From an optimization exercise on the open Yosys and OpenROAD flow, aimed at small area; shortcuts taken in it are not production practice. At most, simulation tests tie the RTL to the original design; equivalence was not proved. Not every run is shown, and edits may drop behaviour that the tests do not exercise. For run 11, only the layout was checked, not whether the RTL still works. Power and IR drop assume default switching activity.

[flow/config.mk]
export PLATFORM = sky130hd
export DESIGN_NAME = avg_median
export DESIGN_NICKNAME = avg_median
export VERILOG_FILES = /design/flow/design.v
export SDC_FILE = /design/flow/constraint.sdc
export NUM_CORES = 4
export LEC_CHECK = 0
export CAP_MARGIN = 20
export CORE_MARGIN = 2
export CORE_UTILIZATION = 45
export SLEW_MARGIN = 20
[flow/constraint.sdc]
create_clock -name core_clock -period 8.0 [get_ports {Clk}]
set_input_delay 1.6000 -clock core_clock [delete_from_list [all_inputs] [get_ports {Clk}]]
set_output_delay 1.6000 -clock core_clock [all_outputs]
set_load 0.01 [all_outputs]
[flow/design.v]
module MovingAverage (
  input wire Clk,
  input wire Reset,
  input wire signed [15:0] InputA,       
  input wire signed [15:0] Oldest,       
  input wire OldestValid,                
  output wire signed [15:0] OutputA
);
  reg signed [23:0] r_acc;
  reg signed [15:0] temp_reg;
  wire signed [15:0] old = OldestValid ? Oldest : 16'sd0;
  always @(posedge Clk) begin
    if (Reset) begin
      r_acc <= 24'sd0;
      temp_reg <= 16'sd0;
    end else begin
      r_acc <= r_acc + InputA - old;
      temp_reg <= r_acc[23:8];
    end
  end
  assign OutputA = temp_reg;
endmodule
module MovingMedian (
  input wire Clk,
  input wire Reset,
  input wire [16*6-1:0] Taps,       
  input wire [5:0] TapsValid,       
  output wire signed [15:0] Output
);
  wire signed [15:0] t6 = Taps[0 +: 16];
  reg [3:0] c1;
  reg [2:0] c2;
  reg [1:0] c3;
  reg       c4;
  wire t6_pos = !t6[15] && (t6[14:0] != 15'd0);
  wire [4:1] gt_new;
  genvar d;
  generate
    for (d = 1; d <= 4; d = d + 1) begin : cmp
      wire signed [15:0] other = Taps[16*d +: 16];
      assign gt_new[d] = TapsValid[0] & (TapsValid[d] ? (t6 > other) : t6_pos);
    end
  endgenerate
  always @(posedge Clk) begin
    if (Reset) begin
      c1 <= 4'd0;
      c2 <= 3'd0;
      c3 <= 2'd0;
      c4 <= 1'b0;
    end else begin
      c1 <= {c1[2:0], gt_new[1]};
      c2 <= {c2[1:0], gt_new[2]};
      c3 <= {c3[0],   gt_new[3]};
      c4 <= gt_new[4];
    end
  end
  wire g01 = c1[0], g12 = c1[1], g23 = c1[2], g34 = c1[3];
  wire g02 = c2[0], g13 = c2[1], g24 = c2[2];
  wire g03 = c3[0], g14 = c3[1];
  wire g04 = c4;
  wire [3:0] b0 = { g04,  g03,  g02,  g01};
  wire [3:0] b1 = { g14,  g13,  g12, !g01};
  wire [3:0] b2 = { g24,  g23, !g12, !g02};
  wire [3:0] b3 = { g34, !g23, !g13, !g03};
  wire [3:0] b4 = {!g34, !g24, !g14, !g04};
  function two_of_four(input [3:0] b);
    two_of_four = (b == 4'b0011) | (b == 4'b0101) | (b == 4'b0110) |
                  (b == 4'b1001) | (b == 4'b1010) | (b == 4'b1100);
  endfunction
  wire [4:0] sel = {two_of_four(b4) & TapsValid[5], two_of_four(b3) & TapsValid[4],
                    two_of_four(b2) & TapsValid[3], two_of_four(b1) & TapsValid[2],
                    two_of_four(b0) & TapsValid[1]};
  assign Output = ({16{sel[0]}} & Taps[16*1 +: 16]) |
                  ({16{sel[1]}} & Taps[16*2 +: 16]) |
                  ({16{sel[2]}} & Taps[16*3 +: 16]) |
                  ({16{sel[3]}} & Taps[16*4 +: 16]) |
                  ({16{sel[4]}} & Taps[16*5 +: 16]);
endmodule
module avg_median (
    input wire Clk,
    input wire Reset,
    input wire signed [15:0] InputA,
    output wire signed [15:0] OutputA,
    output wire signed [15:0] OutputB
);
  reg [16*256-1:0] sr;
  always @(posedge Clk)
    sr <= {sr[16*255-1:0], InputA};
  reg [8:0] cnt;
  always @(posedge Clk)
    if (Reset)
      cnt <= 9'd0;
    else if (!cnt[8])
      cnt <= cnt + 9'd1;
  wire valid255 = cnt[8];
  wire [5:0] valid_med;    
  genvar g;
  generate
    for (g = 0; g < 6; g = g + 1) begin : vm
      assign valid_med[g] = cnt[8] | (cnt[7:0] >= (g + 7));
    end
  endgenerate
  MovingAverage M1 (
    .Clk(Clk), .Reset(Reset), .InputA(InputA),
    .Oldest(sr[16*255 +: 16]), .OldestValid(valid255),
    .OutputA(OutputA)
  );
  MovingMedian M2 (
    .Clk(Clk), .Reset(Reset),
    .Taps(sr[16*6 +: 16*6]), .TapsValid(valid_med),
    .Output(OutputB)
  );
endmodule
[flow/run.sh]
#!/bin/bash
# synth_recipe.tcl (not shown) runs the flow's synth.tcl, then flattens the netlist and writes it again
# the make line also repeats each setting of config.mk as NAME=value (left out here)
make -C /OpenROAD-flow-scripts/flow DESIGN_CONFIG=/design/flow/config.mk WORK_HOME=/design/flow/orfs CLKGATE_MAP_FILE= SYNTH_SCRIPT=/design/flow/synth_recipe.tcl finish
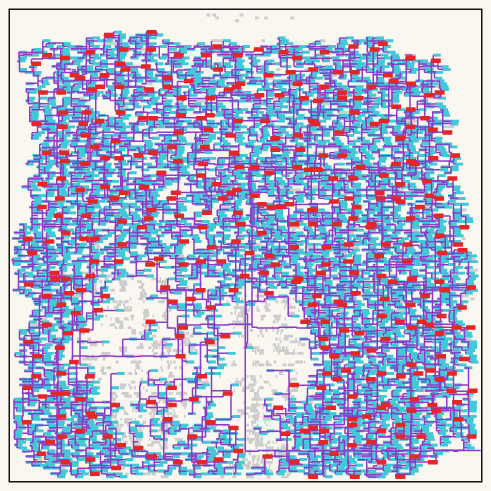
**Above:** run 1 (clock distribution).
cells driving clock nets: marked red, count 383. clock wires: marked purple, length 38.8 mm. flip-flops: marked cyan, count 4155.
Position of the flops: all over the die.

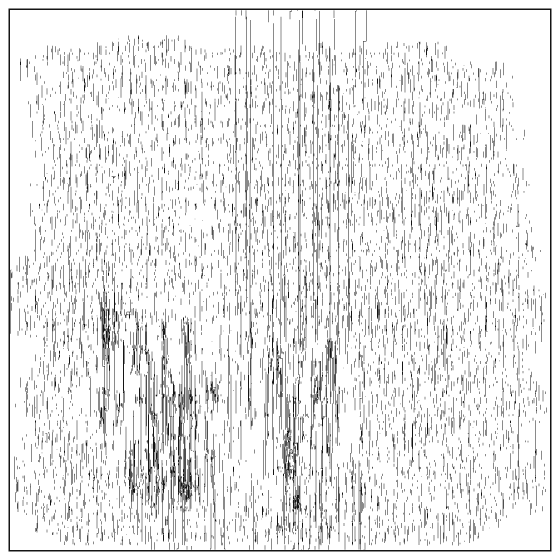
**Above:** run 1 (M2 wires).
The longest straight run is 243 um. The layer holds 41% of the routed length. 4807 nets have wire on it. The wires run mostly vertical. The layer carries 42.6 mm of wire.

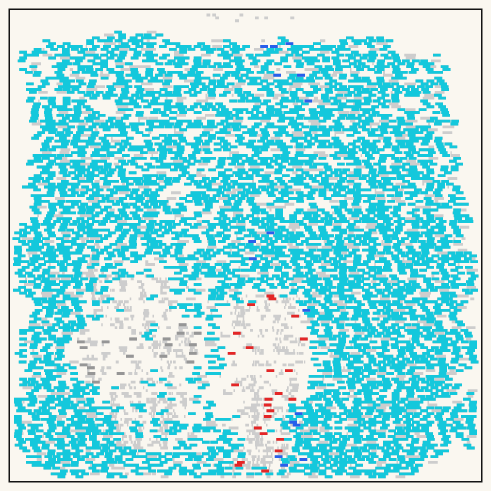
**Above:** run 1 (where the registers sit).
`M1.r_acc`: marked red, placed flops 24, where south. `sr`: marked cyan, placed flops 4096, where all over the die. `M1.temp_reg`: marked blue, placed flops 16.
Another 19 sequential cells are not coloured.

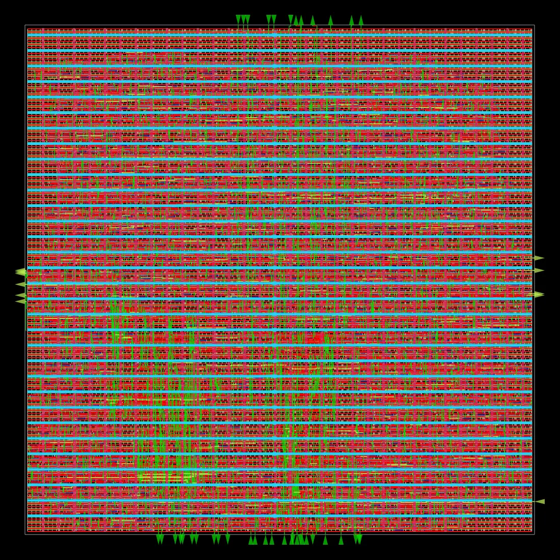
**Above:** run 1 (finished layout with every layer on).
final core area utilization: 53.8%
number of standard cells in the final layout excluding fillers: 8211
Core Rows: 162

run 1: logic make-up after synthesis:
logic type      count (synthesis)  share of synthesized area, %
flops                        4155                          94.3
simple gates                  222                          1.29
compound gates                180                          1.45
buf+inv                       174                         0.752
fa+ha+maj                     115                          1.83
xor+xnor                       26                         0.258
mux                            10                         0.123
run 1: metrics by stage:
stage                     worst slack, ps  instance area, um^2
after detailed placement             2510                91900
after global placement               2530                91900
after CTS                            2390               105000
after global routing                 2270               105000
after floorplan                      3730                88200
final                                2560               105000
run 1: critical path: stages, from the launching register on:
cell             delay, ps
dfxtp_1                330
or4_4                  560
nor3_1                 630
a21oi_2                360
a222oi_1               310
nand2_1                150
clkdlybuf4s50_1        600
run 1: layout make-up:
type | instances | area share (%)
repair buffers | 53 | 0.492
clock inverters | 145 | 1.77
inverters | 150 | 0.538
clock buffers | 525 | 10.5
flip-flops and latches | 4155 | 79.4
diodes | 6 | 0.0143
well taps | 2624 | 3.13
multi-input cells | 553 | 4.17
run 1: how the worst max path moves through the flow:
stage	cells past startpoint	from	slack [ps]	endpoint
detailed placement	11	InputA[15]	2510	M1.r_acc[22]$_SDFF_PP0_
global placement	11	InputA[15]	2530	M1.r_acc[22]$_SDFF_PP0_
global route	6	cnt[7]$_SDFFE_PP0N_	2270	OutputB[14]
floorplan	10	InputA[1]	3730	M1.r_acc[20]$_SDFF_PP0_
finish	6	cnt[7]$_SDFFE_PP0N_	2560	OutputB[9]
CTS	6	cnt[7]$_SDFFE_PP0N_	2390	OutputB[14]
run 1: metal layers:
layer  track usage [%]  part of all wire, %  vias to the layer above
met5                 0                    0                        -
met2              15.3                   41                      474
met4              5.37                  3.9                        0
li1                  -                    -                    16200
met3              2.91                  4.5                      348
met1              15.3                   51                    15000
run 1: power by group through the flow:
stage	Combinational [W]	Sequential [W]	Clock, W
6_report	0.00104	0.0211	0.0179
3_5_place_dp	0.00106	0.0215	0
3_3_place_gp	0.00106	0.0216	0
2_1_floorplan	0.000735	0.0215	0
4_1_cts	0.00107	0.0211	0.0185
5_1_grt	0.00119	0.0211	0.0193
==> flow_metrics.py, run 1 <==
metrics = {
    "synthesis": {
        "synth_area_leader_cell": "dfxtp_1",
        "instance_count_of_the_mapped_netlist": 4882,
        "synth_seq_area_share_pct": 94.3,
        "synthTopCellsByArea": "dfxtp_1 (94%), ha_1 (1.3%), inv_1 (0.64%)",
        "synth_common_cells": "dfxtp_1 (4155), inv_1 (150), ha_1 (92)",
        "count_leader_synth": "dfxtp_1",
        "synth_seq_cells": 4155,
        "post_synth_num_cell_types": 59,
        "synth.yosys.warnings": 3,
        "post_synth_instance_area_mm2": 0.0882,
        "synth_flop_cell": "dfxtp_1",
        "synth_edf_count": 0,
        "netlist.area_leader.share_pct": 94.3,
        "postSynthNetCount": 5015,
        "synthArstFlopShare_pct": 0,
        "syn-mean-instance-area_um2": 18.1,
    },
    "grt": {
        "gr-usage-all-layers_pct": 10.8,
        "grt_pass1_vias": 32800,
        "gr-total-overflow": 0,
        "grt_first_pass_wirelength_um": 173000,
        "maximum_number_of_pins_on_one_net_before_global_route_repair": 67,
    },
    "min_path": {
        "holdPathEnd": "sr[910]$_DFF_P_",
        "timing.hold.worst.start": "sr[894]$_DFF_P_",
        "hold_path_cells": 0,
        "hold_class": "reg2reg",
    },
    "power": {
        "power.share.sequential_pct": 52.7,
        "p_sw_w": 0.00786,
        "power.density_cell_area_mw_per_mm2": 382,
        "ir_worst_vdd_mv": 0.246,
        "power.share.combinational_pct": 2.6,
        "leakagePower_nw": 42.9,
        "power.total_w": 0.0400,
        "p_int_w": 0.0322,
        "sw_frac_of_total_pct": 19.6,
        "relative_contribution_of_the_clock_network_to_total_power_pct": 44.7,
    },
    "clocking": {
        "post-cts-setup-buffers": 0,
        "post_cts_resize_count": 0,
        "cts_inserted_buffers": 383,
        "hold_bufs_inserted_after_cts": 0,
        "clock_tree.buffer_depth": 4,
        "total_number_of_clock_tree_sinks": 4155,
        "clk_latency_ps": 950,
        "cts_tree": "built",
        "cts-root-buf": "clkbuf_16",
        "clk_transition_reported_paths_ps": 60,
        "cts_max_level": 5,
    },
    "final_layout": {
        "drive_above_1_share_pct": 11.4,
        "regArea_mm2": 0.0832,
        "mostFrequentLayoutCells": "dfxtp_1 (4155), clkbuf_16 (386), inv_1 (150)",
        "nets": 5429,
        "area.growth.synth_to_final_pct": 18.7,
        "multi_input_comb_area_mm2": 0.00437,
    },
    "timing": {
        "timing.max_slew.rel_slack_pct": 25.1,
        "final.setup.tns_ps": 0,
        "min_period_ps": 5440,
        "fin_worst_hold_slack_ps": 267,
        "fin_worst_skew_ps": 69.5,
        "setup_repair_after_global_routing_missed_its_margin": "no",
        "finalCritPeriodShare_pct": 68.0,
        "final-hold-violation-count": 0,
        "finalMaxSlewViolations": 0,
    },
    "critical_path": {
        "timing.critical_path.fanout_max": 16,
        "cp-start-kind": "flip-flop",
        "crit-reg2reg-capture": "M1.r_acc[20]$_SDFF_PP0_",
        "critical_path.reg2reg.startpoint": "cnt[8]$_SDFF_PP0_",
        "end_kind": "output pin",
        "worst_ep_arrival_ps": 3840,
        "reg2regPathDepth": 11,
        "critical_path_class": "reg2out",
        "ff2ff_setup_slack_ps": 4020,
        "timing.critical_path.required_ps": 6400,
    },
    "route": {
        "detail_route.iter0.violations": 1562,
        "post_drt_via_cell_ratio": 3.90,
        "routed-via-count": 32000,
        "drc": 0,
        "route.antenna.remaining_nets": 0,
        "wl_um": 105000,
        "dr_pass1_iterations": 6,
    },
    "place": {
        "globalplace.congestion": 0.775,
        "dp.final_hpwl_um": 55500,
        "dp.cells": 7535,
    },
    "die": {
        "initial_core_util_pct": 45.3,
        "fp.dieArea_mm2": 0.200,
        "floorplan.io_pins": 50,
        "floorplan.core_area_mm2": 0.195,
        "die_w_um": 447,
    },
    "outcome": {
        "run_status": "finished clean",
    },
    "flow_run": {
        "max_cap_violations": 0,
    },
}
==> run 2, diff against run 1 <==
--- a/flow/config.mk
+++ b/flow/config.mk
@@ -7,5 +7,7 @@
 export LEC_CHECK = 0
 export CAP_MARGIN = 20
 export CORE_MARGIN = 2
-export CORE_UTILIZATION = 45
+export CORE_UTILIZATION = 85
+export CTS_CLUSTER_DIAMETER = 100
+export CTS_CLUSTER_SIZE = 32
 export SLEW_MARGIN = 20
==> flow_metrics.py, run 2 <==
metrics = {
    "outcome": {
        "run_status": "did not finish",
        "last-stage-reached": "detailed placement",
        "toolErrorMsg": "Error: detail_place.tcl, 38 bad optional access",
    },
    "synthesis": {
        "post_synth_num_cell_types": 59,
        "synth_seq_area_share_pct": 94.3,
        "synth.yosys.warnings": 3,
        "instance_count_of_the_mapped_netlist": 4882,
        "syn-mean-instance-area_um2": 18.1,
        "synth_common_cells": "dfxtp_1 (4155), inv_1 (150), ha_1 (92)",
        "synthTopCellsByArea": "dfxtp_1 (94%), ha_1 (1.3%), inv_1 (0.64%)",
        "synthArstFlopShare_pct": 0,
        "postSynthNetCount": 5015,
        "synth_flop_cell": "dfxtp_1",
        "synth_seq_cells": 4155,
        "synth_edf_count": 0,
        "netlist.area_leader.share_pct": 94.3,
        "synth_area_leader_cell": "dfxtp_1",
        "count_leader_synth": "dfxtp_1",
        "post_synth_instance_area_mm2": 0.0882,
    },
    "die": {
        "floorplan.io_pins": 50,
        "die_w_um": 326,
        "die_h_um": 326,
        "floorplan.rows": 118,
        "initial_core_util_pct": 85.5,
    },
    "place": {
        "numPortBuffers": 49,
        "globalplace.congestion": 0.819,
    },
}
## run 2: cells by family after synthesis
group,synth area share (%)
fa+ha+maj,1.83
simple gates,1.29
compound gates,1.45
mux,0.123
buf+inv,0.752
flops,94.3
xor+xnor,0.258
## run 2: power by group through the flow
stage	clock network (W)	registers (W)	logic, W
after floorplan	0	0.0215	0.000735
after global placement	0	0.0215	0.000990
## run 2: worst min-delay path by stage
| stage | start | end | slack (ps) |
|---|---|---|---|
| global placement | sr[194]$_DFF_P_ | sr[210]$_DFF_P_ | 310 |
| floorplan | sr[984]$_DFF_P_ | sr[1000]$_DFF_P_ | 310 |
## run 2: per-stage QoR
stage                   hold WS (ps)  std cells  instance area (um^2)  worst slack, ps  power [W]
after global placement           310       6290                 90300             2630     0.0225
after floorplan                  310       4882                 88200             3730     0.0222
==> run 3, diff against run 2 <==
--- a/flow/design.v
+++ b/flow/design.v
@@ -14,7 +14,7 @@
       r_acc <= 24'sd0;
       temp_reg <= 16'sd0;
     end else begin
-      r_acc <= r_acc + InputA - old;
+      r_acc <= r_acc - ({{8{old[15]}}, old} - {{8{InputA[15]}}, InputA});
       temp_reg <= r_acc[23:8];
     end
   end
@@ -38,7 +38,8 @@
   generate
     for (d = 1; d <= 4; d = d + 1) begin : cmp
       wire signed [15:0] other = Taps[16*d +: 16];
-      assign gt_new[d] = TapsValid[0] & (TapsValid[d] ? (t6 > other) : t6_pos);
+      wire [16:0] s = {1'b0, ~other[15], other[14:0]} + {1'b0, t6[15], ~t6[14:0]} + 17'd1;
+      assign gt_new[d] = TapsValid[0] & (TapsValid[d] ? !s[16] : t6_pos);
     end
   endgenerate
   always @(posedge Clk) begin
==> flow/flow/run.sh (new file) <==
#!/bin/bash
# Standard layout, with the clock tree built from the arguments in flow/cts_args.txt.
set -euo pipefail
ARGS=$(cat flow/cts_args.txt)
bash standard.sh "CTS_ARGS=$ARGS" finish > make_finish.log 2>&1
==> flow/flow/cts_args.txt (new file) <==
-sink_clustering_enable -repair_clock_nets -sink_clustering_size 30 -sink_clustering_max_diameter 40 -distance_between_buffers 60
==> flow/standard.sh (new file) <==
#!/bin/bash
# synth_recipe.tcl (not shown) runs the flow's synth.tcl, then flattens the netlist and writes it again
# the make line also repeats each setting of config.mk as NAME=value (left out here)
make -C /OpenROAD-flow-scripts/flow DESIGN_CONFIG=/design/flow/config.mk WORK_HOME=/design/flow/orfs CLKGATE_MAP_FILE= SYNTH_SCRIPT=/design/flow/synth_recipe.tcl "${@:-finish}"
--- a/flow/config.mk
+++ b/flow/config.mk
@@ -7,7 +7,5 @@
 export LEC_CHECK = 0
 export CAP_MARGIN = 20
 export CORE_MARGIN = 2
-export CORE_UTILIZATION = 85
-export CTS_CLUSTER_DIAMETER = 100
-export CTS_CLUSTER_SIZE = 32
+export CORE_UTILIZATION = 75
 export SLEW_MARGIN = 20
removed: flow/run.sh
==> flow_metrics.py, run 3 <==
metrics = {
    "outcome": {
        "run_status": "did not finish",
        "toolErrorMsg": "[ERROR DPL-0033] detailed placement checks failed during check placement.",
        "last-stage-reached": "clock tree synthesis",
    },
    "synthesis": {
        "synth_seq_area_share_pct": 94.9,
        "instance_count_of_the_mapped_netlist": 4785,
        "synth_area_leader_cell": "dfxtp_1",
        "synth_flop_cell": "dfxtp_1",
        "post_synth_num_cell_types": 63,
        "synth_seq_cells": 4155,
        "postSynthNetCount": 4901,
        "netlist.area_leader.share_pct": 94.9,
        "post_synth_instance_area_mm2": 0.0877,
        "synthTopCellsByArea": "dfxtp_1 (95%), ha_1 (1.4%), a21o_1 (0.24%)",
        "synth.yosys.warnings": 3,
        "synthArstFlopShare_pct": 0,
        "synth_common_cells": "dfxtp_1 (4155), ha_1 (96), nand2_1 (50)",
        "syn-mean-instance-area_um2": 18.3,
        "count_leader_synth": "dfxtp_1",
        "synth_edf_count": 0,
    },
    "die": {
        "die_w_um": 346,
        "die_h_um": 346,
        "initial_core_util_pct": 75.5,
        "floorplan.io_pins": 50,
        "floorplan.rows": 125,
    },
    "clocking": {
        "hold_bufs_inserted_after_cts": 0,
        "cts_inserted_buffers": 242,
        "post_cts_resize_count": 0,
        "cts_max_level": 4,
        "cts-root-buf": "clkbuf_16",
        "post-cts-setup-buffers": 0,
        "total_number_of_clock_tree_sinks": 4155,
        "clock_tree.buffer_depth": 6,
    },
    "place": {
        "globalplace.congestion": 0.793,
        "dp.final_hpwl_um": 53300,
        "numPortBuffers": 49,
        "dp_slack_ps": 1890,
    },
}
[run 3: changes by cell type after synthesis, moves of 5 or more]
cell / change
nand2b_1: +8
nor3_1: +5
inv_1: -104
mux2_2: -6
a21o_1: +5
xor2_1: +7
fa_1: -21
a21oi_1: -11
nor2_1: -14
xnor2_1: +8
nand4_1: -9
[run 3: metrics by stage]
stage | std cells | cell area (um^2)
after detailed placement | 6340 | 90000
after floorplan | 4785 | 87700
after global placement | 6340 | 90000
[run 3: power by group through the flow]
stage | clock network [W] | logic (W) | registers, W
after floorplan | 0 | 0.000405 | 0.0215
after global placement | 0 | 0.000532 | 0.0216
after detailed placement | 0 | 0.000544 | 0.0216
[run 3: how the worst min path moves through the flow]
stage / end / slack (ps) / cells after the start
after floorplan: sr[1000]$_DFF_P_ / 310 / 0
after global placement: sr[3527]$_DFF_P_ / 310 / 0
after detailed placement: sr[1116]$_DFF_P_ / 310 / 0
[run 3: cells by family after synthesis]
logic type / Yosys count / synth area share [%]
xor+xnor: 41 / 0.410
buf+inv: 68 / 0.295
flops: 4155 / 94.9
simple gates: 230 / 1.38
compound gates: 184 / 1.50
mux: 9 / 0.106
fa+ha+maj: 98 / 1.42
==> run 4, diff against run 3 <==
==> flow/flow/cts_args.txt (replaced) <==
-sink_clustering_enable -repair_clock_nets -sink_clustering_size 28 -sink_clustering_max_diameter 60 -distance_between_buffers 60 -balance_levels
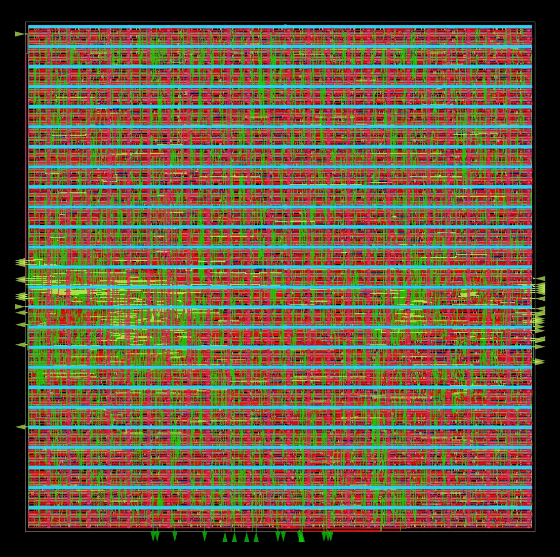
**Above:** run 4 (finished layout with every layer on).
overall die area: 0.120 mm^2
number of standard cells in the final layout excluding fillers: 6550
floorplan die height: 346 um
ports placed on the boundary: 50

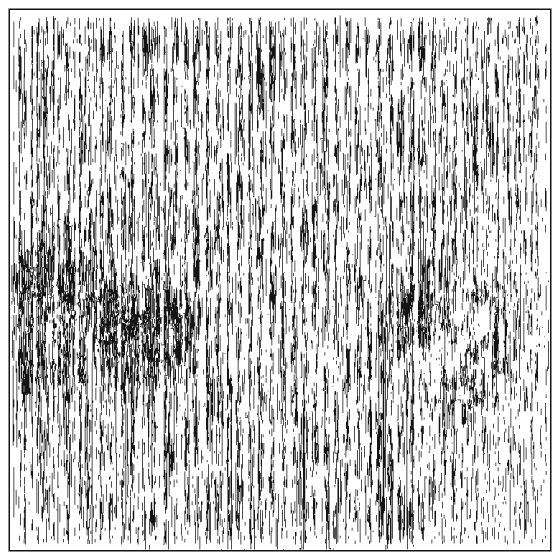
**Above:** run 4 (M2 wires).
The longest straight run is 139 um. The layer carries 62.5 mm of wire. The wires run mostly vertical. 4755 nets have wire on it. The layer holds 50% of the routed length.

==> flow_metrics.py, run 4 <==
metrics = {
    "outcome": {
        "run_status": "finished clean",
    },
    "timing": {
        "fin_worst_skew_ps": 40.7,
        "timing.final.ws_setup_ps": 2270,
        "setup_repair_after_global_routing_missed_its_margin": "no",
        "min_period_ps": 5730,
        "finalCritPeriodShare_pct": 71.6,
        "fmax_mhz": 175,
        "timing_worst_slew_pin_value_ps": 1140,
        "setup_viol": 0,
        "final-hold-violation-count": 0,
        "timing.max_slew.rel_slack_pct": 23.3,
        "final.setup.tns_ps": 0,
        "finalMaxSlewViolations": 0,
    },
    "final_layout": {
        "fill_cells": 5143,
        "multi_input_comb_area_mm2": 0.00422,
        "mostFrequentLayoutCells": "dfxtp_1 (4154), clkbuf_16 (187), ha_1 (96)",
        "regArea_mm2": 0.0832,
        "area.growth.synth_to_final_pct": 8.37,
        "drive_above_1_share_pct": 4.52,
        "largest_register_ff_count": 4096,
        "final_core_util_pct": 81.9,
        "nets": 5120,
        "layout.cells.most_common": "dfxtp_1",
    },
    "synthesis": {
        "instance_count_of_the_mapped_netlist": 4785,
        "synth_common_cells": "dfxtp_1 (4155), ha_1 (96), nand2_1 (50)",
        "synth_seq_cells": 4155,
        "synthArstFlopShare_pct": 0,
        "post_synth_instance_area_mm2": 0.0877,
        "syn-mean-instance-area_um2": 18.3,
        "synth_flop_cell": "dfxtp_1",
        "synth_edf_count": 0,
        "post_synth_num_cell_types": 63,
        "synth_area_leader_cell": "dfxtp_1",
        "synthTopCellsByArea": "dfxtp_1 (95%), ha_1 (1.4%), a21o_1 (0.24%)",
        "synth.yosys.warnings": 3,
        "netlist.area_leader.share_pct": 94.9,
        "postSynthNetCount": 4901,
        "synth_seq_area_share_pct": 94.9,
        "count_leader_synth": "dfxtp_1",
    },
    "critical_path": {
        "timing.critical_path.required_ps": 6400,
        "timing.critical_path.fanout_max": 23,
        "cp-start-kind": "flip-flop",
        "critical_path_class": "reg2out",
        "worst_ep_arrival_ps": 4130,
        "end_kind": "output pin",
    },
    "min_path": {
        "hold_class": "reg2reg",
    },
    "clocking": {
        "clk_transition_reported_paths_ps": 100,
        "post_cts_resize_count": 0,
        "cts-root-buf": "clkbuf_16",
        "cts_tree": "built",
        "cts_max_level": 4,
        "clk_latency_ps": 950,
        "cts_inserted_buffers": 186,
        "clock_tree.buffer_depth": 6,
        "post-cts-setup-buffers": 0,
        "total_number_of_clock_tree_sinks": 4155,
        "hold_bufs_inserted_after_cts": 0,
    },
    "route": {
        "drc": 0,
        "post_drt_via_cell_ratio": 4.79,
        "routed-via-count": 31400,
        "wire_per_inst_um": 19.3,
        "detail_route.iter0.violations": 1952,
        "route.antenna.remaining_nets": 0,
        "dr_pass1_iterations": 5,
        "wl_um": 126000,
    },
    "power": {
        "power.share.sequential_pct": 66.0,
        "p_sw_w": 0.00644,
        "p_int_w": 0.0256,
        "ir_worst_vdd_mv": 0.239,
        "relative_contribution_of_the_clock_network_to_total_power_pct": 32.2,
        "power.share.combinational_pct": 1.8,
        "power.density_cell_area_mw_per_mm2": 337,
        "sw_frac_of_total_pct": 20.1,
        "leakagePower_nw": 38.7,
    },
    "place": {
        "dp.final_hpwl_um": 53300,
        "numPortBuffers": 49,
        "dp_slack_ps": 1890,
        "globalplace.congestion": 0.793,
    },
    "grt": {
        "maximum_number_of_pins_on_one_net_before_global_route_repair": 58,
        "gr-total-overflow": 0,
        "grt_pass1_vias": 34600,
        "gr-usage-all-layers_pct": 21.5,
        "grt_first_pass_wirelength_um": 200000,
        "antenna_violations_before_repair": 19,
    },
    "die": {
        "floorplan.rows": 125,
        "initial_core_util_pct": 75.5,
        "die_w_um": 346,
        "floorplan.core_area_mm2": 0.116,
    },
    "flow_run": {
        "max_cap_violations": 0,
    },
}
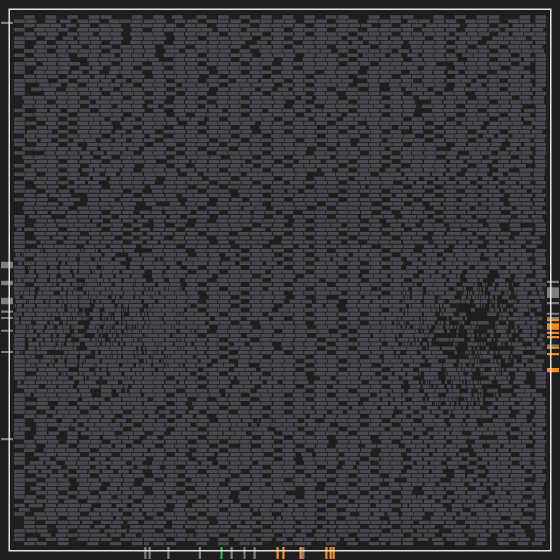
**Above:** run 4 (I/O pins on the die edge).
Pins as bars across the die edge, other pins in grey.
`Reset`: marked green, pins 1, direction input, edge south. `OutputA`: marked orange, pins 16, direction output, edge 10 east, 6 south.
All pins by edge: 20 east, 16 south, 14 west.

## run 4: power groups by stage
stage          Combinational (W)  Sequential (W)  Clock (W)
2_1_floorplan           0.000405          0.0215          0
3_3_place_gp            0.000532          0.0216          0
3_5_place_dp            0.000544          0.0216          0
4_1_cts                 0.000570          0.0211     0.0105
5_1_grt                 0.000629          0.0212     0.0112
6_report                0.000572          0.0211     0.0103
## run 4: path summary, 6_finish.rpt
check / startpoint / to / slack (ps) / cells after the start
worst max-delay path: cnt[8]$_SDFF_PP0_ / OutputB[4] / 2270 / 7
worst min-delay path: sr[3783]$_DFF_P_ / sr[3799]$_DFF_P_ / 310 / 0
worst max register to register: cnt[8]$_SDFF_PP0_ / M1.r_acc[21]$_SDFF_PP0_ / 3170 / 17
worst min register to register: sr[3783]$_DFF_P_ / sr[3799]$_DFF_P_ / 310 / 0
## run 4: cell type report
type	instances	area share, %
Antenna cell	2	0.00527
Clock buffer	191	4.97
Clock inverter	17	0.278
Inverter	46	0.182
Multi-Input combinational cell	562	4.44
Sequential cell	4155	87.6
Tap cell	1524	2.01
Timing Repair Buffer	53	0.543
## run 4: cell families (layout without fill, tap and decap cells)
logic type	after synthesis	after routing	share of synthesized area, %
adder cells (fa/ha/maj)	98	98	1.42
other	0	2	0
multiplexers	9	9	0.106
flip-flops	4155	4155	94.9
XOR/XNOR	41	41	0.410
AO/OA/AOI/OAI	184	184	1.50
AND/OR/NAND/NOR	230	230	1.38
buffers and inverters	68	307	0.295
## run 4: worst max-delay path: stages (launching register included)
cell and delay (ps):
dfxtp_2 730, nor3_1 120, nand2_1 190, a21o_1 180
a21boi_2 890, a222oi_1 220, nand2_1 250, clkdlybuf4s50_1 570
## run 4: routing by layer
layer | vias up | wire [um] | global-route usage [%]
met4 | 0 | 3530 | 6.23
met2 | 676 | 62500 | 36.5
met3 | 274 | 5090 | 3.02
met5 | - | 0 | 0
li1 | 15300 | - | -
met1 | 15100 | 55100 | 29.4
## run 4: per-stage QoR
| step | area, um^2 | hold slack (ps) | std cells | total power, W |
|---|---|---|---|---|
| finish | 95000 | 312 | 6550 | 0.0320 |
| global route | 95000 | 319 | 6548 | 0.0330 |
| global placement | 90000 | 310 | 6340 | 0.0221 |
| floorplan | 87700 | 310 | 4785 | 0.0219 |
| CTS | 95000 | 315 | 6548 | 0.0322 |
| detailed placement | 90000 | 312 | 6340 | 0.0221 |
**Run 4: clock distribution**

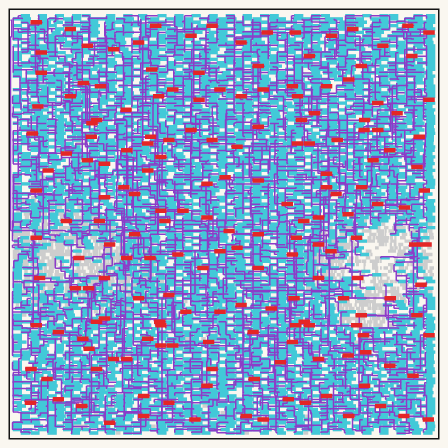

==> run 5, diff against run 4 <==
==> flow/flow/run.sh (replaced) <==
#!/bin/bash
# Standard layout, with extra ORFS make variables, one VAR=value per line in
# flow/make_vars.txt (for example the clock tree's CTS_ARGS).
set -euo pipefail
mapfile -t VARS < <(grep -v '^\s*$' flow/make_vars.txt)
bash standard.sh "${VARS[@]}" finish > make_finish.log 2>&1
==> flow/flow/make_vars.txt (new file) <==
CTS_ARGS=-sink_clustering_enable -repair_clock_nets -sink_clustering_size 28 -sink_clustering_max_diameter 60 -distance_between_buffers 60 -balance_levels -dont_use_dummy_load
BUFFER_PORTS_ARGS=-buffer_cell sky130_fd_sc_hd__buf_1
removed: flow/flow/cts_args.txt
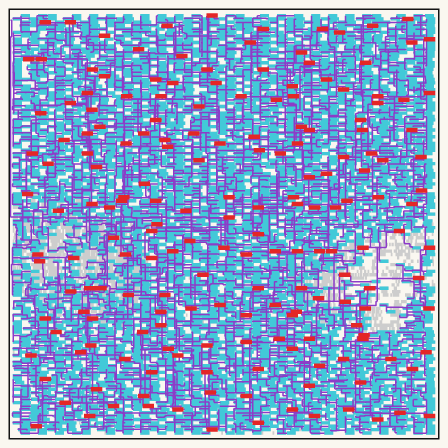
**Above:** run 5 (clock distribution).
flip-flops: marked cyan, count 4155. clock wires: marked purple, length 34.1 mm. cells driving clock nets: marked red, count 186.
There are 187 routed clock nets. Position of the flops: all over the die.

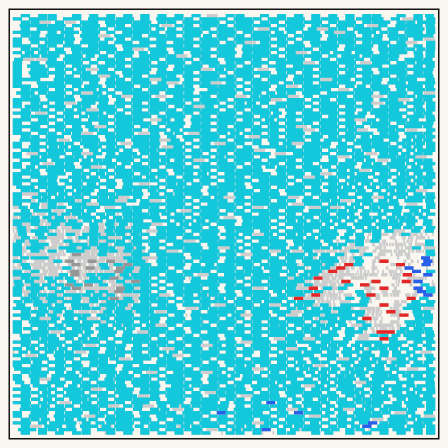
**Above:** run 5 (where the registers sit).
`M1.r_acc`: marked red, placed flops 24. `M1.temp_reg`: marked blue, placed flops 16. `sr`: marked cyan, placed flops 4096, where all over the die.

==> flow_metrics.py, run 5 <==
metrics = {
    "route": {
        "route.antenna.remaining_nets": 0,
        "detail_route.iter0.violations": 1859,
        "post_drt_via_cell_ratio": 4.80,
        "routed-via-count": 31300,
        "drc": 0,
        "dr_pass1_iterations": 5,
        "wire_per_inst_um": 19.0,
    },
    "synthesis": {
        "synth_area_leader_cell": "dfxtp_1",
        "synth_common_cells": "dfxtp_1 (4155), ha_1 (96), nand2_1 (50)",
        "synth_seq_cells": 4155,
        "instance_count_of_the_mapped_netlist": 4785,
        "synth_edf_count": 0,
        "postSynthNetCount": 4901,
        "post_synth_num_cell_types": 63,
        "synthTopCellsByArea": "dfxtp_1 (95%), ha_1 (1.4%), a21o_1 (0.24%)",
        "syn-mean-instance-area_um2": 18.3,
        "count_leader_synth": "dfxtp_1",
        "synth.yosys.warnings": 3,
        "synth_seq_area_share_pct": 94.9,
        "netlist.area_leader.share_pct": 94.9,
        "synthArstFlopShare_pct": 0,
        "synth_flop_cell": "dfxtp_1",
        "post_synth_instance_area_mm2": 0.0877,
    },
    "critical_path": {
        "timing.critical_path.slowest_cell_delay_ps": 1040,
        "worst_ep_arrival_ps": 4500,
        "critical_path.reg2reg.startpoint": "cnt[8]$_SDFF_PP0_",
        "critical_path_class": "reg2out",
        "crit-reg2reg-capture": "M1.r_acc[18]$_SDFF_PP0_",
        "timing.critical_path.cells": "nor3_1, nand2_1, a21o_1, a21oi_1, a31oi_2, a222oi_1, nand2_1, buf_1",
        "timing.critical_path.fanout_max": 23,
        "cpMaxStageDelayCell": "dfxtp_1",
        "cp-start-kind": "flip-flop",
        "timing.critical_path.required_ps": 6400,
        "ff2ff_setup_slack_ps": 2810,
        "critPathMostFrequentCell": "nand2_1",
        "end_kind": "output pin",
        "reg2regPathDepth": 18,
    },
    "grt": {
        "gr-usage-all-layers_pct": 21.3,
        "grt_util_met2_pct": 36.1,
        "met3_use_gr_pct": 2.90,
        "maximum_number_of_pins_on_one_net_before_global_route_repair": 58,
        "busiest_layer": "met2",
        "globalRouteMet1Util_pct": 29.4,
        "antenna_violations_before_repair": 8,
        "gr-total-overflow": 0,
        "grt_pass1_vias": 34300,
        "grt_first_pass_wirelength_um": 199000,
    },
    "flow_run": {
        "max_cap_violations": 0,
    },
    "place": {
        "dp.final_hpwl_um": 53900,
        "globalplace.congestion": 0.777,
        "dp.cells": 6341,
        "dp_slack_ps": 2380,
        "numPortBuffers": 49,
    },
    "final_layout": {
        "drive_above_1_share_pct": 4.10,
        "mostFrequentLayoutCells": "dfxtp_1 (4155), clkbuf_16 (186), ha_1 (96)",
        "nets": 5121,
        "layout.cells.most_common": "dfxtp_1",
        "area.growth.synth_to_final_pct": 7.66,
        "largest_register_ff_count": 4096,
    },
    "clocking": {
        "cts-root-buf": "clkbuf_16",
        "post_cts_resize_count": 0,
        "post-cts-setup-buffers": 0,
        "cts_inserted_buffers": 186,
        "cts_tree": "built",
        "clock_tree.buffer_depth": 6,
        "clk_transition_reported_paths_ps": 110,
        "hold_bufs_inserted_after_cts": 0,
        "clk_latency_ps": 950,
        "total_number_of_clock_tree_sinks": 4155,
        "cts_max_level": 4,
    },
    "power": {
        "seq-power_w": 0.0211,
        "p_int_w": 0.0254,
        "power.density_cell_area_mw_per_mm2": 335,
        "power.share.combinational_pct": 1.7,
        "power.share.sequential_pct": 66.8,
        "p_sw_w": 0.00623,
        "power.total_w": 0.0316,
        "relative_contribution_of_the_clock_network_to_total_power_pct": 31.5,
        "p_comb_w": 0.000542,
        "powerClk_w": 0.00996,
        "leakagePower_nw": 38.4,
        "sw_frac_of_total_pct": 19.7,
        "ir_worst_vdd_mv": 0.302,
        "maxPowerGroup": "registers",
    },
    "timing": {
        "setup_repair_after_global_routing_missed_its_margin": "no",
        "final.setup.tns_ps": 0,
        "fmax_mhz": 164,
        "fin_worst_hold_slack_ps": 270,
        "timing_worst_slew_pin_value_ps": 1140,
        "timing.max_slew.rel_slack_pct": 23.4,
        "setup_viol": 0,
        "fin_worst_skew_ps": 78.0,
        "final-hold-violation-count": 0,
        "min_period_ps": 6100,
        "finalMaxSlewViolations": 0,
        "finalCritPeriodShare_pct": 76.2,
        "timing.final.ws_setup_ps": 1900,
    },
    "die": {
        "floorplan.core_area_mm2": 0.116,
        "initial_core_util_pct": 75.5,
        "floorplan.io_pins": 50,
        "fp.dieArea_mm2": 0.120,
    },
    "min_path": {
        "timing.hold.worst.start": "sr[3590]$_DFF_P_",
        "hold_path_cells": 0,
        "holdPathEnd": "sr[3606]$_DFF_P_",
        "hold_class": "reg2reg",
    },
    "outcome": {
        "run_status": "finished clean",
    },
}
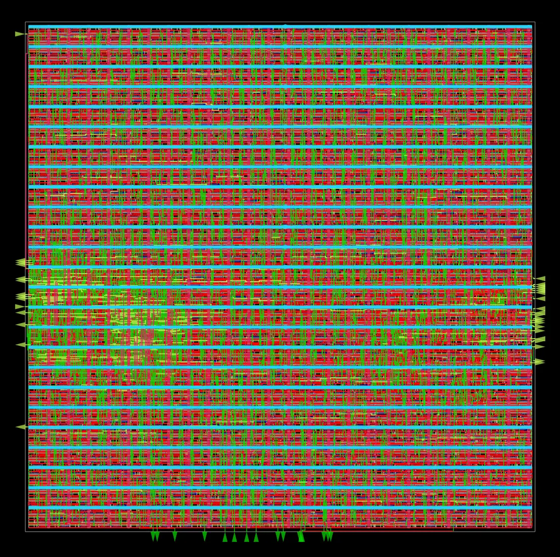
**Above:** run 5 (finished layout with every layer on).
number of standard cells in the final layout excluding fillers: 6530
Die Span X: 346 um
final core area utilization: 81.3%
Core Rows: 125
total wire length after detailed routing: 124000 um

run 5: changes by cell type in the layout (fill, tap and decap cells not counted), sizes merged:
cell,before,now
buf,5,53
bufinv,1,0
clkbuf,191,187
clkdlybuf4s50,48,0
clkinv,2,0
diode,2,3
inv,60,46
run 5: cells by family (layout without fill, tap and decap cells):
| kind of cell | after synthesis | count (layout) | share of synthesized area [%] |
|---|---|---|---|
| DFF | 4155 | 4155 | 94.9 |
| and+or+nand+nor | 230 | 230 | 1.38 |
| adders and majority gates | 98 | 98 | 1.42 |
| AOI/OAI and AO/OA | 184 | 184 | 1.50 |
| other | 0 | 3 | 0 |
| muxes | 9 | 9 | 0.106 |
| buffers and inverters | 68 | 286 | 0.295 |
| xor gates and xnor gates | 41 | 41 | 0.410 |
run 5: stage by stage:
stage / utilization [%] / instance area, um^2
2_1_floorplan: - / 87700
3_3_place_gp: 77.3 / 89700
3_5_place_dp: 77.3 / 89700
4_1_cts: 81.3 / 94400
5_1_grt: 81.3 / 94400
6_report: 81.3 / 94400
run 5: area by class of cell:
type / instances / area, um^2
Timing Repair Buffer: 54 / 223
Fill cell: 5191 / 21700
Antenna cell: 3 / 7.51
Multi-Input combinational cell: 562 / 4220
Sequential cell: 4155 / 83200
Inverter: 46 / 173
Clock buffer: 186 / 4650
Tap cell: 1524 / 1910
run 5: layer usage:
layer  vias to the layer above  wire length, um
li1                      15300                -
met1                     15100            55600
met2                       623            60900
met4                         0             3010
met5                         -                0
met3                       238             4680
run 5: critical path: cells and delay by family, from the launching register on:
| kind | cells | cell delay, ps |
|---|---|---|
| buffers and inverters | 1 | 260 |
| AND/OR/NAND/NOR | 3 | 650 |
| AO/OA/AOI/OAI | 4 | 1580 |
| flip-flops | 1 | 1040 |
run 5: how the worst max path moves through the flow:
stage	startpoint	endpoint	cells past startpoint
after floorplan	InputA[0]	M1.r_acc[17]$_SDFF_PP0_	16
after global placement	InputA[0]	M1.r_acc[18]$_SDFF_PP0_	18
after detailed placement	InputA[0]	M1.r_acc[18]$_SDFF_PP0_	18
after CTS	cnt[8]$_SDFF_PP0_	OutputB[12]	8
after global routing	cnt[8]$_SDFF_PP0_	OutputB[12]	8
final	cnt[8]$_SDFF_PP0_	OutputB[12]	8
**Run 5: I/O pins on the die edge**

Pins as bars across the die edge, other pins in grey.
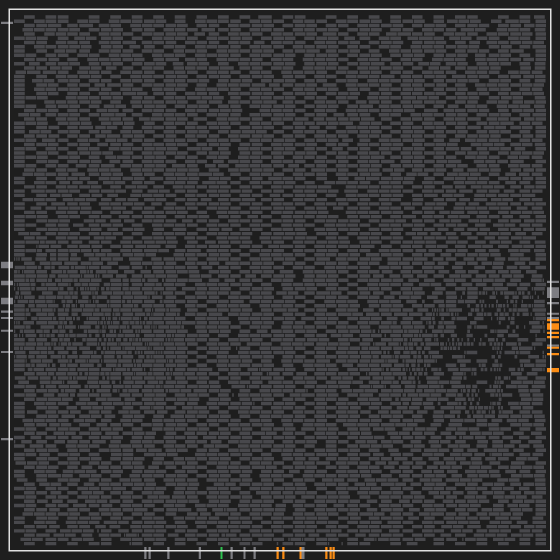

==> run 6, diff against run 5 <==
==> flow/flow/make_vars.txt (replaced) <==
CTS_ARGS=-sink_clustering_enable -repair_clock_nets -sink_clustering_size 28 -sink_clustering_max_diameter 60 -distance_between_buffers 60 -balance_levels -dont_use_dummy_load -buf_list {sky130_fd_sc_hd__clkbuf_16 sky130_fd_sc_hd__buf_12} -sink_clustering_buffer sky130_fd_sc_hd__buf_12 -tree_buf sky130_fd_sc_hd__clkbuf_16 -root_buf sky130_fd_sc_hd__clkbuf_16
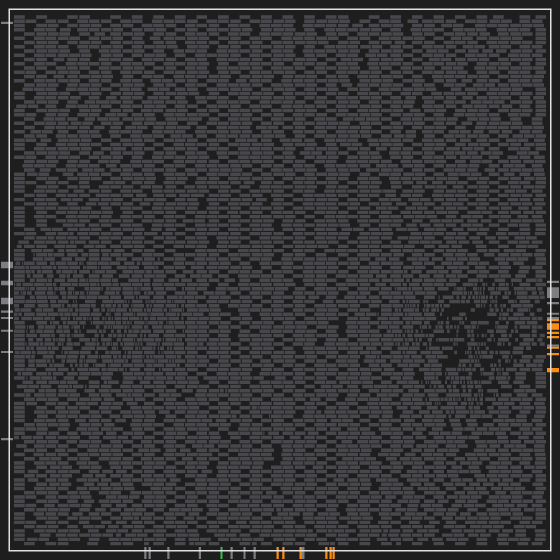
**Above:** run 6 (I/O pins on the die edge).
Pins as bars across the die edge, other pins in grey.
`Reset`: marked green, pins 1, direction input, edge south. `OutputA`: marked orange, pins 16, direction output, edge 10 east, 6 south.
All pins by edge: 20 east, 16 south, 14 west.

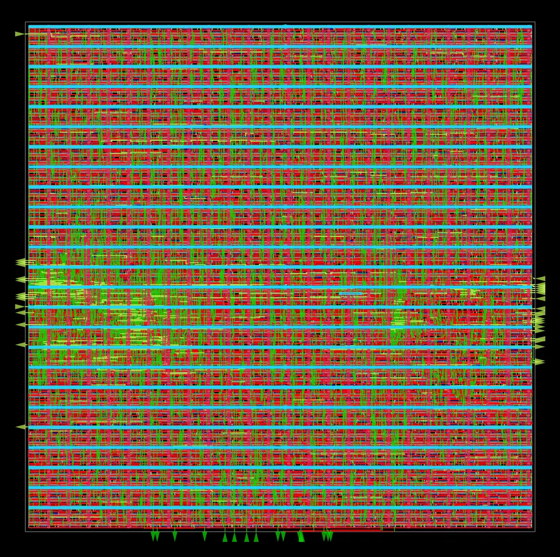
**Above:** run 6 (finished layout with every layer on).
total non-filler cell area in the finished layout: 0.0939 mm^2
number of standard cells in the final layout excluding fillers: 6529
total wire length after detailed routing: 123000 um

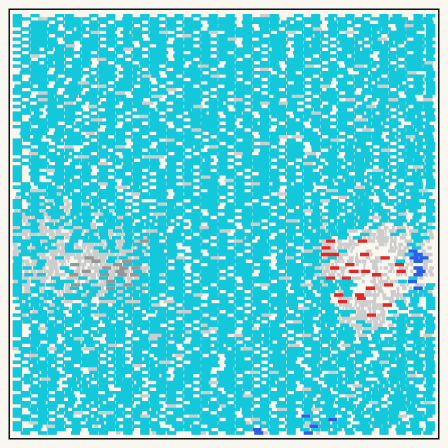
**Above:** run 6 (where the registers sit).
`sr`: marked cyan, placed flops 4096, where all over the die. `M1.r_acc`: marked red, placed flops 24, where east. `M1.temp_reg`: marked blue, placed flops 16.
Another 19 sequential cells are not coloured.

==> flow_metrics.py, run 6 <==
metrics = {
    "place": {
        "area_after_dpl_mm2": 0.0900,
        "globalplace.congestion": 0.793,
        "numPortBuffers": 49,
        "dp.final_hpwl_um": 53300,
    },
    "synthesis": {
        "synth_seq_area_share_pct": 94.9,
        "synth_seq_cells": 4155,
        "synth.yosys.warnings": 3,
        "synthArstFlopShare_pct": 0,
        "postSynthNetCount": 4901,
        "synth_edf_count": 0,
        "synth_area_leader_cell": "dfxtp_1",
        "count_leader_synth": "dfxtp_1",
        "post_synth_instance_area_mm2": 0.0877,
        "netlist.area_leader.share_pct": 94.9,
        "synth_flop_cell": "dfxtp_1",
        "synth_common_cells": "dfxtp_1 (4155), ha_1 (96), nand2_1 (50)",
        "syn-mean-instance-area_um2": 18.3,
        "instance_count_of_the_mapped_netlist": 4785,
        "synthTopCellsByArea": "dfxtp_1 (95%), ha_1 (1.4%), a21o_1 (0.24%)",
        "post_synth_num_cell_types": 63,
    },
    "critical_path": {
        "critical_path.reg2reg.startpoint": "cnt[8]$_SDFF_PP0_",
        "cpMaxStageDelayCell": "clkdlybuf4s50_1",
        "critPathMostFrequentCell": "nand2_1",
        "cp-start-kind": "flip-flop",
        "critical_path_class": "reg2out",
        "timing.critical_path.cells": "nor3_1, nand2_1, a21o_1, a21oi_1, a31oi_1, buf_4, a222oi_1, nand2_1, clkdlybuf4s50_1",
        "ff2ff_setup_slack_ps": 3090,
        "end_kind": "output pin",
        "worst-path-buf-inv": 2,
        "critical_path_depth": 9,
        "worst_setup_path_startpoint": "cnt[8]$_SDFF_PP0_",
        "timing.critical_path.required_ps": 6400,
        "reg2regPathDepth": 18,
        "timing.critical_path.fanout_max": 23,
        "worst_ep_arrival_ps": 4120,
        "timing.critical_path.slowest_cell_delay_ps": 540,
        "worst_path_dominant_cell_family": "compound AO/OA/AOI/OAI gates",
        "crit-reg2reg-capture": "M1.r_acc[22]$_SDFF_PP0_",
        "cp-endpoint": "OutputB[0]",
    },
    "final_layout": {
        "largest_register_ff_count": 4096,
        "drive_above_1_share_pct": 4.12,
        "nets": 5120,
        "layout.cells.most_common": "dfxtp_1",
        "area.growth.synth_to_final_pct": 7.11,
        "mostFrequentLayoutCells": "dfxtp_1 (4154), buf_12 (155), ha_1 (96)",
    },
    "power": {
        "power.share.sequential_pct": 67.5,
        "sw_frac_of_total_pct": 20.3,
        "ir_worst_vdd_mv": 0.265,
        "power.share.combinational_pct": 1.8,
        "leakagePower_nw": 38.1,
        "power.density_cell_area_mw_per_mm2": 333,
        "relative_contribution_of_the_clock_network_to_total_power_pct": 30.7,
        "p_int_w": 0.0250,
        "p_sw_w": 0.00635,
    },
    "clocking": {
        "clk_latency_ps": 930,
        "cts_max_level": 4,
        "cts_tree": "built",
        "post-cts-setup-buffers": 0,
        "cts_inserted_buffers": 186,
        "cts-root-buf": "clkbuf_16",
        "hold_bufs_inserted_after_cts": 0,
        "total_number_of_clock_tree_sinks": 4155,
        "clk_transition_reported_paths_ps": 90,
        "post_cts_resize_count": 0,
        "clock_tree.buffer_depth": 6,
    },
    "die": {
        "die_w_um": 346,
        "floorplan.rows": 125,
        "fp.dieArea_mm2": 0.120,
        "floorplan.core_area_mm2": 0.116,
        "die_h_um": 346,
        "initial_core_util_pct": 75.5,
        "floorplan.io_pins": 50,
    },
    "timing": {
        "min_period_ps": 5720,
        "final-hold-violation-count": 0,
        "final.setup.tns_ps": 0,
        "setup_repair_after_global_routing_missed_its_margin": "no",
        "fin_worst_skew_ps": 90.3,
        "timing_worst_slew_pin_value_ps": 1120,
        "fin_worst_hold_slack_ps": 256,
        "setup_viol": 0,
        "timing.max_slew.rel_slack_pct": 25.5,
        "fmax_mhz": 175,
        "finalMaxSlewViolations": 0,
        "finalCritPeriodShare_pct": 71.5,
    },
    "route": {
        "drc": 0,
        "post_drt_via_cell_ratio": 4.76,
        "route.antenna.remaining_nets": 0,
        "dr_pass1_iterations": 8,
        "dr.max_layer_used": "met5",
        "wl_met3_um": 4970,
        "detail_route.iter0.violations": 1872,
        "met2_length_um": 60500,
        "m1WireLength_um": 55000,
        "wire_per_inst_um": 18.9,
        "routed-via-count": 31100,
    },
    "outcome": {
        "run_status": "finished clean",
    },
    "min_path": {
        "hold_class": "reg2reg",
    },
    "grt": {
        "grt_first_pass_wirelength_um": 197000,
        "antenna_violations_before_repair": 6,
        "gr-usage-all-layers_pct": 21.1,
        "grt_pass1_vias": 34000,
        "maximum_number_of_pins_on_one_net_before_global_route_repair": 58,
        "gr-total-overflow": 0,
    },
    "flow_run": {
        "max_cap_violations": 0,
    },
}
-- run 6: cell counts after synthesis --
No cell type changed its count.
-- run 6: cells by family (layout without fill, tap and decap cells) --
group	after synthesis	after routing	synth area share, %
AO/OA/AOI/OAI	184	184	1.50
XOR/XNOR	41	41	0.410
adder cells (fa/ha/maj)	98	98	1.42
buffers and inverters	68	285	0.295
flip-flops	4155	4155	94.9
multiplexers	9	9	0.106
other	0	3	0
AND/OR/NAND/NOR	230	230	1.38
-- run 6: worst reg2reg max path, delay by kind of cell, from the launching register on --
family          cells  cell delay [ps]
compound gates      6             1400
xor+xnor            2              300
flops               1              740
simple gates        6              910
fa+ha+maj           3             1020
mux                 1              320
-- run 6: layout make-up --
class,instances,area (um^2)
Inverter,46,173
Fill cell,5250,22200
Antenna cell,3,7.51
Sequential cell,4155,83200
Tap cell,1524,1910
Multi-Input combinational cell,562,4220
Clock buffer,186,3880
Timing Repair Buffer,53,515
-- run 6: how the worst min path moves through the flow --
stage,start,end,cells past startpoint
5_1_grt,sr[11]$_DFF_P_,sr[27]$_DFF_P_,0
4_1_cts,sr[13]$_DFF_P_,sr[29]$_DFF_P_,0
6_report,sr[13]$_DFF_P_,sr[29]$_DFF_P_,0
2_1_floorplan,sr[984]$_DFF_P_,sr[1000]$_DFF_P_,0
3_3_place_gp,sr[3511]$_DFF_P_,sr[3527]$_DFF_P_,0
3_5_place_dp,sr[1100]$_DFF_P_,sr[1116]$_DFF_P_,0
-- run 6: per-layer routing --
metal | GRT usage, % | up-vias
met4 | 5.31 | 2
li1 | - | 15300
met3 | 3.10 | 253
met2 | 35.7 | 584
met1 | 29.1 | 14900
met5 | 0 | -
-- run 6: power by group through the flow --
| stage | Clock (W) | Sequential (W) | Combinational (W) |
|---|---|---|---|
| after CTS | 0.00982 | 0.0211 | 0.000568 |
| after floorplan | 0 | 0.0215 | 0.000405 |
| after global placement | 0 | 0.0216 | 0.000532 |
| after detailed placement | 0 | 0.0216 | 0.000544 |
| after global routing | 0.0105 | 0.0211 | 0.000628 |
| final | 0.00961 | 0.0211 | 0.000570 |
-- run 6: metrics by stage --
step           util (%)  power, W  cells  worst slack [ps]
4_1_cts            80.9    0.0315   6526              1870
3_3_place_gp       77.5    0.0221   6340              1930
5_1_grt            80.9    0.0322   6526              2090
3_5_place_dp       77.5    0.0221   6340              1890
2_1_floorplan         -    0.0219   4785              3080
6_report           80.9    0.0313   6529              2280
==> run 7, diff against run 6 <==
--- a/flow/design.v
+++ b/flow/design.v
@@ -1,24 +1,42 @@
 module MovingAverage (
   input wire Clk,
   input wire Reset,
-  input wire signed [15:0] InputA,       
+  input wire signed [15:0] Newest,       
+  input wire NewestValid,                
   input wire signed [15:0] Oldest,       
   input wire OldestValid,                
   output wire signed [15:0] OutputA
 );
-  reg signed [23:0] r_acc;
-  reg signed [15:0] temp_reg;
-  wire signed [15:0] old = OldestValid ? Oldest : 16'sd0;
-  always @(posedge Clk) begin
-    if (Reset) begin
-      r_acc <= 24'sd0;
-      temp_reg <= 16'sd0;
-    end else begin
-      r_acc <= r_acc - ({{8{old[15]}}, old} - {{8{InputA[15]}}, InputA});
-      temp_reg <= r_acc[23:8];
+  reg [23:0] r_acc;
+  wire [15:0] a  = Newest & {16{NewestValid}};
+  wire [15:0] nb = ~(Oldest & {16{OldestValid}});
+  wire [16:0] dc;
+  wire [16:0] d;
+  assign dc[0] = 1'b1;
+  genvar i;
+  generate
+    for (i = 0; i < 16; i = i + 1) begin : sub
+      assign d[i]    = a[i] ^ nb[i] ^ dc[i];
+      assign dc[i+1] = (a[i] & nb[i]) | (dc[i] & (a[i] ^ nb[i]));
     end
-  end
-  assign OutputA = temp_reg;
+  endgenerate
+  assign d[16] = a[15] ^ nb[15] ^ dc[16];
+  wire [24:0] sc;
+  wire [23:0] s;
+  assign sc[0] = 1'b0;
+  generate
+    for (i = 0; i < 24; i = i + 1) begin : add
+      wire di = d[i < 16 ? i : 16];
+      assign s[i]    = r_acc[i] ^ di ^ sc[i];
+      assign sc[i+1] = (r_acc[i] & di) | (sc[i] & (r_acc[i] ^ di));
+    end
+  endgenerate
+  always @(posedge Clk)
+    if (Reset)
+      r_acc <= 24'd0;
+    else
+      r_acc <= s;
+  assign OutputA = r_acc[23:8];
 endmodule
 module MovingMedian (
   input wire Clk,
@@ -27,19 +45,24 @@
   input wire [5:0] TapsValid,       
   output wire signed [15:0] Output
 );
-  wire signed [15:0] t6 = Taps[0 +: 16];
+  wire [15:0] t6 = Taps[0 +: 16];
   reg [3:0] c1;
   reg [2:0] c2;
   reg [1:0] c3;
   reg       c4;
+  wire [15:0] nt6 = {t6[15], ~t6[14:0]};
   wire t6_pos = !t6[15] && (t6[14:0] != 15'd0);
   wire [4:1] gt_new;
-  genvar d;
+  genvar d, i;
   generate
     for (d = 1; d <= 4; d = d + 1) begin : cmp
-      wire signed [15:0] other = Taps[16*d +: 16];
-      wire [16:0] s = {1'b0, ~other[15], other[14:0]} + {1'b0, t6[15], ~t6[14:0]} + 17'd1;
-      assign gt_new[d] = TapsValid[0] & (TapsValid[d] ? !s[16] : t6_pos);
+      wire [15:0] o = {~Taps[16*d + 15], Taps[16*d +: 15]};
+      wire [16:0] c;
+      assign c[0] = 1'b1;
+      for (i = 0; i < 16; i = i + 1) begin : bt
+        assign c[i+1] = (o[i] & nt6[i]) | (c[i] & (o[i] | nt6[i]));
+      end
+      assign gt_new[d] = TapsValid[0] & (TapsValid[d] ? !c[16] : t6_pos);
     end
   endgenerate
   always @(posedge Clk) begin
@@ -84,16 +107,17 @@
     output wire signed [15:0] OutputA,
     output wire signed [15:0] OutputB
 );
-  reg [16*256-1:0] sr;
+  reg [16*257-1:0] sr;
   always @(posedge Clk)
-    sr <= {sr[16*255-1:0], InputA};
+    sr <= {sr[16*256-1:0], InputA};
   reg [8:0] cnt;
   always @(posedge Clk)
     if (Reset)
       cnt <= 9'd0;
-    else if (!cnt[8])
+    else if (!(cnt[8] & cnt[0]))
       cnt <= cnt + 9'd1;
-  wire valid255 = cnt[8];
+  wire valid0   = |cnt;
+  wire valid256 = cnt[8] & cnt[0];
   wire [5:0] valid_med;    
   genvar g;
   generate
@@ -102,8 +126,9 @@
     end
   endgenerate
   MovingAverage M1 (
-    .Clk(Clk), .Reset(Reset), .InputA(InputA),
-    .Oldest(sr[16*255 +: 16]), .OldestValid(valid255),
+    .Clk(Clk), .Reset(Reset),
+    .Newest(sr[0 +: 16]), .NewestValid(valid0),
+    .Oldest(sr[16*256 +: 16]), .OldestValid(valid256),
     .OutputA(OutputA)
   );
   MovingMedian M2 (
==> flow/flow/make_vars.txt (replaced) <==
CTS_ARGS=-sink_clustering_enable -repair_clock_nets -sink_clustering_max_diameter 50 -distance_between_buffers 60 -balance_levels -dont_use_dummy_load -sink_clustering_size 24 -buf_list {sky130_fd_sc_hd__clkbuf_16 sky130_fd_sc_hd__buf_12} -sink_clustering_buffer sky130_fd_sc_hd__buf_12 -tree_buf sky130_fd_sc_hd__clkbuf_16 -root_buf sky130_fd_sc_hd__clkbuf_16
BUFFER_PORTS_ARGS=-buffer_cell sky130_fd_sc_hd__buf_1
==> flow_metrics.py, run 7 <==
metrics = {
    "outcome": {
        "run_status": "did not finish",
        "last-stage-reached": "clock tree synthesis",
        "toolErrorMsg": "[ERROR DPL-0033] detailed placement checks failed during check placement.",
    },
    "clocking": {
        "post-cts-setup-buffers": 1,
        "clock_tree.buffer_depth": 6,
        "cts_inserted_buffers": 214,
        "hold_bufs_inserted_after_cts": 0,
        "total_number_of_clock_tree_sinks": 4155,
        "cts_max_level": 4,
        "post_cts_resize_count": 3,
        "cts-root-buf": "clkbuf_16",
    },
    "synthesis": {
        "instance_count_of_the_mapped_netlist": 4629,
        "synth.yosys.warnings": 3,
        "synthTopCellsByArea": "dfxtp_1 (96%), fa_1 (0.86%), nand2_1 (0.24%)",
        "synth_edf_count": 0,
        "synth_area_leader_cell": "dfxtp_1",
        "count_leader_synth": "dfxtp_1",
        "synthArstFlopShare_pct": 0,
        "synth_common_cells": "dfxtp_1 (4155), nand2_1 (56), inv_1 (54)",
        "postSynthNetCount": 4690,
        "synth_seq_area_share_pct": 96.1,
        "syn-mean-instance-area_um2": 18.7,
        "post_synth_instance_area_mm2": 0.0865,
        "netlist.area_leader.share_pct": 96.1,
        "post_synth_num_cell_types": 64,
        "synth_flop_cell": "dfxtp_1",
        "synth_seq_cells": 4155,
    },
    "place": {
        "numPortBuffers": 49,
        "dp_slack_ps": -2130,
        "globalplace.congestion": 0.809,
        "dp.final_hpwl_um": 48200,
    },
    "die": {
        "die_w_um": 344,
        "floorplan.io_pins": 50,
        "floorplan.rows": 124,
        "die_h_um": 344,
        "initial_core_util_pct": 75.7,
    },
}
## run 7: cell types whose count changed after synthesis, moves of 15 or more
cell / delta
ha_1: -90
fa_1: +35
a21o_1: -27
a21oi_1: -20
buf_4: +16
and2_1: -15
## run 7: worst max-delay path by stage
stage,start,endpoint,slack (ps),depth (start not counted)
detailed placement,cnt[7]$_SDFFE_PP0P_,M1.r_acc[23]$_SDFF_PP0_,-2130,31
floorplan,cnt[7]$_SDFFE_PP0P_,M1.r_acc[23]$_SDFF_PP0_,-2160,32
global placement,cnt[7]$_SDFFE_PP0P_,M1.r_acc[23]$_SDFF_PP0_,-2000,31
## run 7: metrics by stage
stage | cell area (um^2) | total power [W] | cells
floorplan | 86600 | 0.0217 | 4629
global placement | 88600 | 0.0218 | 6174
detailed placement | 88600 | 0.0218 | 6174
## run 7: cells by family after synthesis
kind of cell             share of synthesized area, %
flip-flops                                       96.1
AO/OA/AOI/OAI                                    1.03
adder cells (fa/ha/maj)                          1.07
XOR/XNOR                                        0.172
AND/OR/NAND/NOR                                  1.09
buffers and inverters                           0.503
multiplexers                                   0.0116
## run 7: power groups by stage
stage | clock network (W) | logic (W) | registers [W]
floorplan | 0 | 0.000228 | 0.0215
global placement | 0 | 0.000303 | 0.0215
detailed placement | 0 | 0.000310 | 0.0215
==> run 8, diff against run 7 <==
==> flow/flow/make_vars.txt (replaced) <==
CTS_ARGS=-sink_clustering_enable -repair_clock_nets -sink_clustering_max_diameter 60 -distance_between_buffers 60 -balance_levels -dont_use_dummy_load -sink_clustering_size 28
BUFFER_PORTS_ARGS=-buffer_cell sky130_fd_sc_hd__buf_1
==> flow_metrics.py, run 8 <==
metrics = {
    "synthesis": {
        "synth_edf_count": 0,
        "post_synth_instance_area_mm2": 0.0865,
        "synth_seq_area_share_pct": 96.1,
        "synth-compound-area-share_pct": 1.03,
        "synth.mux.area_fraction_pct": 0.0116,
        "adder_cell_share_of_the_synthesized_area_pct": 1.07,
        "postSynthNetCount": 4690,
        "post_synth_num_cell_types": 64,
        "synth_common_cells": "dfxtp_1 (4155), nand2_1 (56), inv_1 (54)",
        "synthTopCellsByArea": "dfxtp_1 (96%), fa_1 (0.86%), nand2_1 (0.24%)",
        "synth_flop_cell": "dfxtp_1",
        "synth-simple-area-share_pct": 1.09,
        "syn-mean-instance-area_um2": 18.7,
        "synth_area_leader_cell": "dfxtp_1",
        "synthArstFlopShare_pct": 0,
        "instance_count_of_the_mapped_netlist": 4629,
        "synth.yosys.warnings": 3,
        "synthXorXnorAreaFrac_pct": 0.172,
        "count_leader_synth": "dfxtp_1",
        "synth_seq_cells": 4155,
        "netlist.area_leader.share_pct": 96.1,
        "synth_top_family_by_area": "simple AND/OR/NAND/NOR gates",
    },
    "die": {
        "die_h_um": 344,
        "die_w_um": 344,
        "initial_core_util_pct": 75.7,
        "floorplan.io_pins": 50,
        "floorplan.rows": 124,
    },
    "clocking": {
        "hold_bufs_inserted_after_cts": 0,
        "post-cts-setup-buffers": 2,
        "cts_inserted_buffers": 183,
        "clock_tree.buffer_depth": 6,
        "cts-root-buf": "clkbuf_16",
        "total_number_of_clock_tree_sinks": 4155,
        "cts_max_level": 4,
        "post_cts_resize_count": 4,
    },
    "place": {
        "dp.cells": 6174,
        "dp.final_hpwl_um": 48200,
        "area_after_dpl_mm2": 0.0886,
        "globalplace.congestion": 0.809,
        "numPortBuffers": 49,
    },
    "outcome": {
        "run_status": "did not finish",
        "last-stage-reached": "clock tree synthesis",
        "toolErrorMsg": "[ERROR DPL-0033] detailed placement checks failed during check placement.",
    },
}
-- run 8: stage by stage --
stage / setup TNS, ps / hold WS [ps] / setup WS, ps
floorplan: -9230 / 310 / -2160
detailed placement: -8460 / 312 / -2130
global placement: -7920 / 310 / -2000
-- run 8: logic make-up after synthesis --
kind of cell    count (synthesis)
flops                        4155
simple gates                  187
compound gates                119
buf+inv                        96
fa+ha+maj                      54
xor+xnor                       17
mux                             1
-- run 8: worst min path at each step --
stage,end,start,slack (ps)
after floorplan,sr[1000]$_DFF_P_,sr[984]$_DFF_P_,310
after global placement,sr[378]$_DFF_P_,sr[362]$_DFF_P_,310
after detailed placement,sr[1151]$_DFF_P_,sr[1135]$_DFF_P_,310
-- run 8: power groups by stage --
| stage | Sequential, W | Clock (W) | Combinational [W] |
|---|---|---|---|
| detailed placement | 0.0215 | 0 | 0.000310 |
| global placement | 0.0215 | 0 | 0.000303 |
| floorplan | 0.0215 | 0 | 0.000228 |
==> run 9, diff against run 8 <==
--- a/flow/config.mk
+++ b/flow/config.mk
@@ -7,5 +7,5 @@
 export LEC_CHECK = 0
 export CAP_MARGIN = 20
 export CORE_MARGIN = 2
-export CORE_UTILIZATION = 75
+export CORE_UTILIZATION = 70
 export SLEW_MARGIN = 20
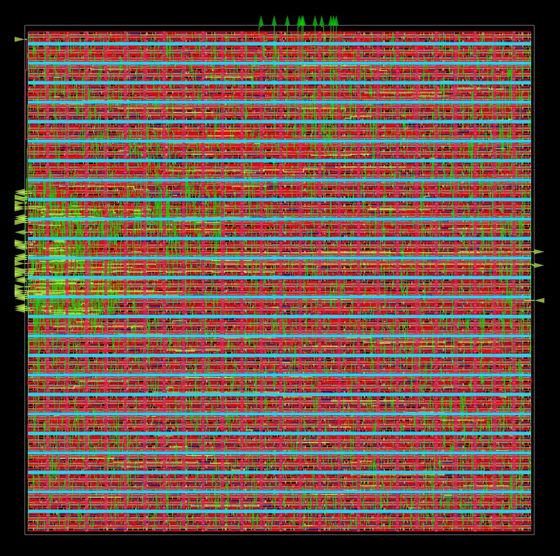
**Above:** run 9 (finished layout with every layer on).
final core area utilization: 76.6%
Die Span X: 356 um
total wire length after detailed routing: 95200 um
overall die area: 0.126 mm^2
Core Rows: 128

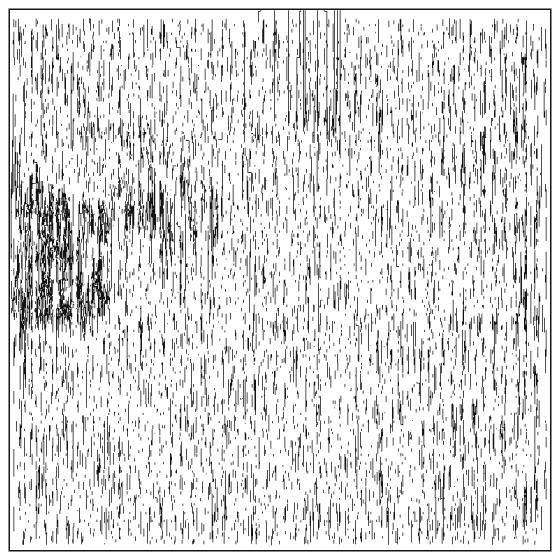
**Above:** run 9 (M2 wires).
4370 nets have wire on it. The wires run mostly vertical. The longest straight run is 97.4 um.

==> flow_metrics.py, run 9 <==
metrics = {
    "grt": {
        "grt_pass1_vias": 29100,
        "gr-usage-all-layers_pct": 15.3,
        "busiest_layer": "met1",
        "grt_first_pass_wirelength_um": 155000,
        "antenna_violations_before_repair": 5,
        "gr-total-overflow": 0,
        "globalRouteMet1Util_pct": 24.7,
        "maximum_number_of_pins_on_one_net_before_global_route_repair": 41,
        "grt_util_met2_pct": 20.6,
        "met3_use_gr_pct": 3.28,
    },
    "final_layout": {
        "area.growth.synth_to_final_pct": 8.17,
        "mostFrequentLayoutCells": "dfxtp_1 (4153), clkbuf_16 (185), inv_1 (54), nand2_1 (54), buf_1 (48)",
        "final_area_mm2": 0.0936,
        "nets": 4932,
        "fill_cells": 6747,
        "multi_input_comb_area_mm2": 0.00301,
        "top_register": "sr",
        "largest_register_ff_count": 4112,
        "layout.cells.most_common": "dfxtp_1",
        "drive_above_1_share_pct": 5.65,
    },
    "critical_path": {
        "worst_ep_arrival_ps": 10890,
        "timing.critical_path.required_ps": 8770,
        "critical_path_depth": 32,
        "cp-start-kind": "flip-flop",
        "cp-endpoint": "M1.r_acc[23]$_SDFF_PP0_",
        "timing.critical_path.fanout_max": 2,
        "timing.critical_path.slowest_cell_delay_ps": 550,
        "end_kind": "flip-flop",
        "worst_setup_path_startpoint": "cnt[7]$_SDFFE_PP0P_",
        "critical_path.reg2reg.startpoint": "cnt[7]$_SDFFE_PP0P_",
        "critPathMostFrequentCell": "fa_2",
        "reg2regPathDepth": 32,
        "cpMaxStageDelayCell": "or4_4",
        "worst_path_dominant_cell_family": "adder cells",
        "worst-path-buf-inv": 1,
        "ff2ff_setup_slack_ps": -2120,
        "critical_path_class": "reg2reg",
        "crit-reg2reg-capture": "M1.r_acc[23]$_SDFF_PP0_",
    },
    "synthesis": {
        "syn-mean-instance-area_um2": 18.7,
        "synth_common_cells": "dfxtp_1 (4155), nand2_1 (56), inv_1 (54)",
        "netlist.area_leader.share_pct": 96.1,
        "instance_count_of_the_mapped_netlist": 4629,
        "count_leader_synth": "dfxtp_1",
        "synth_seq_area_share_pct": 96.1,
        "post_synth_num_cell_types": 64,
        "synthTopCellsByArea": "dfxtp_1 (96%), fa_1 (0.86%), nand2_1 (0.24%)",
        "synth.yosys.warnings": 3,
        "synth_area_leader_cell": "dfxtp_1",
        "synth_seq_cells": 4155,
        "synth_edf_count": 0,
        "postSynthNetCount": 4690,
        "synthArstFlopShare_pct": 0,
        "synth_flop_cell": "dfxtp_1",
        "post_synth_instance_area_mm2": 0.0865,
    },
    "timing": {
        "final-hold-violation-count": 0,
        "finalMaxSlewViolations": 0,
        "min_period_ps": 10120,
        "fin_worst_skew_ps": 41.1,
        "setup_repair_after_global_routing_missed_its_margin": "yes",
        "timing_worst_slew_pin_value_ps": 1120,
        "timing.max_slew.rel_slack_pct": 25.4,
        "fmax_mhz": 98.8,
        "timing.final.ws_setup_ps": -2120,
        "finalCritPeriodShare_pct": 127,
        "setup_viol": 7,
    },
    "clocking": {
        "clk_latency_ps": 940,
        "cts-root-buf": "clkbuf_16",
        "clk_transition_reported_paths_ps": 100,
        "total_number_of_clock_tree_sinks": 4155,
        "clock_tree.buffer_depth": 6,
        "cts_tree": "built",
        "cts_max_level": 4,
        "hold_bufs_inserted_after_cts": 0,
        "cts_inserted_buffers": 185,
    },
    "route": {
        "detail_route.iter0.violations": 1710,
        "route.antenna.remaining_nets": 0,
        "drc": 0,
        "dr_pass1_iterations": 6,
        "wire_per_inst_um": 14.6,
        "post_drt_via_cell_ratio": 4.44,
        "routed-via-count": 28800,
    },
    "place": {
        "dp_slack_ps": -2130,
        "dp.final_hpwl_um": 47600,
        "globalplace.congestion": 0.817,
        "area_after_dpl_mm2": 0.0888,
        "numPortBuffers": 49,
    },
    "die": {
        "floorplan.core_area_mm2": 0.122,
        "initial_core_util_pct": 70.8,
        "floorplan.io_pins": 50,
    },
    "min_path": {
        "hold_class": "reg2reg",
    },
    "flow_run": {
        "max_cap_violations": 0,
    },
    "outcome": {
        "layout.failed_checks": "negative setup slack",
        "run_status": "finished with violations",
    },
    "power": {
        "power.density_cell_area_mw_per_mm2": 332,
        "power.total_w": 0.0311,
        "leakagePower_nw": 37.6,
        "ir_worst_vdd_mv": 0.272,
    },
}
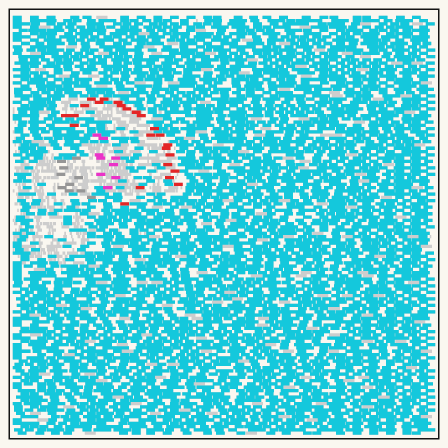
**Above:** run 9 (where the registers sit).
storage element area: 0.0832 mm^2
sequential share of cell area: 88.9%
Power Sequential: 0.0210 W

-- run 9: final cells by class --
class,count,area share [%]
antenna,4,0.0107
multi-input combinational,378,3.21
inverter,57,0.229
sequential,4155,88.9
clock buffer,185,4.95
tap,1625,2.17
timing repair buffer,94,0.559
-- run 9: timing repair --
item	CTS	global route
pin swaps	4	5
hold endpoints to repair	0	0
resized for setup	0	2
setup endpoints to repair	7	8
buffers inserted	25	1
-- run 9: where the power goes --
part	switching [W]	total (W)	internal, W
Combinational	0.000206	0.000336	0.000130
Clock	0.00556	0.00972	0.00416
Sequential	0.000107	0.0210	0.0209
Total	0.00588	0.0311	0.0252
-- run 9: cells by family after synthesis --
family / count (synthesis) / share of synthesized area (%)
adders and majority gates: 54 / 1.07
xor gates and xnor gates: 17 / 0.172
buffers and inverters: 96 / 0.503
muxes: 1 / 0.0116
DFF: 4155 / 96.1
AOI/OAI and AO/OA: 119 / 1.03
and+or+nand+nor: 187 / 1.09
-- run 9: per-stage QoR --
step	std cells	hold WS [ps]	TNS, ps
2_1_floorplan	4629	310	-9230
3_3_place_gp	6283	310	-8360
3_5_place_dp	6283	312	-8790
4_1_cts	6493	300	-8590
5_1_grt	6494	307	-10300
6_report	6498	299	-8700
-- run 9: how the worst min path moves through the flow --
stage          depth (start not counted)          endpoint        startpoint
2_1_floorplan                          0  sr[1000]$_DFF_P_   sr[984]$_DFF_P_
3_5_place_dp                           0  sr[1511]$_DFF_P_  sr[1495]$_DFF_P_
6_report                               0   sr[208]$_DFF_P_   sr[192]$_DFF_P_
4_1_cts                                0   sr[208]$_DFF_P_   sr[192]$_DFF_P_
5_1_grt                                0    sr[37]$_DFF_P_    sr[21]$_DFF_P_
3_3_place_gp                           0  sr[1209]$_DFF_P_  sr[1193]$_DFF_P_
-- run 9: layer usage --
metal,part of all wire (%),up-vias,wire length [um]
li1,-,14700,-
met1,54,13500,51700
met2,38,401,36300
met3,4.9,208,4640
met4,2.6,0,2470
met5,0,-,0
**Run 9: I/O pins on the die edge**

Pins as bars across the die edge, other pins in grey.
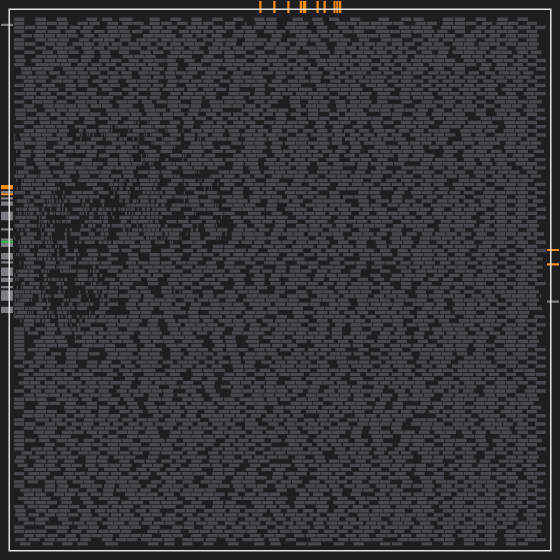

==> run 10, diff against run 9 <==
==> flow/flow/make_vars.txt (replaced) <==
CTS_ARGS=-sink_clustering_enable -repair_clock_nets -sink_clustering_max_diameter 35 -distance_between_buffers 60 -balance_levels -dont_use_dummy_load -sink_clustering_size 28
BUFFER_PORTS_ARGS=-buffer_cell sky130_fd_sc_hd__buf_1
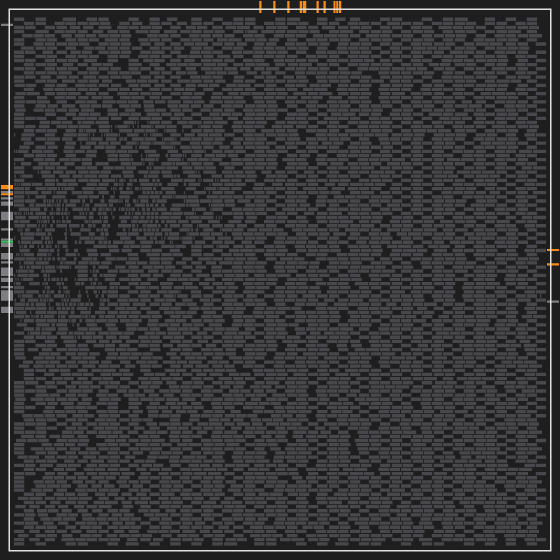
**Above:** run 10 (I/O pins on the die edge).
Pins as bars across the die edge, other pins in grey.
`Reset`: marked green, pins 1, direction input, edge west. `OutputA`: marked orange, pins 16, direction output, edge 11 north, 3 west, 2 east.

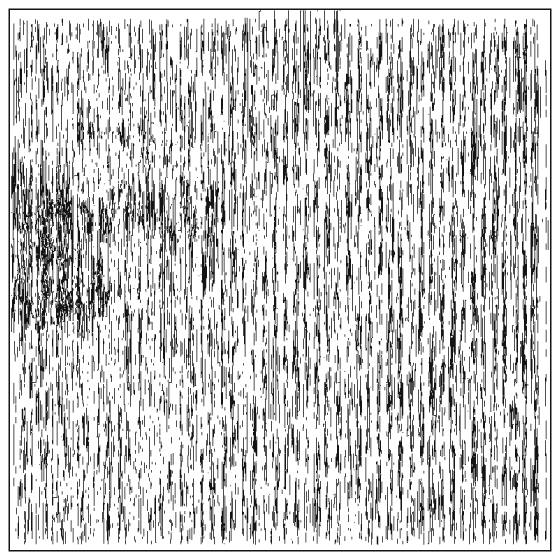
**Above:** run 10 (M2 wires).
The layer holds 48% of the routed length. 4790 nets have wire on it. The longest straight run is 96.6 um. The wires run mostly vertical. The layer carries 59.8 mm of wire.

==> flow_metrics.py, run 10 <==
metrics = {
    "critical_path": {
        "critical_path_depth": 47,
        "worst_ep_arrival_ps": 10980,
        "end_kind": "flip-flop",
        "critPathMostFrequentCell": "buf_4",
        "cp-start-kind": "flip-flop",
        "cpMaxStageDelayCell": "or4_4",
        "timing.critical_path.required_ps": 8860,
        "worst-path-buf-inv": 25,
        "critical_path_class": "reg2reg",
        "reg2regPathDepth": 47,
        "timing.critical_path.slowest_cell_delay_ps": 550,
        "worst_path_dominant_cell_family": "adder cells",
        "timing.critical_path.fanout_max": 7,
    },
    "timing": {
        "fmax_mhz": 98.8,
        "finalCritPeriodShare_pct": 127,
        "timing.max_slew.rel_slack_pct": 26.3,
        "timing_worst_slew_pin_value_ps": 1110,
        "timing.final.ws_setup_ps": -2120,
        "setup_repair_after_global_routing_missed_its_margin": "yes",
        "min_period_ps": 10120,
        "final-hold-violation-count": 0,
        "fin_worst_skew_ps": 72.7,
        "finalMaxSlewViolations": 0,
        "setup_viol": 7,
    },
    "grt": {
        "busiest_layer": "met2",
        "gr-total-overflow": 0,
        "maximum_number_of_pins_on_one_net_before_global_route_repair": 41,
        "grt_pass1_vias": 35500,
        "globalRouteMet1Util_pct": 28.8,
        "met3_use_gr_pct": 3.80,
        "grt_first_pass_wirelength_um": 202000,
        "gr-usage-all-layers_pct": 20.6,
        "grt_util_met2_pct": 33.1,
        "antenna_violations_before_repair": 10,
    },
    "power": {
        "relative_contribution_of_the_clock_network_to_total_power_pct": 41.3,
        "power.share.sequential_pct": 57.8,
        "power.total_w": 0.0365,
        "p_sw_w": 0.00711,
        "power.share.combinational_pct": 0.9,
        "sw_frac_of_total_pct": 19.5,
        "leakagePower_nw": 40.0,
        "p_int_w": 0.0294,
        "ir_worst_vdd_mv": 0.314,
        "power.density_cell_area_mw_per_mm2": 371,
    },
    "route": {
        "drc": 0,
        "detail_route.iter0.violations": 1541,
        "routed-via-count": 31000,
        "route.antenna.remaining_nets": 0,
        "wire_per_inst_um": 18.7,
        "post_drt_via_cell_ratio": 4.63,
        "dr_pass1_iterations": 5,
    },
    "die": {
        "floorplan.io_pins": 50,
        "floorplan.core_area_mm2": 0.122,
        "fp.dieArea_mm2": 0.126,
        "die_w_um": 356,
        "floorplan.rows": 128,
        "initial_core_util_pct": 70.8,
    },
    "final_layout": {
        "mostFrequentLayoutCells": "dfxtp_1 (4153), clkbuf_16 (377), inv_1 (54), nand2_1 (54), buf_1 (48)",
        "drive_above_1_share_pct": 9.25,
        "top_register": "sr",
        "layout.cells.most_common": "dfxtp_1",
        "area.growth.synth_to_final_pct": 13.7,
        "largest_register_ff_count": 4112,
        "nets": 5125,
    },
    "clocking": {
        "cts_max_level": 5,
        "clock_tree.buffer_depth": 7,
        "clk_transition_reported_paths_ps": 120,
        "cts-root-buf": "clkbuf_16",
        "clk_latency_ps": 1060,
        "hold_bufs_inserted_after_cts": 0,
        "total_number_of_clock_tree_sinks": 4155,
        "cts_tree": "built",
        "cts_inserted_buffers": 377,
    },
    "min_path": {
        "hold_path_cells": 0,
        "hold_class": "reg2reg",
    },
    "synthesis": {
        "synth_edf_count": 0,
        "post_synth_instance_area_mm2": 0.0865,
        "synth_area_leader_cell": "dfxtp_1",
        "synth.yosys.warnings": 3,
        "synth_seq_area_share_pct": 96.1,
        "netlist.area_leader.share_pct": 96.1,
        "post_synth_num_cell_types": 64,
        "synth_flop_cell": "dfxtp_1",
        "syn-mean-instance-area_um2": 18.7,
        "synth_common_cells": "dfxtp_1 (4155), nand2_1 (56), inv_1 (54)",
        "count_leader_synth": "dfxtp_1",
        "synthArstFlopShare_pct": 0,
        "instance_count_of_the_mapped_netlist": 4629,
        "synthTopCellsByArea": "dfxtp_1 (96%), fa_1 (0.86%), nand2_1 (0.24%)",
        "synth_seq_cells": 4155,
        "postSynthNetCount": 4690,
    },
    "place": {
        "dp_slack_ps": -2130,
        "dp.cells": 6283,
        "dp.final_hpwl_um": 47600,
        "numPortBuffers": 49,
        "globalplace.congestion": 0.817,
    },
    "outcome": {
        "run_status": "finished with violations",
        "layout.failed_checks": "negative setup slack",
    },
    "flow_run": {
        "max_cap_violations": 0,
    },
}
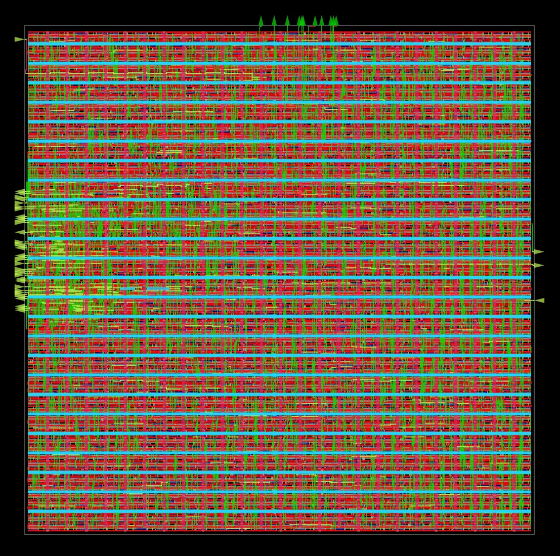
**Above:** run 10 (finished layout with every layer on).
number of standard cells in the final layout excluding fillers: 6689
floorplan die height: 356 um
total wire length after detailed routing: 125000 um
total non-filler cell area in the finished layout: 0.0984 mm^2

-- run 10: cell count changes in the layout (fill, tap and decap cells not counted), sizes merged --
cell | before | now
buf | 93 | 94
diode | 4 | 2
clkbuf | 186 | 378
-- run 10: timing repair --
action,4_1_cts,5_1_grt
buffers inserted,25,2
endpoints found under the hold margin,0,0
pin swaps,5,2
setup endpoints to repair,7,8
resized for setup,0,1
-- run 10: metal layers --
metal | part of all wire [%] | routed length [um]
met1 | 46 | 57700
met2 | 48 | 59800
met3 | 3.7 | 4620
met4 | 2.3 | 2830
met5 | 0.018 | 22
-- run 10: cells by family after synthesis --
kind of cell | after synthesis | share of synthesized area, %
DFF | 4155 | 96.1
muxes | 1 | 0.0116
adders and majority gates | 54 | 1.07
AOI/OAI and AO/OA | 119 | 1.03
and+or+nand+nor | 187 | 1.09
buffers and inverters | 96 | 0.503
xor gates and xnor gates | 17 | 0.172
-- run 10: area by class of cell --
| type | instances | area (um^2) |
|---|---|---|
| antenna | 2 | 5.00 |
| clock buffer | 377 | 9430 |
| fill | 5608 | 23800 |
| inverter | 57 | 214 |
| multi-input combinational | 378 | 3000 |
| sequential | 4155 | 83200 |
| tap | 1625 | 2030 |
| timing repair buffer | 95 | 531 |
-- run 10: power groups by stage --
stage	Sequential, W	Combinational [W]	Clock, W
2_1_floorplan	0.0215	0.000228	0
3_3_place_gp	0.0215	0.000303	0
3_5_place_dp	0.0215	0.000307	0
4_1_cts	0.0211	0.000342	0.0154
5_1_grt	0.0211	0.000382	0.0161
6_report	0.0211	0.000342	0.0151
-- run 10: final timing paths --
check	from	to	slack, ps
setup / recovery	cnt[7]$_SDFFE_PP0P_	M1.r_acc[23]$_SDFF_PP0_	-2120
hold / removal	sr[2930]$_DFF_P_	sr[2946]$_DFF_P_	260
setup reg to reg	cnt[7]$_SDFFE_PP0P_	M1.r_acc[23]$_SDFF_PP0_	-2120
hold reg to reg	sr[2930]$_DFF_P_	sr[2946]$_DFF_P_	260
-- run 10: per-stage QoR --
step / setup TNS [ps] / hold WS (ps) / util [%] / cell area, um^2
finish: -8700 / 262 / 80.5 / 98400
global route: -10150 / 256 / 80.5 / 98400
CTS: -8330 / 258 / 80.5 / 98400
detailed placement: -8790 / 312 / 72.6 / 88800
global placement: -8360 / 310 / 72.6 / 88800
floorplan: -9230 / 310 / - / 86600
**Run 10: clock distribution**

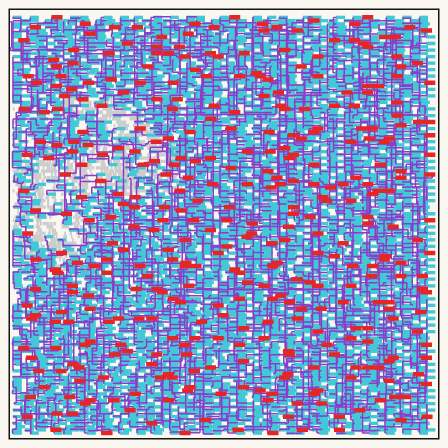

--- run 11 (changed files replaced; the others as in run 10) ---
removed: flow/flow/run.sh
removed: flow/flow/make_vars.txt
removed: flow/standard.sh
==> flow/design.v <==
module MovingAverage #(
  parameter G_AVERAGE_LENGTH_LOG = 10   
)(
  input wire Clk,                       
  input wire Reset,                     
  input wire signed [15:0] InputA,      
  input wire signed [15:0] InputB,      
  input wire [15:0] Control0,           
  input wire [15:0] Control1,           
  output wire signed [15:0] OutputA,    
  output wire signed [15:0] OutputB     
);
  reg signed [15:0] p_moving_average [0:2**G_AVERAGE_LENGTH_LOG-1];   
  reg signed [16+G_AVERAGE_LENGTH_LOG-1:0] r_acc;                     
  reg r_data_valid;                                                   
  reg signed [15:0] temp_reg;                                         
  integer j;
  always @ (posedge Clk) begin
    if (Reset == 1'b1) begin                                          
      for (j=0; j<2**G_AVERAGE_LENGTH_LOG; j=j+1) begin
        p_moving_average[j] <= 16'd0;                                 
      end   
      for (j=0; j<16+G_AVERAGE_LENGTH_LOG; j=j+1) begin
        r_acc[j]<= 1'b0;                                              
      end
      temp_reg <= 16'd0;                                              
    end else begin
      p_moving_average[0] <= InputA;                                  
      for (j=1; j<2**G_AVERAGE_LENGTH_LOG; j=j+1) begin
        p_moving_average[j] <= p_moving_average[j-1];
      end
      r_acc <= r_acc + InputA - p_moving_average[2**G_AVERAGE_LENGTH_LOG-1];         
      temp_reg <= r_acc[16+G_AVERAGE_LENGTH_LOG-1:G_AVERAGE_LENGTH_LOG];             
    end
  end
  assign OutputA = temp_reg;
  assign OutputB = 16'sd0;   
endmodule
module MovingMedian (
  input wire Clk,                            
  input wire Reset,                          
  input wire signed [15:0] Input,            
  output wire signed [15:0] Output           
);
  reg signed [15:0] moving_window [0:4];
  reg signed [15:0] staged_sort [0:29];
  reg signed [15:0] median;
  always @(posedge Clk) begin
    integer i;
    if (Reset==1'b1)
      for (i=0; i<5; i=i+1) begin
        moving_window[i] <= 0;                         
      end
    else
    begin
      moving_window[0] <= Input;                       
      for (i=1; i<5; i=i+1) begin
        moving_window[i] <= moving_window[i-1];
      end
    end
  end
  always @(posedge Clk) begin
    integer i,j;
    if (Reset==1'b1) begin
      for (i=0; i<30; i=i+1) begin
          staged_sort[i] <= 0;                         
      end
      median <= 16'd0;
    end else begin
      for (j=0;j<5; j=j+1) begin
        staged_sort[j] <= moving_window[j];
      end
      if (staged_sort[0]>staged_sort[1]) begin
        staged_sort[5] <= staged_sort[1];
        staged_sort[6] <= staged_sort[0];
      end else begin
        staged_sort[5] <= staged_sort[0];
        staged_sort[6] <= staged_sort[1];
      end
      if (staged_sort[2]>staged_sort[3]) begin
        staged_sort[7] <= staged_sort[3];
        staged_sort[8] <= staged_sort[2];
      end else begin
        staged_sort[7] <= staged_sort[2];
        staged_sort[8] <= staged_sort[3];
      end
      staged_sort[9]<=staged_sort[4];  
      staged_sort[10]<= staged_sort[5];
      if (staged_sort[6]>staged_sort[7]) begin
        staged_sort[11] <= staged_sort[7];
        staged_sort[12] <= staged_sort[6];
      end else begin
        staged_sort[11] <= staged_sort[6];
        staged_sort[12] <= staged_sort[7];
      end
      if (staged_sort[8]>staged_sort[9]) begin
        staged_sort[13] <= staged_sort[9];
        staged_sort[14] <= staged_sort[8];
      end else begin
        staged_sort[13] <= staged_sort[8];
        staged_sort[14] <= staged_sort[9];
      end
      if (staged_sort[10]>staged_sort[11]) begin
        staged_sort[15] <= staged_sort[11];
        staged_sort[16] <= staged_sort[10];
      end else begin
        staged_sort[15] <= staged_sort[10];
        staged_sort[16] <= staged_sort[11];
      end
      if (staged_sort[12]>staged_sort[13]) begin
        staged_sort[17] <= staged_sort[13];
        staged_sort[18] <= staged_sort[12];
      end else begin
        staged_sort[17] <= staged_sort[12];
        staged_sort[18] <= staged_sort[13];
      end
      staged_sort[19] <= staged_sort[14];
      staged_sort[20] <= staged_sort[20];
      if (staged_sort[16]>staged_sort[17]) begin
        staged_sort[21] <= staged_sort[17];
        staged_sort[22] <= staged_sort[16];
      end else begin
        staged_sort[21] <= staged_sort[16];
        staged_sort[22] <= staged_sort[17];
      end
      if (staged_sort[18]>staged_sort[19]) begin
        staged_sort[23] <= staged_sort[19];
        staged_sort[24] <= staged_sort[18];
      end else begin
        staged_sort[23] <= staged_sort[18];
        staged_sort[24] <= staged_sort[19];
      end
      if (staged_sort[20]>staged_sort[21]) begin
        staged_sort[25] <= staged_sort[21];
        staged_sort[26] <= staged_sort[20];
      end else begin
        staged_sort[25] <= staged_sort[20];
        staged_sort[26] <= staged_sort[21];
      end
      if (staged_sort[22]>staged_sort[23]) begin
        staged_sort[27] <= staged_sort[23];
        staged_sort[28] <= staged_sort[22];
      end else begin
        staged_sort[27] <= staged_sort[22];
        staged_sort[28] <= staged_sort[23];
      end
      staged_sort[29] <= staged_sort[24];
      median <=staged_sort[27];
    end
  end
  assign Output = median;
endmodule
module avg_median (
    input wire Clk,
    input wire Reset,
    input wire signed [15:0] InputA,
    output wire signed [15:0] OutputA,
    output wire signed [15:0] OutputB
);
  MovingAverage #(.G_AVERAGE_LENGTH_LOG(8)) M1(Clk, Reset, InputA, 16'sd0, 16'd0, 16'd0, OutputA, );
  MovingMedian M2(Clk, Reset, InputA, OutputB);
endmodule
==> flow/run.sh <==
#!/bin/bash
# synth_recipe.tcl (not shown) runs the flow's synth.tcl, then flattens the netlist and writes it again
# the make line also repeats each setting of config.mk as NAME=value (left out here)
make -C /OpenROAD-flow-scripts/flow DESIGN_CONFIG=/design/flow/config.mk WORK_HOME=/design/flow/orfs CLKGATE_MAP_FILE= SYNTH_SCRIPT=/design/flow/synth_recipe.tcl finish
==> flow/config.mk <==
export PLATFORM = sky130hd
export DESIGN_NAME = avg_median
export DESIGN_NICKNAME = avg_median
export VERILOG_FILES = /design/flow/design.v
export SDC_FILE = /design/flow/constraint.sdc
export NUM_CORES = 4
export LEC_CHECK = 0
export CAP_MARGIN = 20
export CORE_MARGIN = 2
export CORE_UTILIZATION = 45
export SLEW_MARGIN = 20
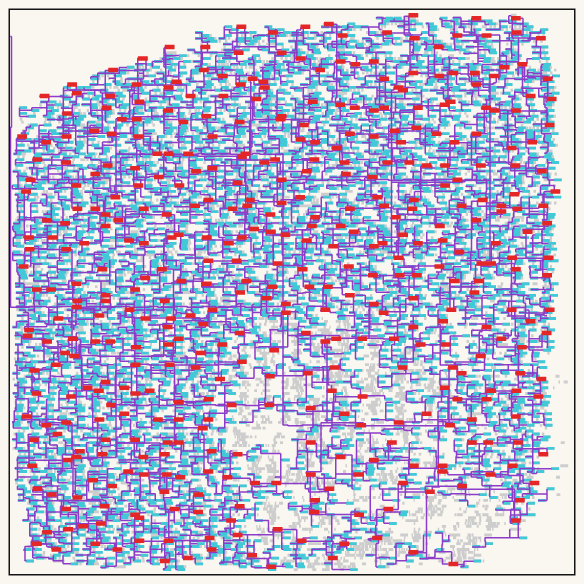
**Above:** run 11 (clock distribution).
clock wires: marked purple, length 47.4 mm. cells driving clock nets: marked red, count 430. flip-flops: marked cyan, count 4408.
There are 431 routed clock nets.

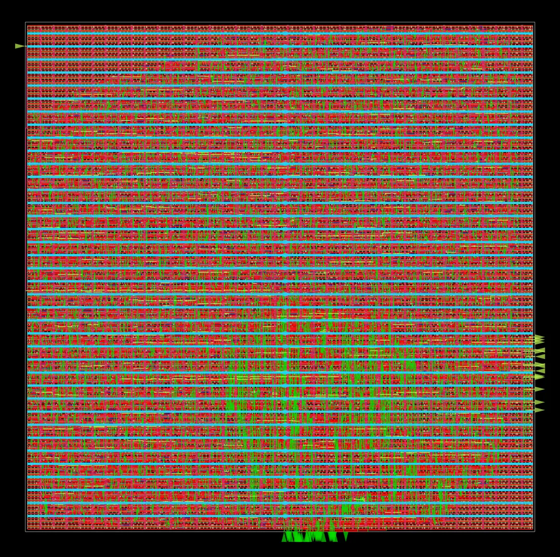
**Above:** run 11 (finished layout with every layer on).
Die Span X: 531 um
final core area utilization: 52.1%
number of standard cells in the final layout excluding fillers: 14.4k
total wire length after detailed routing: 179000 um

==> flow_metrics.py, run 11 <==
metrics = {
    "outcome": {
        "run_status": "finished clean",
    },
    "timing": {
        "fin_worst_skew_ps": 83.1,
        "setup_repair_after_global_routing_missed_its_margin": "no",
        "fmax_mhz": 216,
        "finalCritPeriodShare_pct": 57.7,
        "finalMaxSlewViolations": 0,
        "timing.max_slew.rel_slack_pct": 27.9,
        "min_period_ps": 4620,
        "timing_worst_slew_pin_value_ps": 1080,
        "final-hold-violation-count": 0,
        "final.setup.tns_ps": 0,
        "setup_viol": 0,
    },
    "final_layout": {
        "layout.cells.most_common": "dfxtp_1",
        "mostFrequentLayoutCells": "dfxtp_1 (4408), nor2b_1 (4066), clkbuf_16 (435)",
        "largest_register_ff_count": 3984,
        "final_area_mm2": 0.144,
        "area.growth.synth_to_final_pct": 15.2,
        "drive_above_1_share_pct": 7.26,
        "top_register": "M1.p_moving_average",
        "nets": 10600,
        "fill_cells": 23800,
    },
    "grt": {
        "maximum_number_of_pins_on_one_net_before_global_route_repair": 233,
        "gr-total-overflow": 0,
        "grt_first_pass_wirelength_um": 307000,
        "gr-usage-all-layers_pct": 12.7,
        "grt_pass1_vias": 61800,
        "antenna_violations_before_repair": 1,
    },
    "clocking": {
        "post_cts_resize_count": 0,
        "cts-root-buf": "clkbuf_16",
        "post-cts-setup-buffers": 0,
        "clock_tree.buffer_depth": 4,
        "cts_inserted_buffers": 430,
        "cts_max_level": 5,
        "total_number_of_clock_tree_sinks": 4408,
        "clk_transition_reported_paths_ps": 60,
        "cts_tree": "built",
        "hold_bufs_inserted_after_cts": 0,
        "clk_latency_ps": 940,
    },
    "route": {
        "detail_route.iter0.violations": 2677,
        "met2_length_um": 74900,
        "route.antenna.remaining_nets": 0,
        "post_drt_via_cell_ratio": 4.24,
        "drc": 0,
        "wl_met3_um": 7100,
        "m1WireLength_um": 92200,
        "wire_per_inst_um": 12.4,
        "dr_pass1_iterations": 6,
        "dr.max_layer_used": "met4",
    },
    "place": {
        "globalplace.congestion": 0.799,
        "dp.final_hpwl_um": 95500,
        "numPortBuffers": 49,
        "dp.cells": 13600,
        "area_after_dpl_mm2": 0.129,
    },
    "synthesis": {
        "synth_seq_area_share_pct": 70.5,
        "instance_count_of_the_mapped_netlist": 10300,
        "post_synth_instance_area_mm2": 0.125,
        "synth_common_cells": "dfxtp_1 (4408), nor2b_1 (4066), clkbuf_1 (485)",
        "synth_area_leader_cell": "dfxtp_1",
        "syn-mean-instance-area_um2": 12.1,
        "synth_seq_cells": 4408,
        "synthTopCellsByArea": "dfxtp_1 (71%), nor2b_1 (20%), mux2i_1 (1.8%)",
        "synthArstFlopShare_pct": 0,
        "synth.yosys.warnings": 5,
        "count_leader_synth": "dfxtp_1",
        "synth_flop_cell": "dfxtp_1",
        "post_synth_num_cell_types": 51,
        "synth_edf_count": 0,
        "netlist.area_leader.share_pct": 70.5,
        "postSynthNetCount": 10500,
    },
    "power": {
        "relative_contribution_of_the_clock_network_to_total_power_pct": 46.6,
        "power.density_cell_area_mw_per_mm2": 312,
        "leakagePower_nw": 57.7,
        "power.share.combinational_pct": 4.2,
        "sw_frac_of_total_pct": 21.2,
        "ir_worst_vdd_mv": 0.207,
        "p_int_w": 0.0354,
        "power.total_w": 0.0449,
        "power.share.sequential_pct": 49.2,
        "p_sw_w": 0.00952,
    },
    "die": {
        "floorplan.core_area_mm2": 0.276,
        "floorplan.io_pins": 50,
        "fp.dieArea_mm2": 0.282,
        "floorplan.rows": 193,
        "initial_core_util_pct": 45.2,
    },
    "critical_path": {
        "timing.critical_path.slowest_cell_delay_ps": 560,
        "critical_path_class": "in2reg",
        "timing.critical_path.cells": "clkdlybuf4s50_1, inv_1, fa_1, inv_1, ha_1, a211oi_1, nor2_1, o41ai_2, a41oi_1, a2111oi_0, nor2_1, mux2_2",
        "cpMaxStageDelayCell": "a2111oi_0",
        "timing.critical_path.required_ps": 8780,
        "timing.critical_path.fanout_max": 5,
        "end_kind": "flip-flop",
        "worst_ep_arrival_ps": 5400,
        "cp-start-kind": "primary input",
    },
    "flow_run": {
        "max_cap_violations": 0,
    },
    "min_path": {
        "hold_class": "reg2reg",
    },
}
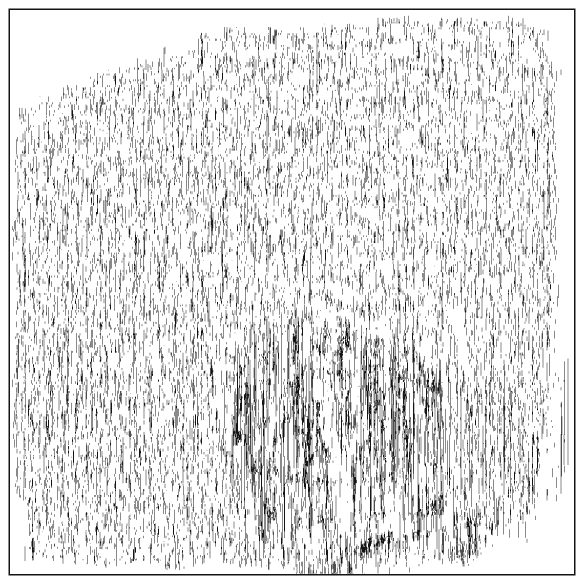
**Above:** run 11 (M2 wires).
met2 Usage GRT: 19.1%
vias after detailed routing: 61.1k

run 11: per-stage QoR:
stage,worst slack (ps),hold WS (ps),utilization [%]
after floorplan,3630,414,-
after global placement,2400,416,46.6
after detailed placement,2490,420,46.6
after CTS,3480,367,52.1
after global routing,3240,389,52.1
final,3380,380,52.1
run 11: cell type report:
type	count	area [um^2]	share of cell area [%]
clock inverter	183	2680	1.86
tap	3705	4640	3.22
antenna	2	5.00	0.00347
clock buffer	613	12500	8.70
timing repair buffer	97	1080	0.753
sequential	4408	88200	61.2
multi-input combinational	5104	33700	23.4
inverter	321	1200	0.836
run 11: cells by family (layout without fill, tap and decap cells):
group / count (synthesis) / in the layout / synth area share, %
adders and majority gates: 192 / 192 / 2.06
and+or+nand+nor: 4481 / 4481 / 22.0
AOI/OAI and AO/OA: 182 / 182 / 0.939
DFF: 4408 / 4408 / 70.5
muxes: 226 / 226 / 1.81
other: 0 / 2 / 0
xor gates and xnor gates: 23 / 23 / 0.161
buffers and inverters: 825 / 1214 / 2.52
run 11: per-layer routing:
layer / up-vias / GRT usage [%]
met3: 355 / 2.78
met4: 0 / 3.95
met2: 594 / 19.1
met1: 28700 / 18.2
met5: - / 0
li1: 31500 / -
run 11: path summary, 6_finish.rpt:
kind	depth (start not counted)	startpoint	slack, ps	end
hold / removal	1	M1.p_moving_average[86][12]$_SDFF_PP0_	380	M1.p_moving_average[87][12]$_SDFF_PP0_
hold reg to reg	1	M1.p_moving_average[86][12]$_SDFF_PP0_	380	M1.p_moving_average[87][12]$_SDFF_PP0_
setup reg to reg	10	M1.p_moving_average[255][1]$_SDFF_PP0_	4330	M1.r_acc[23]$_SDFF_PP0_
setup / recovery	12	InputA[1]	3380	M1.r_acc[23]$_SDFF_PP0_
run 11: worst max-delay path: cells and delay by family:
kind / cells / cell delay [ps]
AND/OR/NAND/NOR: 2 / 260
adder cells (fa/ha/maj): 2 / 860
AO/OA/AOI/OAI: 4 / 1800
buffers and inverters: 3 / 590
multiplexers: 1 / 290
run 11: power groups by stage:
| stage | combinational (W) | sequential, W | clock [W] |
|---|---|---|---|
| global placement | 0.00192 | 0.0226 | 0 |
| floorplan | 0.00146 | 0.0226 | 0 |
| global route | 0.00210 | 0.0221 | 0.0226 |
| detailed placement | 0.00191 | 0.0226 | 0 |
| CTS | 0.00191 | 0.0221 | 0.0216 |
| finish | 0.00188 | 0.0221 | 0.0209 |

==> notes/layouts.md <==
Pictures saved along the way, in no particular order.

Where the registers sit.
panel A
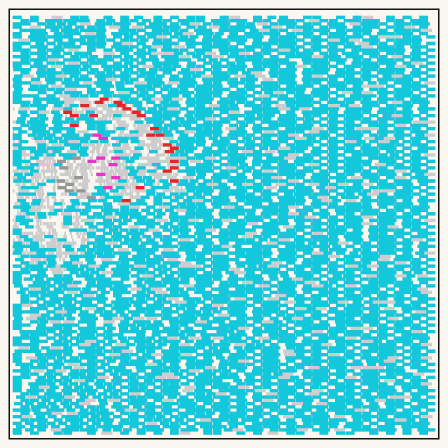
panel B
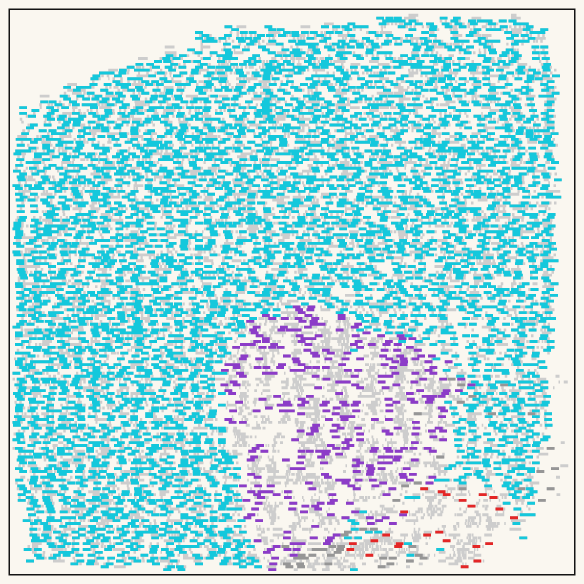
panel C
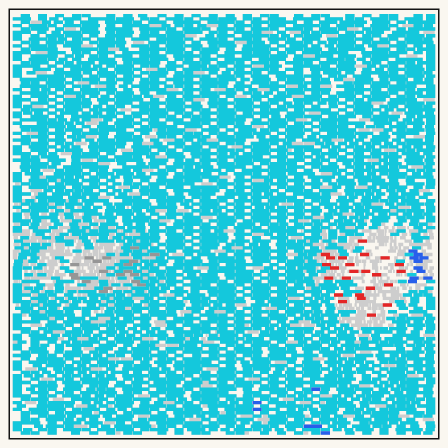
- run 11 = panel B
- run 10 = panel A
- run 4 = panel C
Of these, most cells: panel B

Key to panel B:
`M1.r_acc`: marked red, placed flops 24, where south-east. `M2.staged_sort`: marked purple, placed flops 352. `M1.p_moving_average`: marked cyan, placed flops 3984, where all over the die.
Another 48 sequential cells are not coloured.

port drivers added, routing unchanged:
In the flow no input, the clock included, has a driving cell. The finished layouts below were timed again as built, in two steps.
Step 1: set_driving_cell puts a clkbuf_16 on Clk and a buf_2 on each other input, an assumption about the parent block.
Step 2 times the ports against the registers' clock, not the clock port: input delays grow and output delays shrink by t, the midpoint of the rising clock arrivals with the driver on.
Three values: ideal, step 1, step 2; two values: the first two.
| run | t (ns) | slack for setup (ns) | hold slack, ns | worst setup path after step 2 |
|---|---|---|---|---|
| run 1 | 0.995 | 2.561 / 2.474 / 2.521 | 0.267 / 0.267 / 0.267 | input to register |
| run 4 | 1.007 | 2.271 / 2.197 / 1.782 | 0.312 / 0.312 / 0.312 | input to register |
| run 5 | 0.985 | 1.903 / 1.832 / 2.287 | 0.270 / 0.270 / 0.270 | input to register |
| run 6 | 0.972 | 2.280 / 2.201 / 1.703 | 0.256 / 0.256 / 0.256 | input to register |
| run 9 | 0.995 | -2.122 / -2.122 / -2.122 | 0.299 / 0.299 / 0.299 | register to register |
| run 10 | 1.113 | -2.122 / -2.122 / -2.122 | 0.262 / 0.262 / 0.262 | register to register |
| run 11 | 0.994 | 3.380 / 3.427 / 2.433 | 0.380 / 0.380 / 0.380 | input to register |
The setup slack of run 11, which loses most, moves by +0.047 ns with the drivers and by -0.947 ns with both steps.
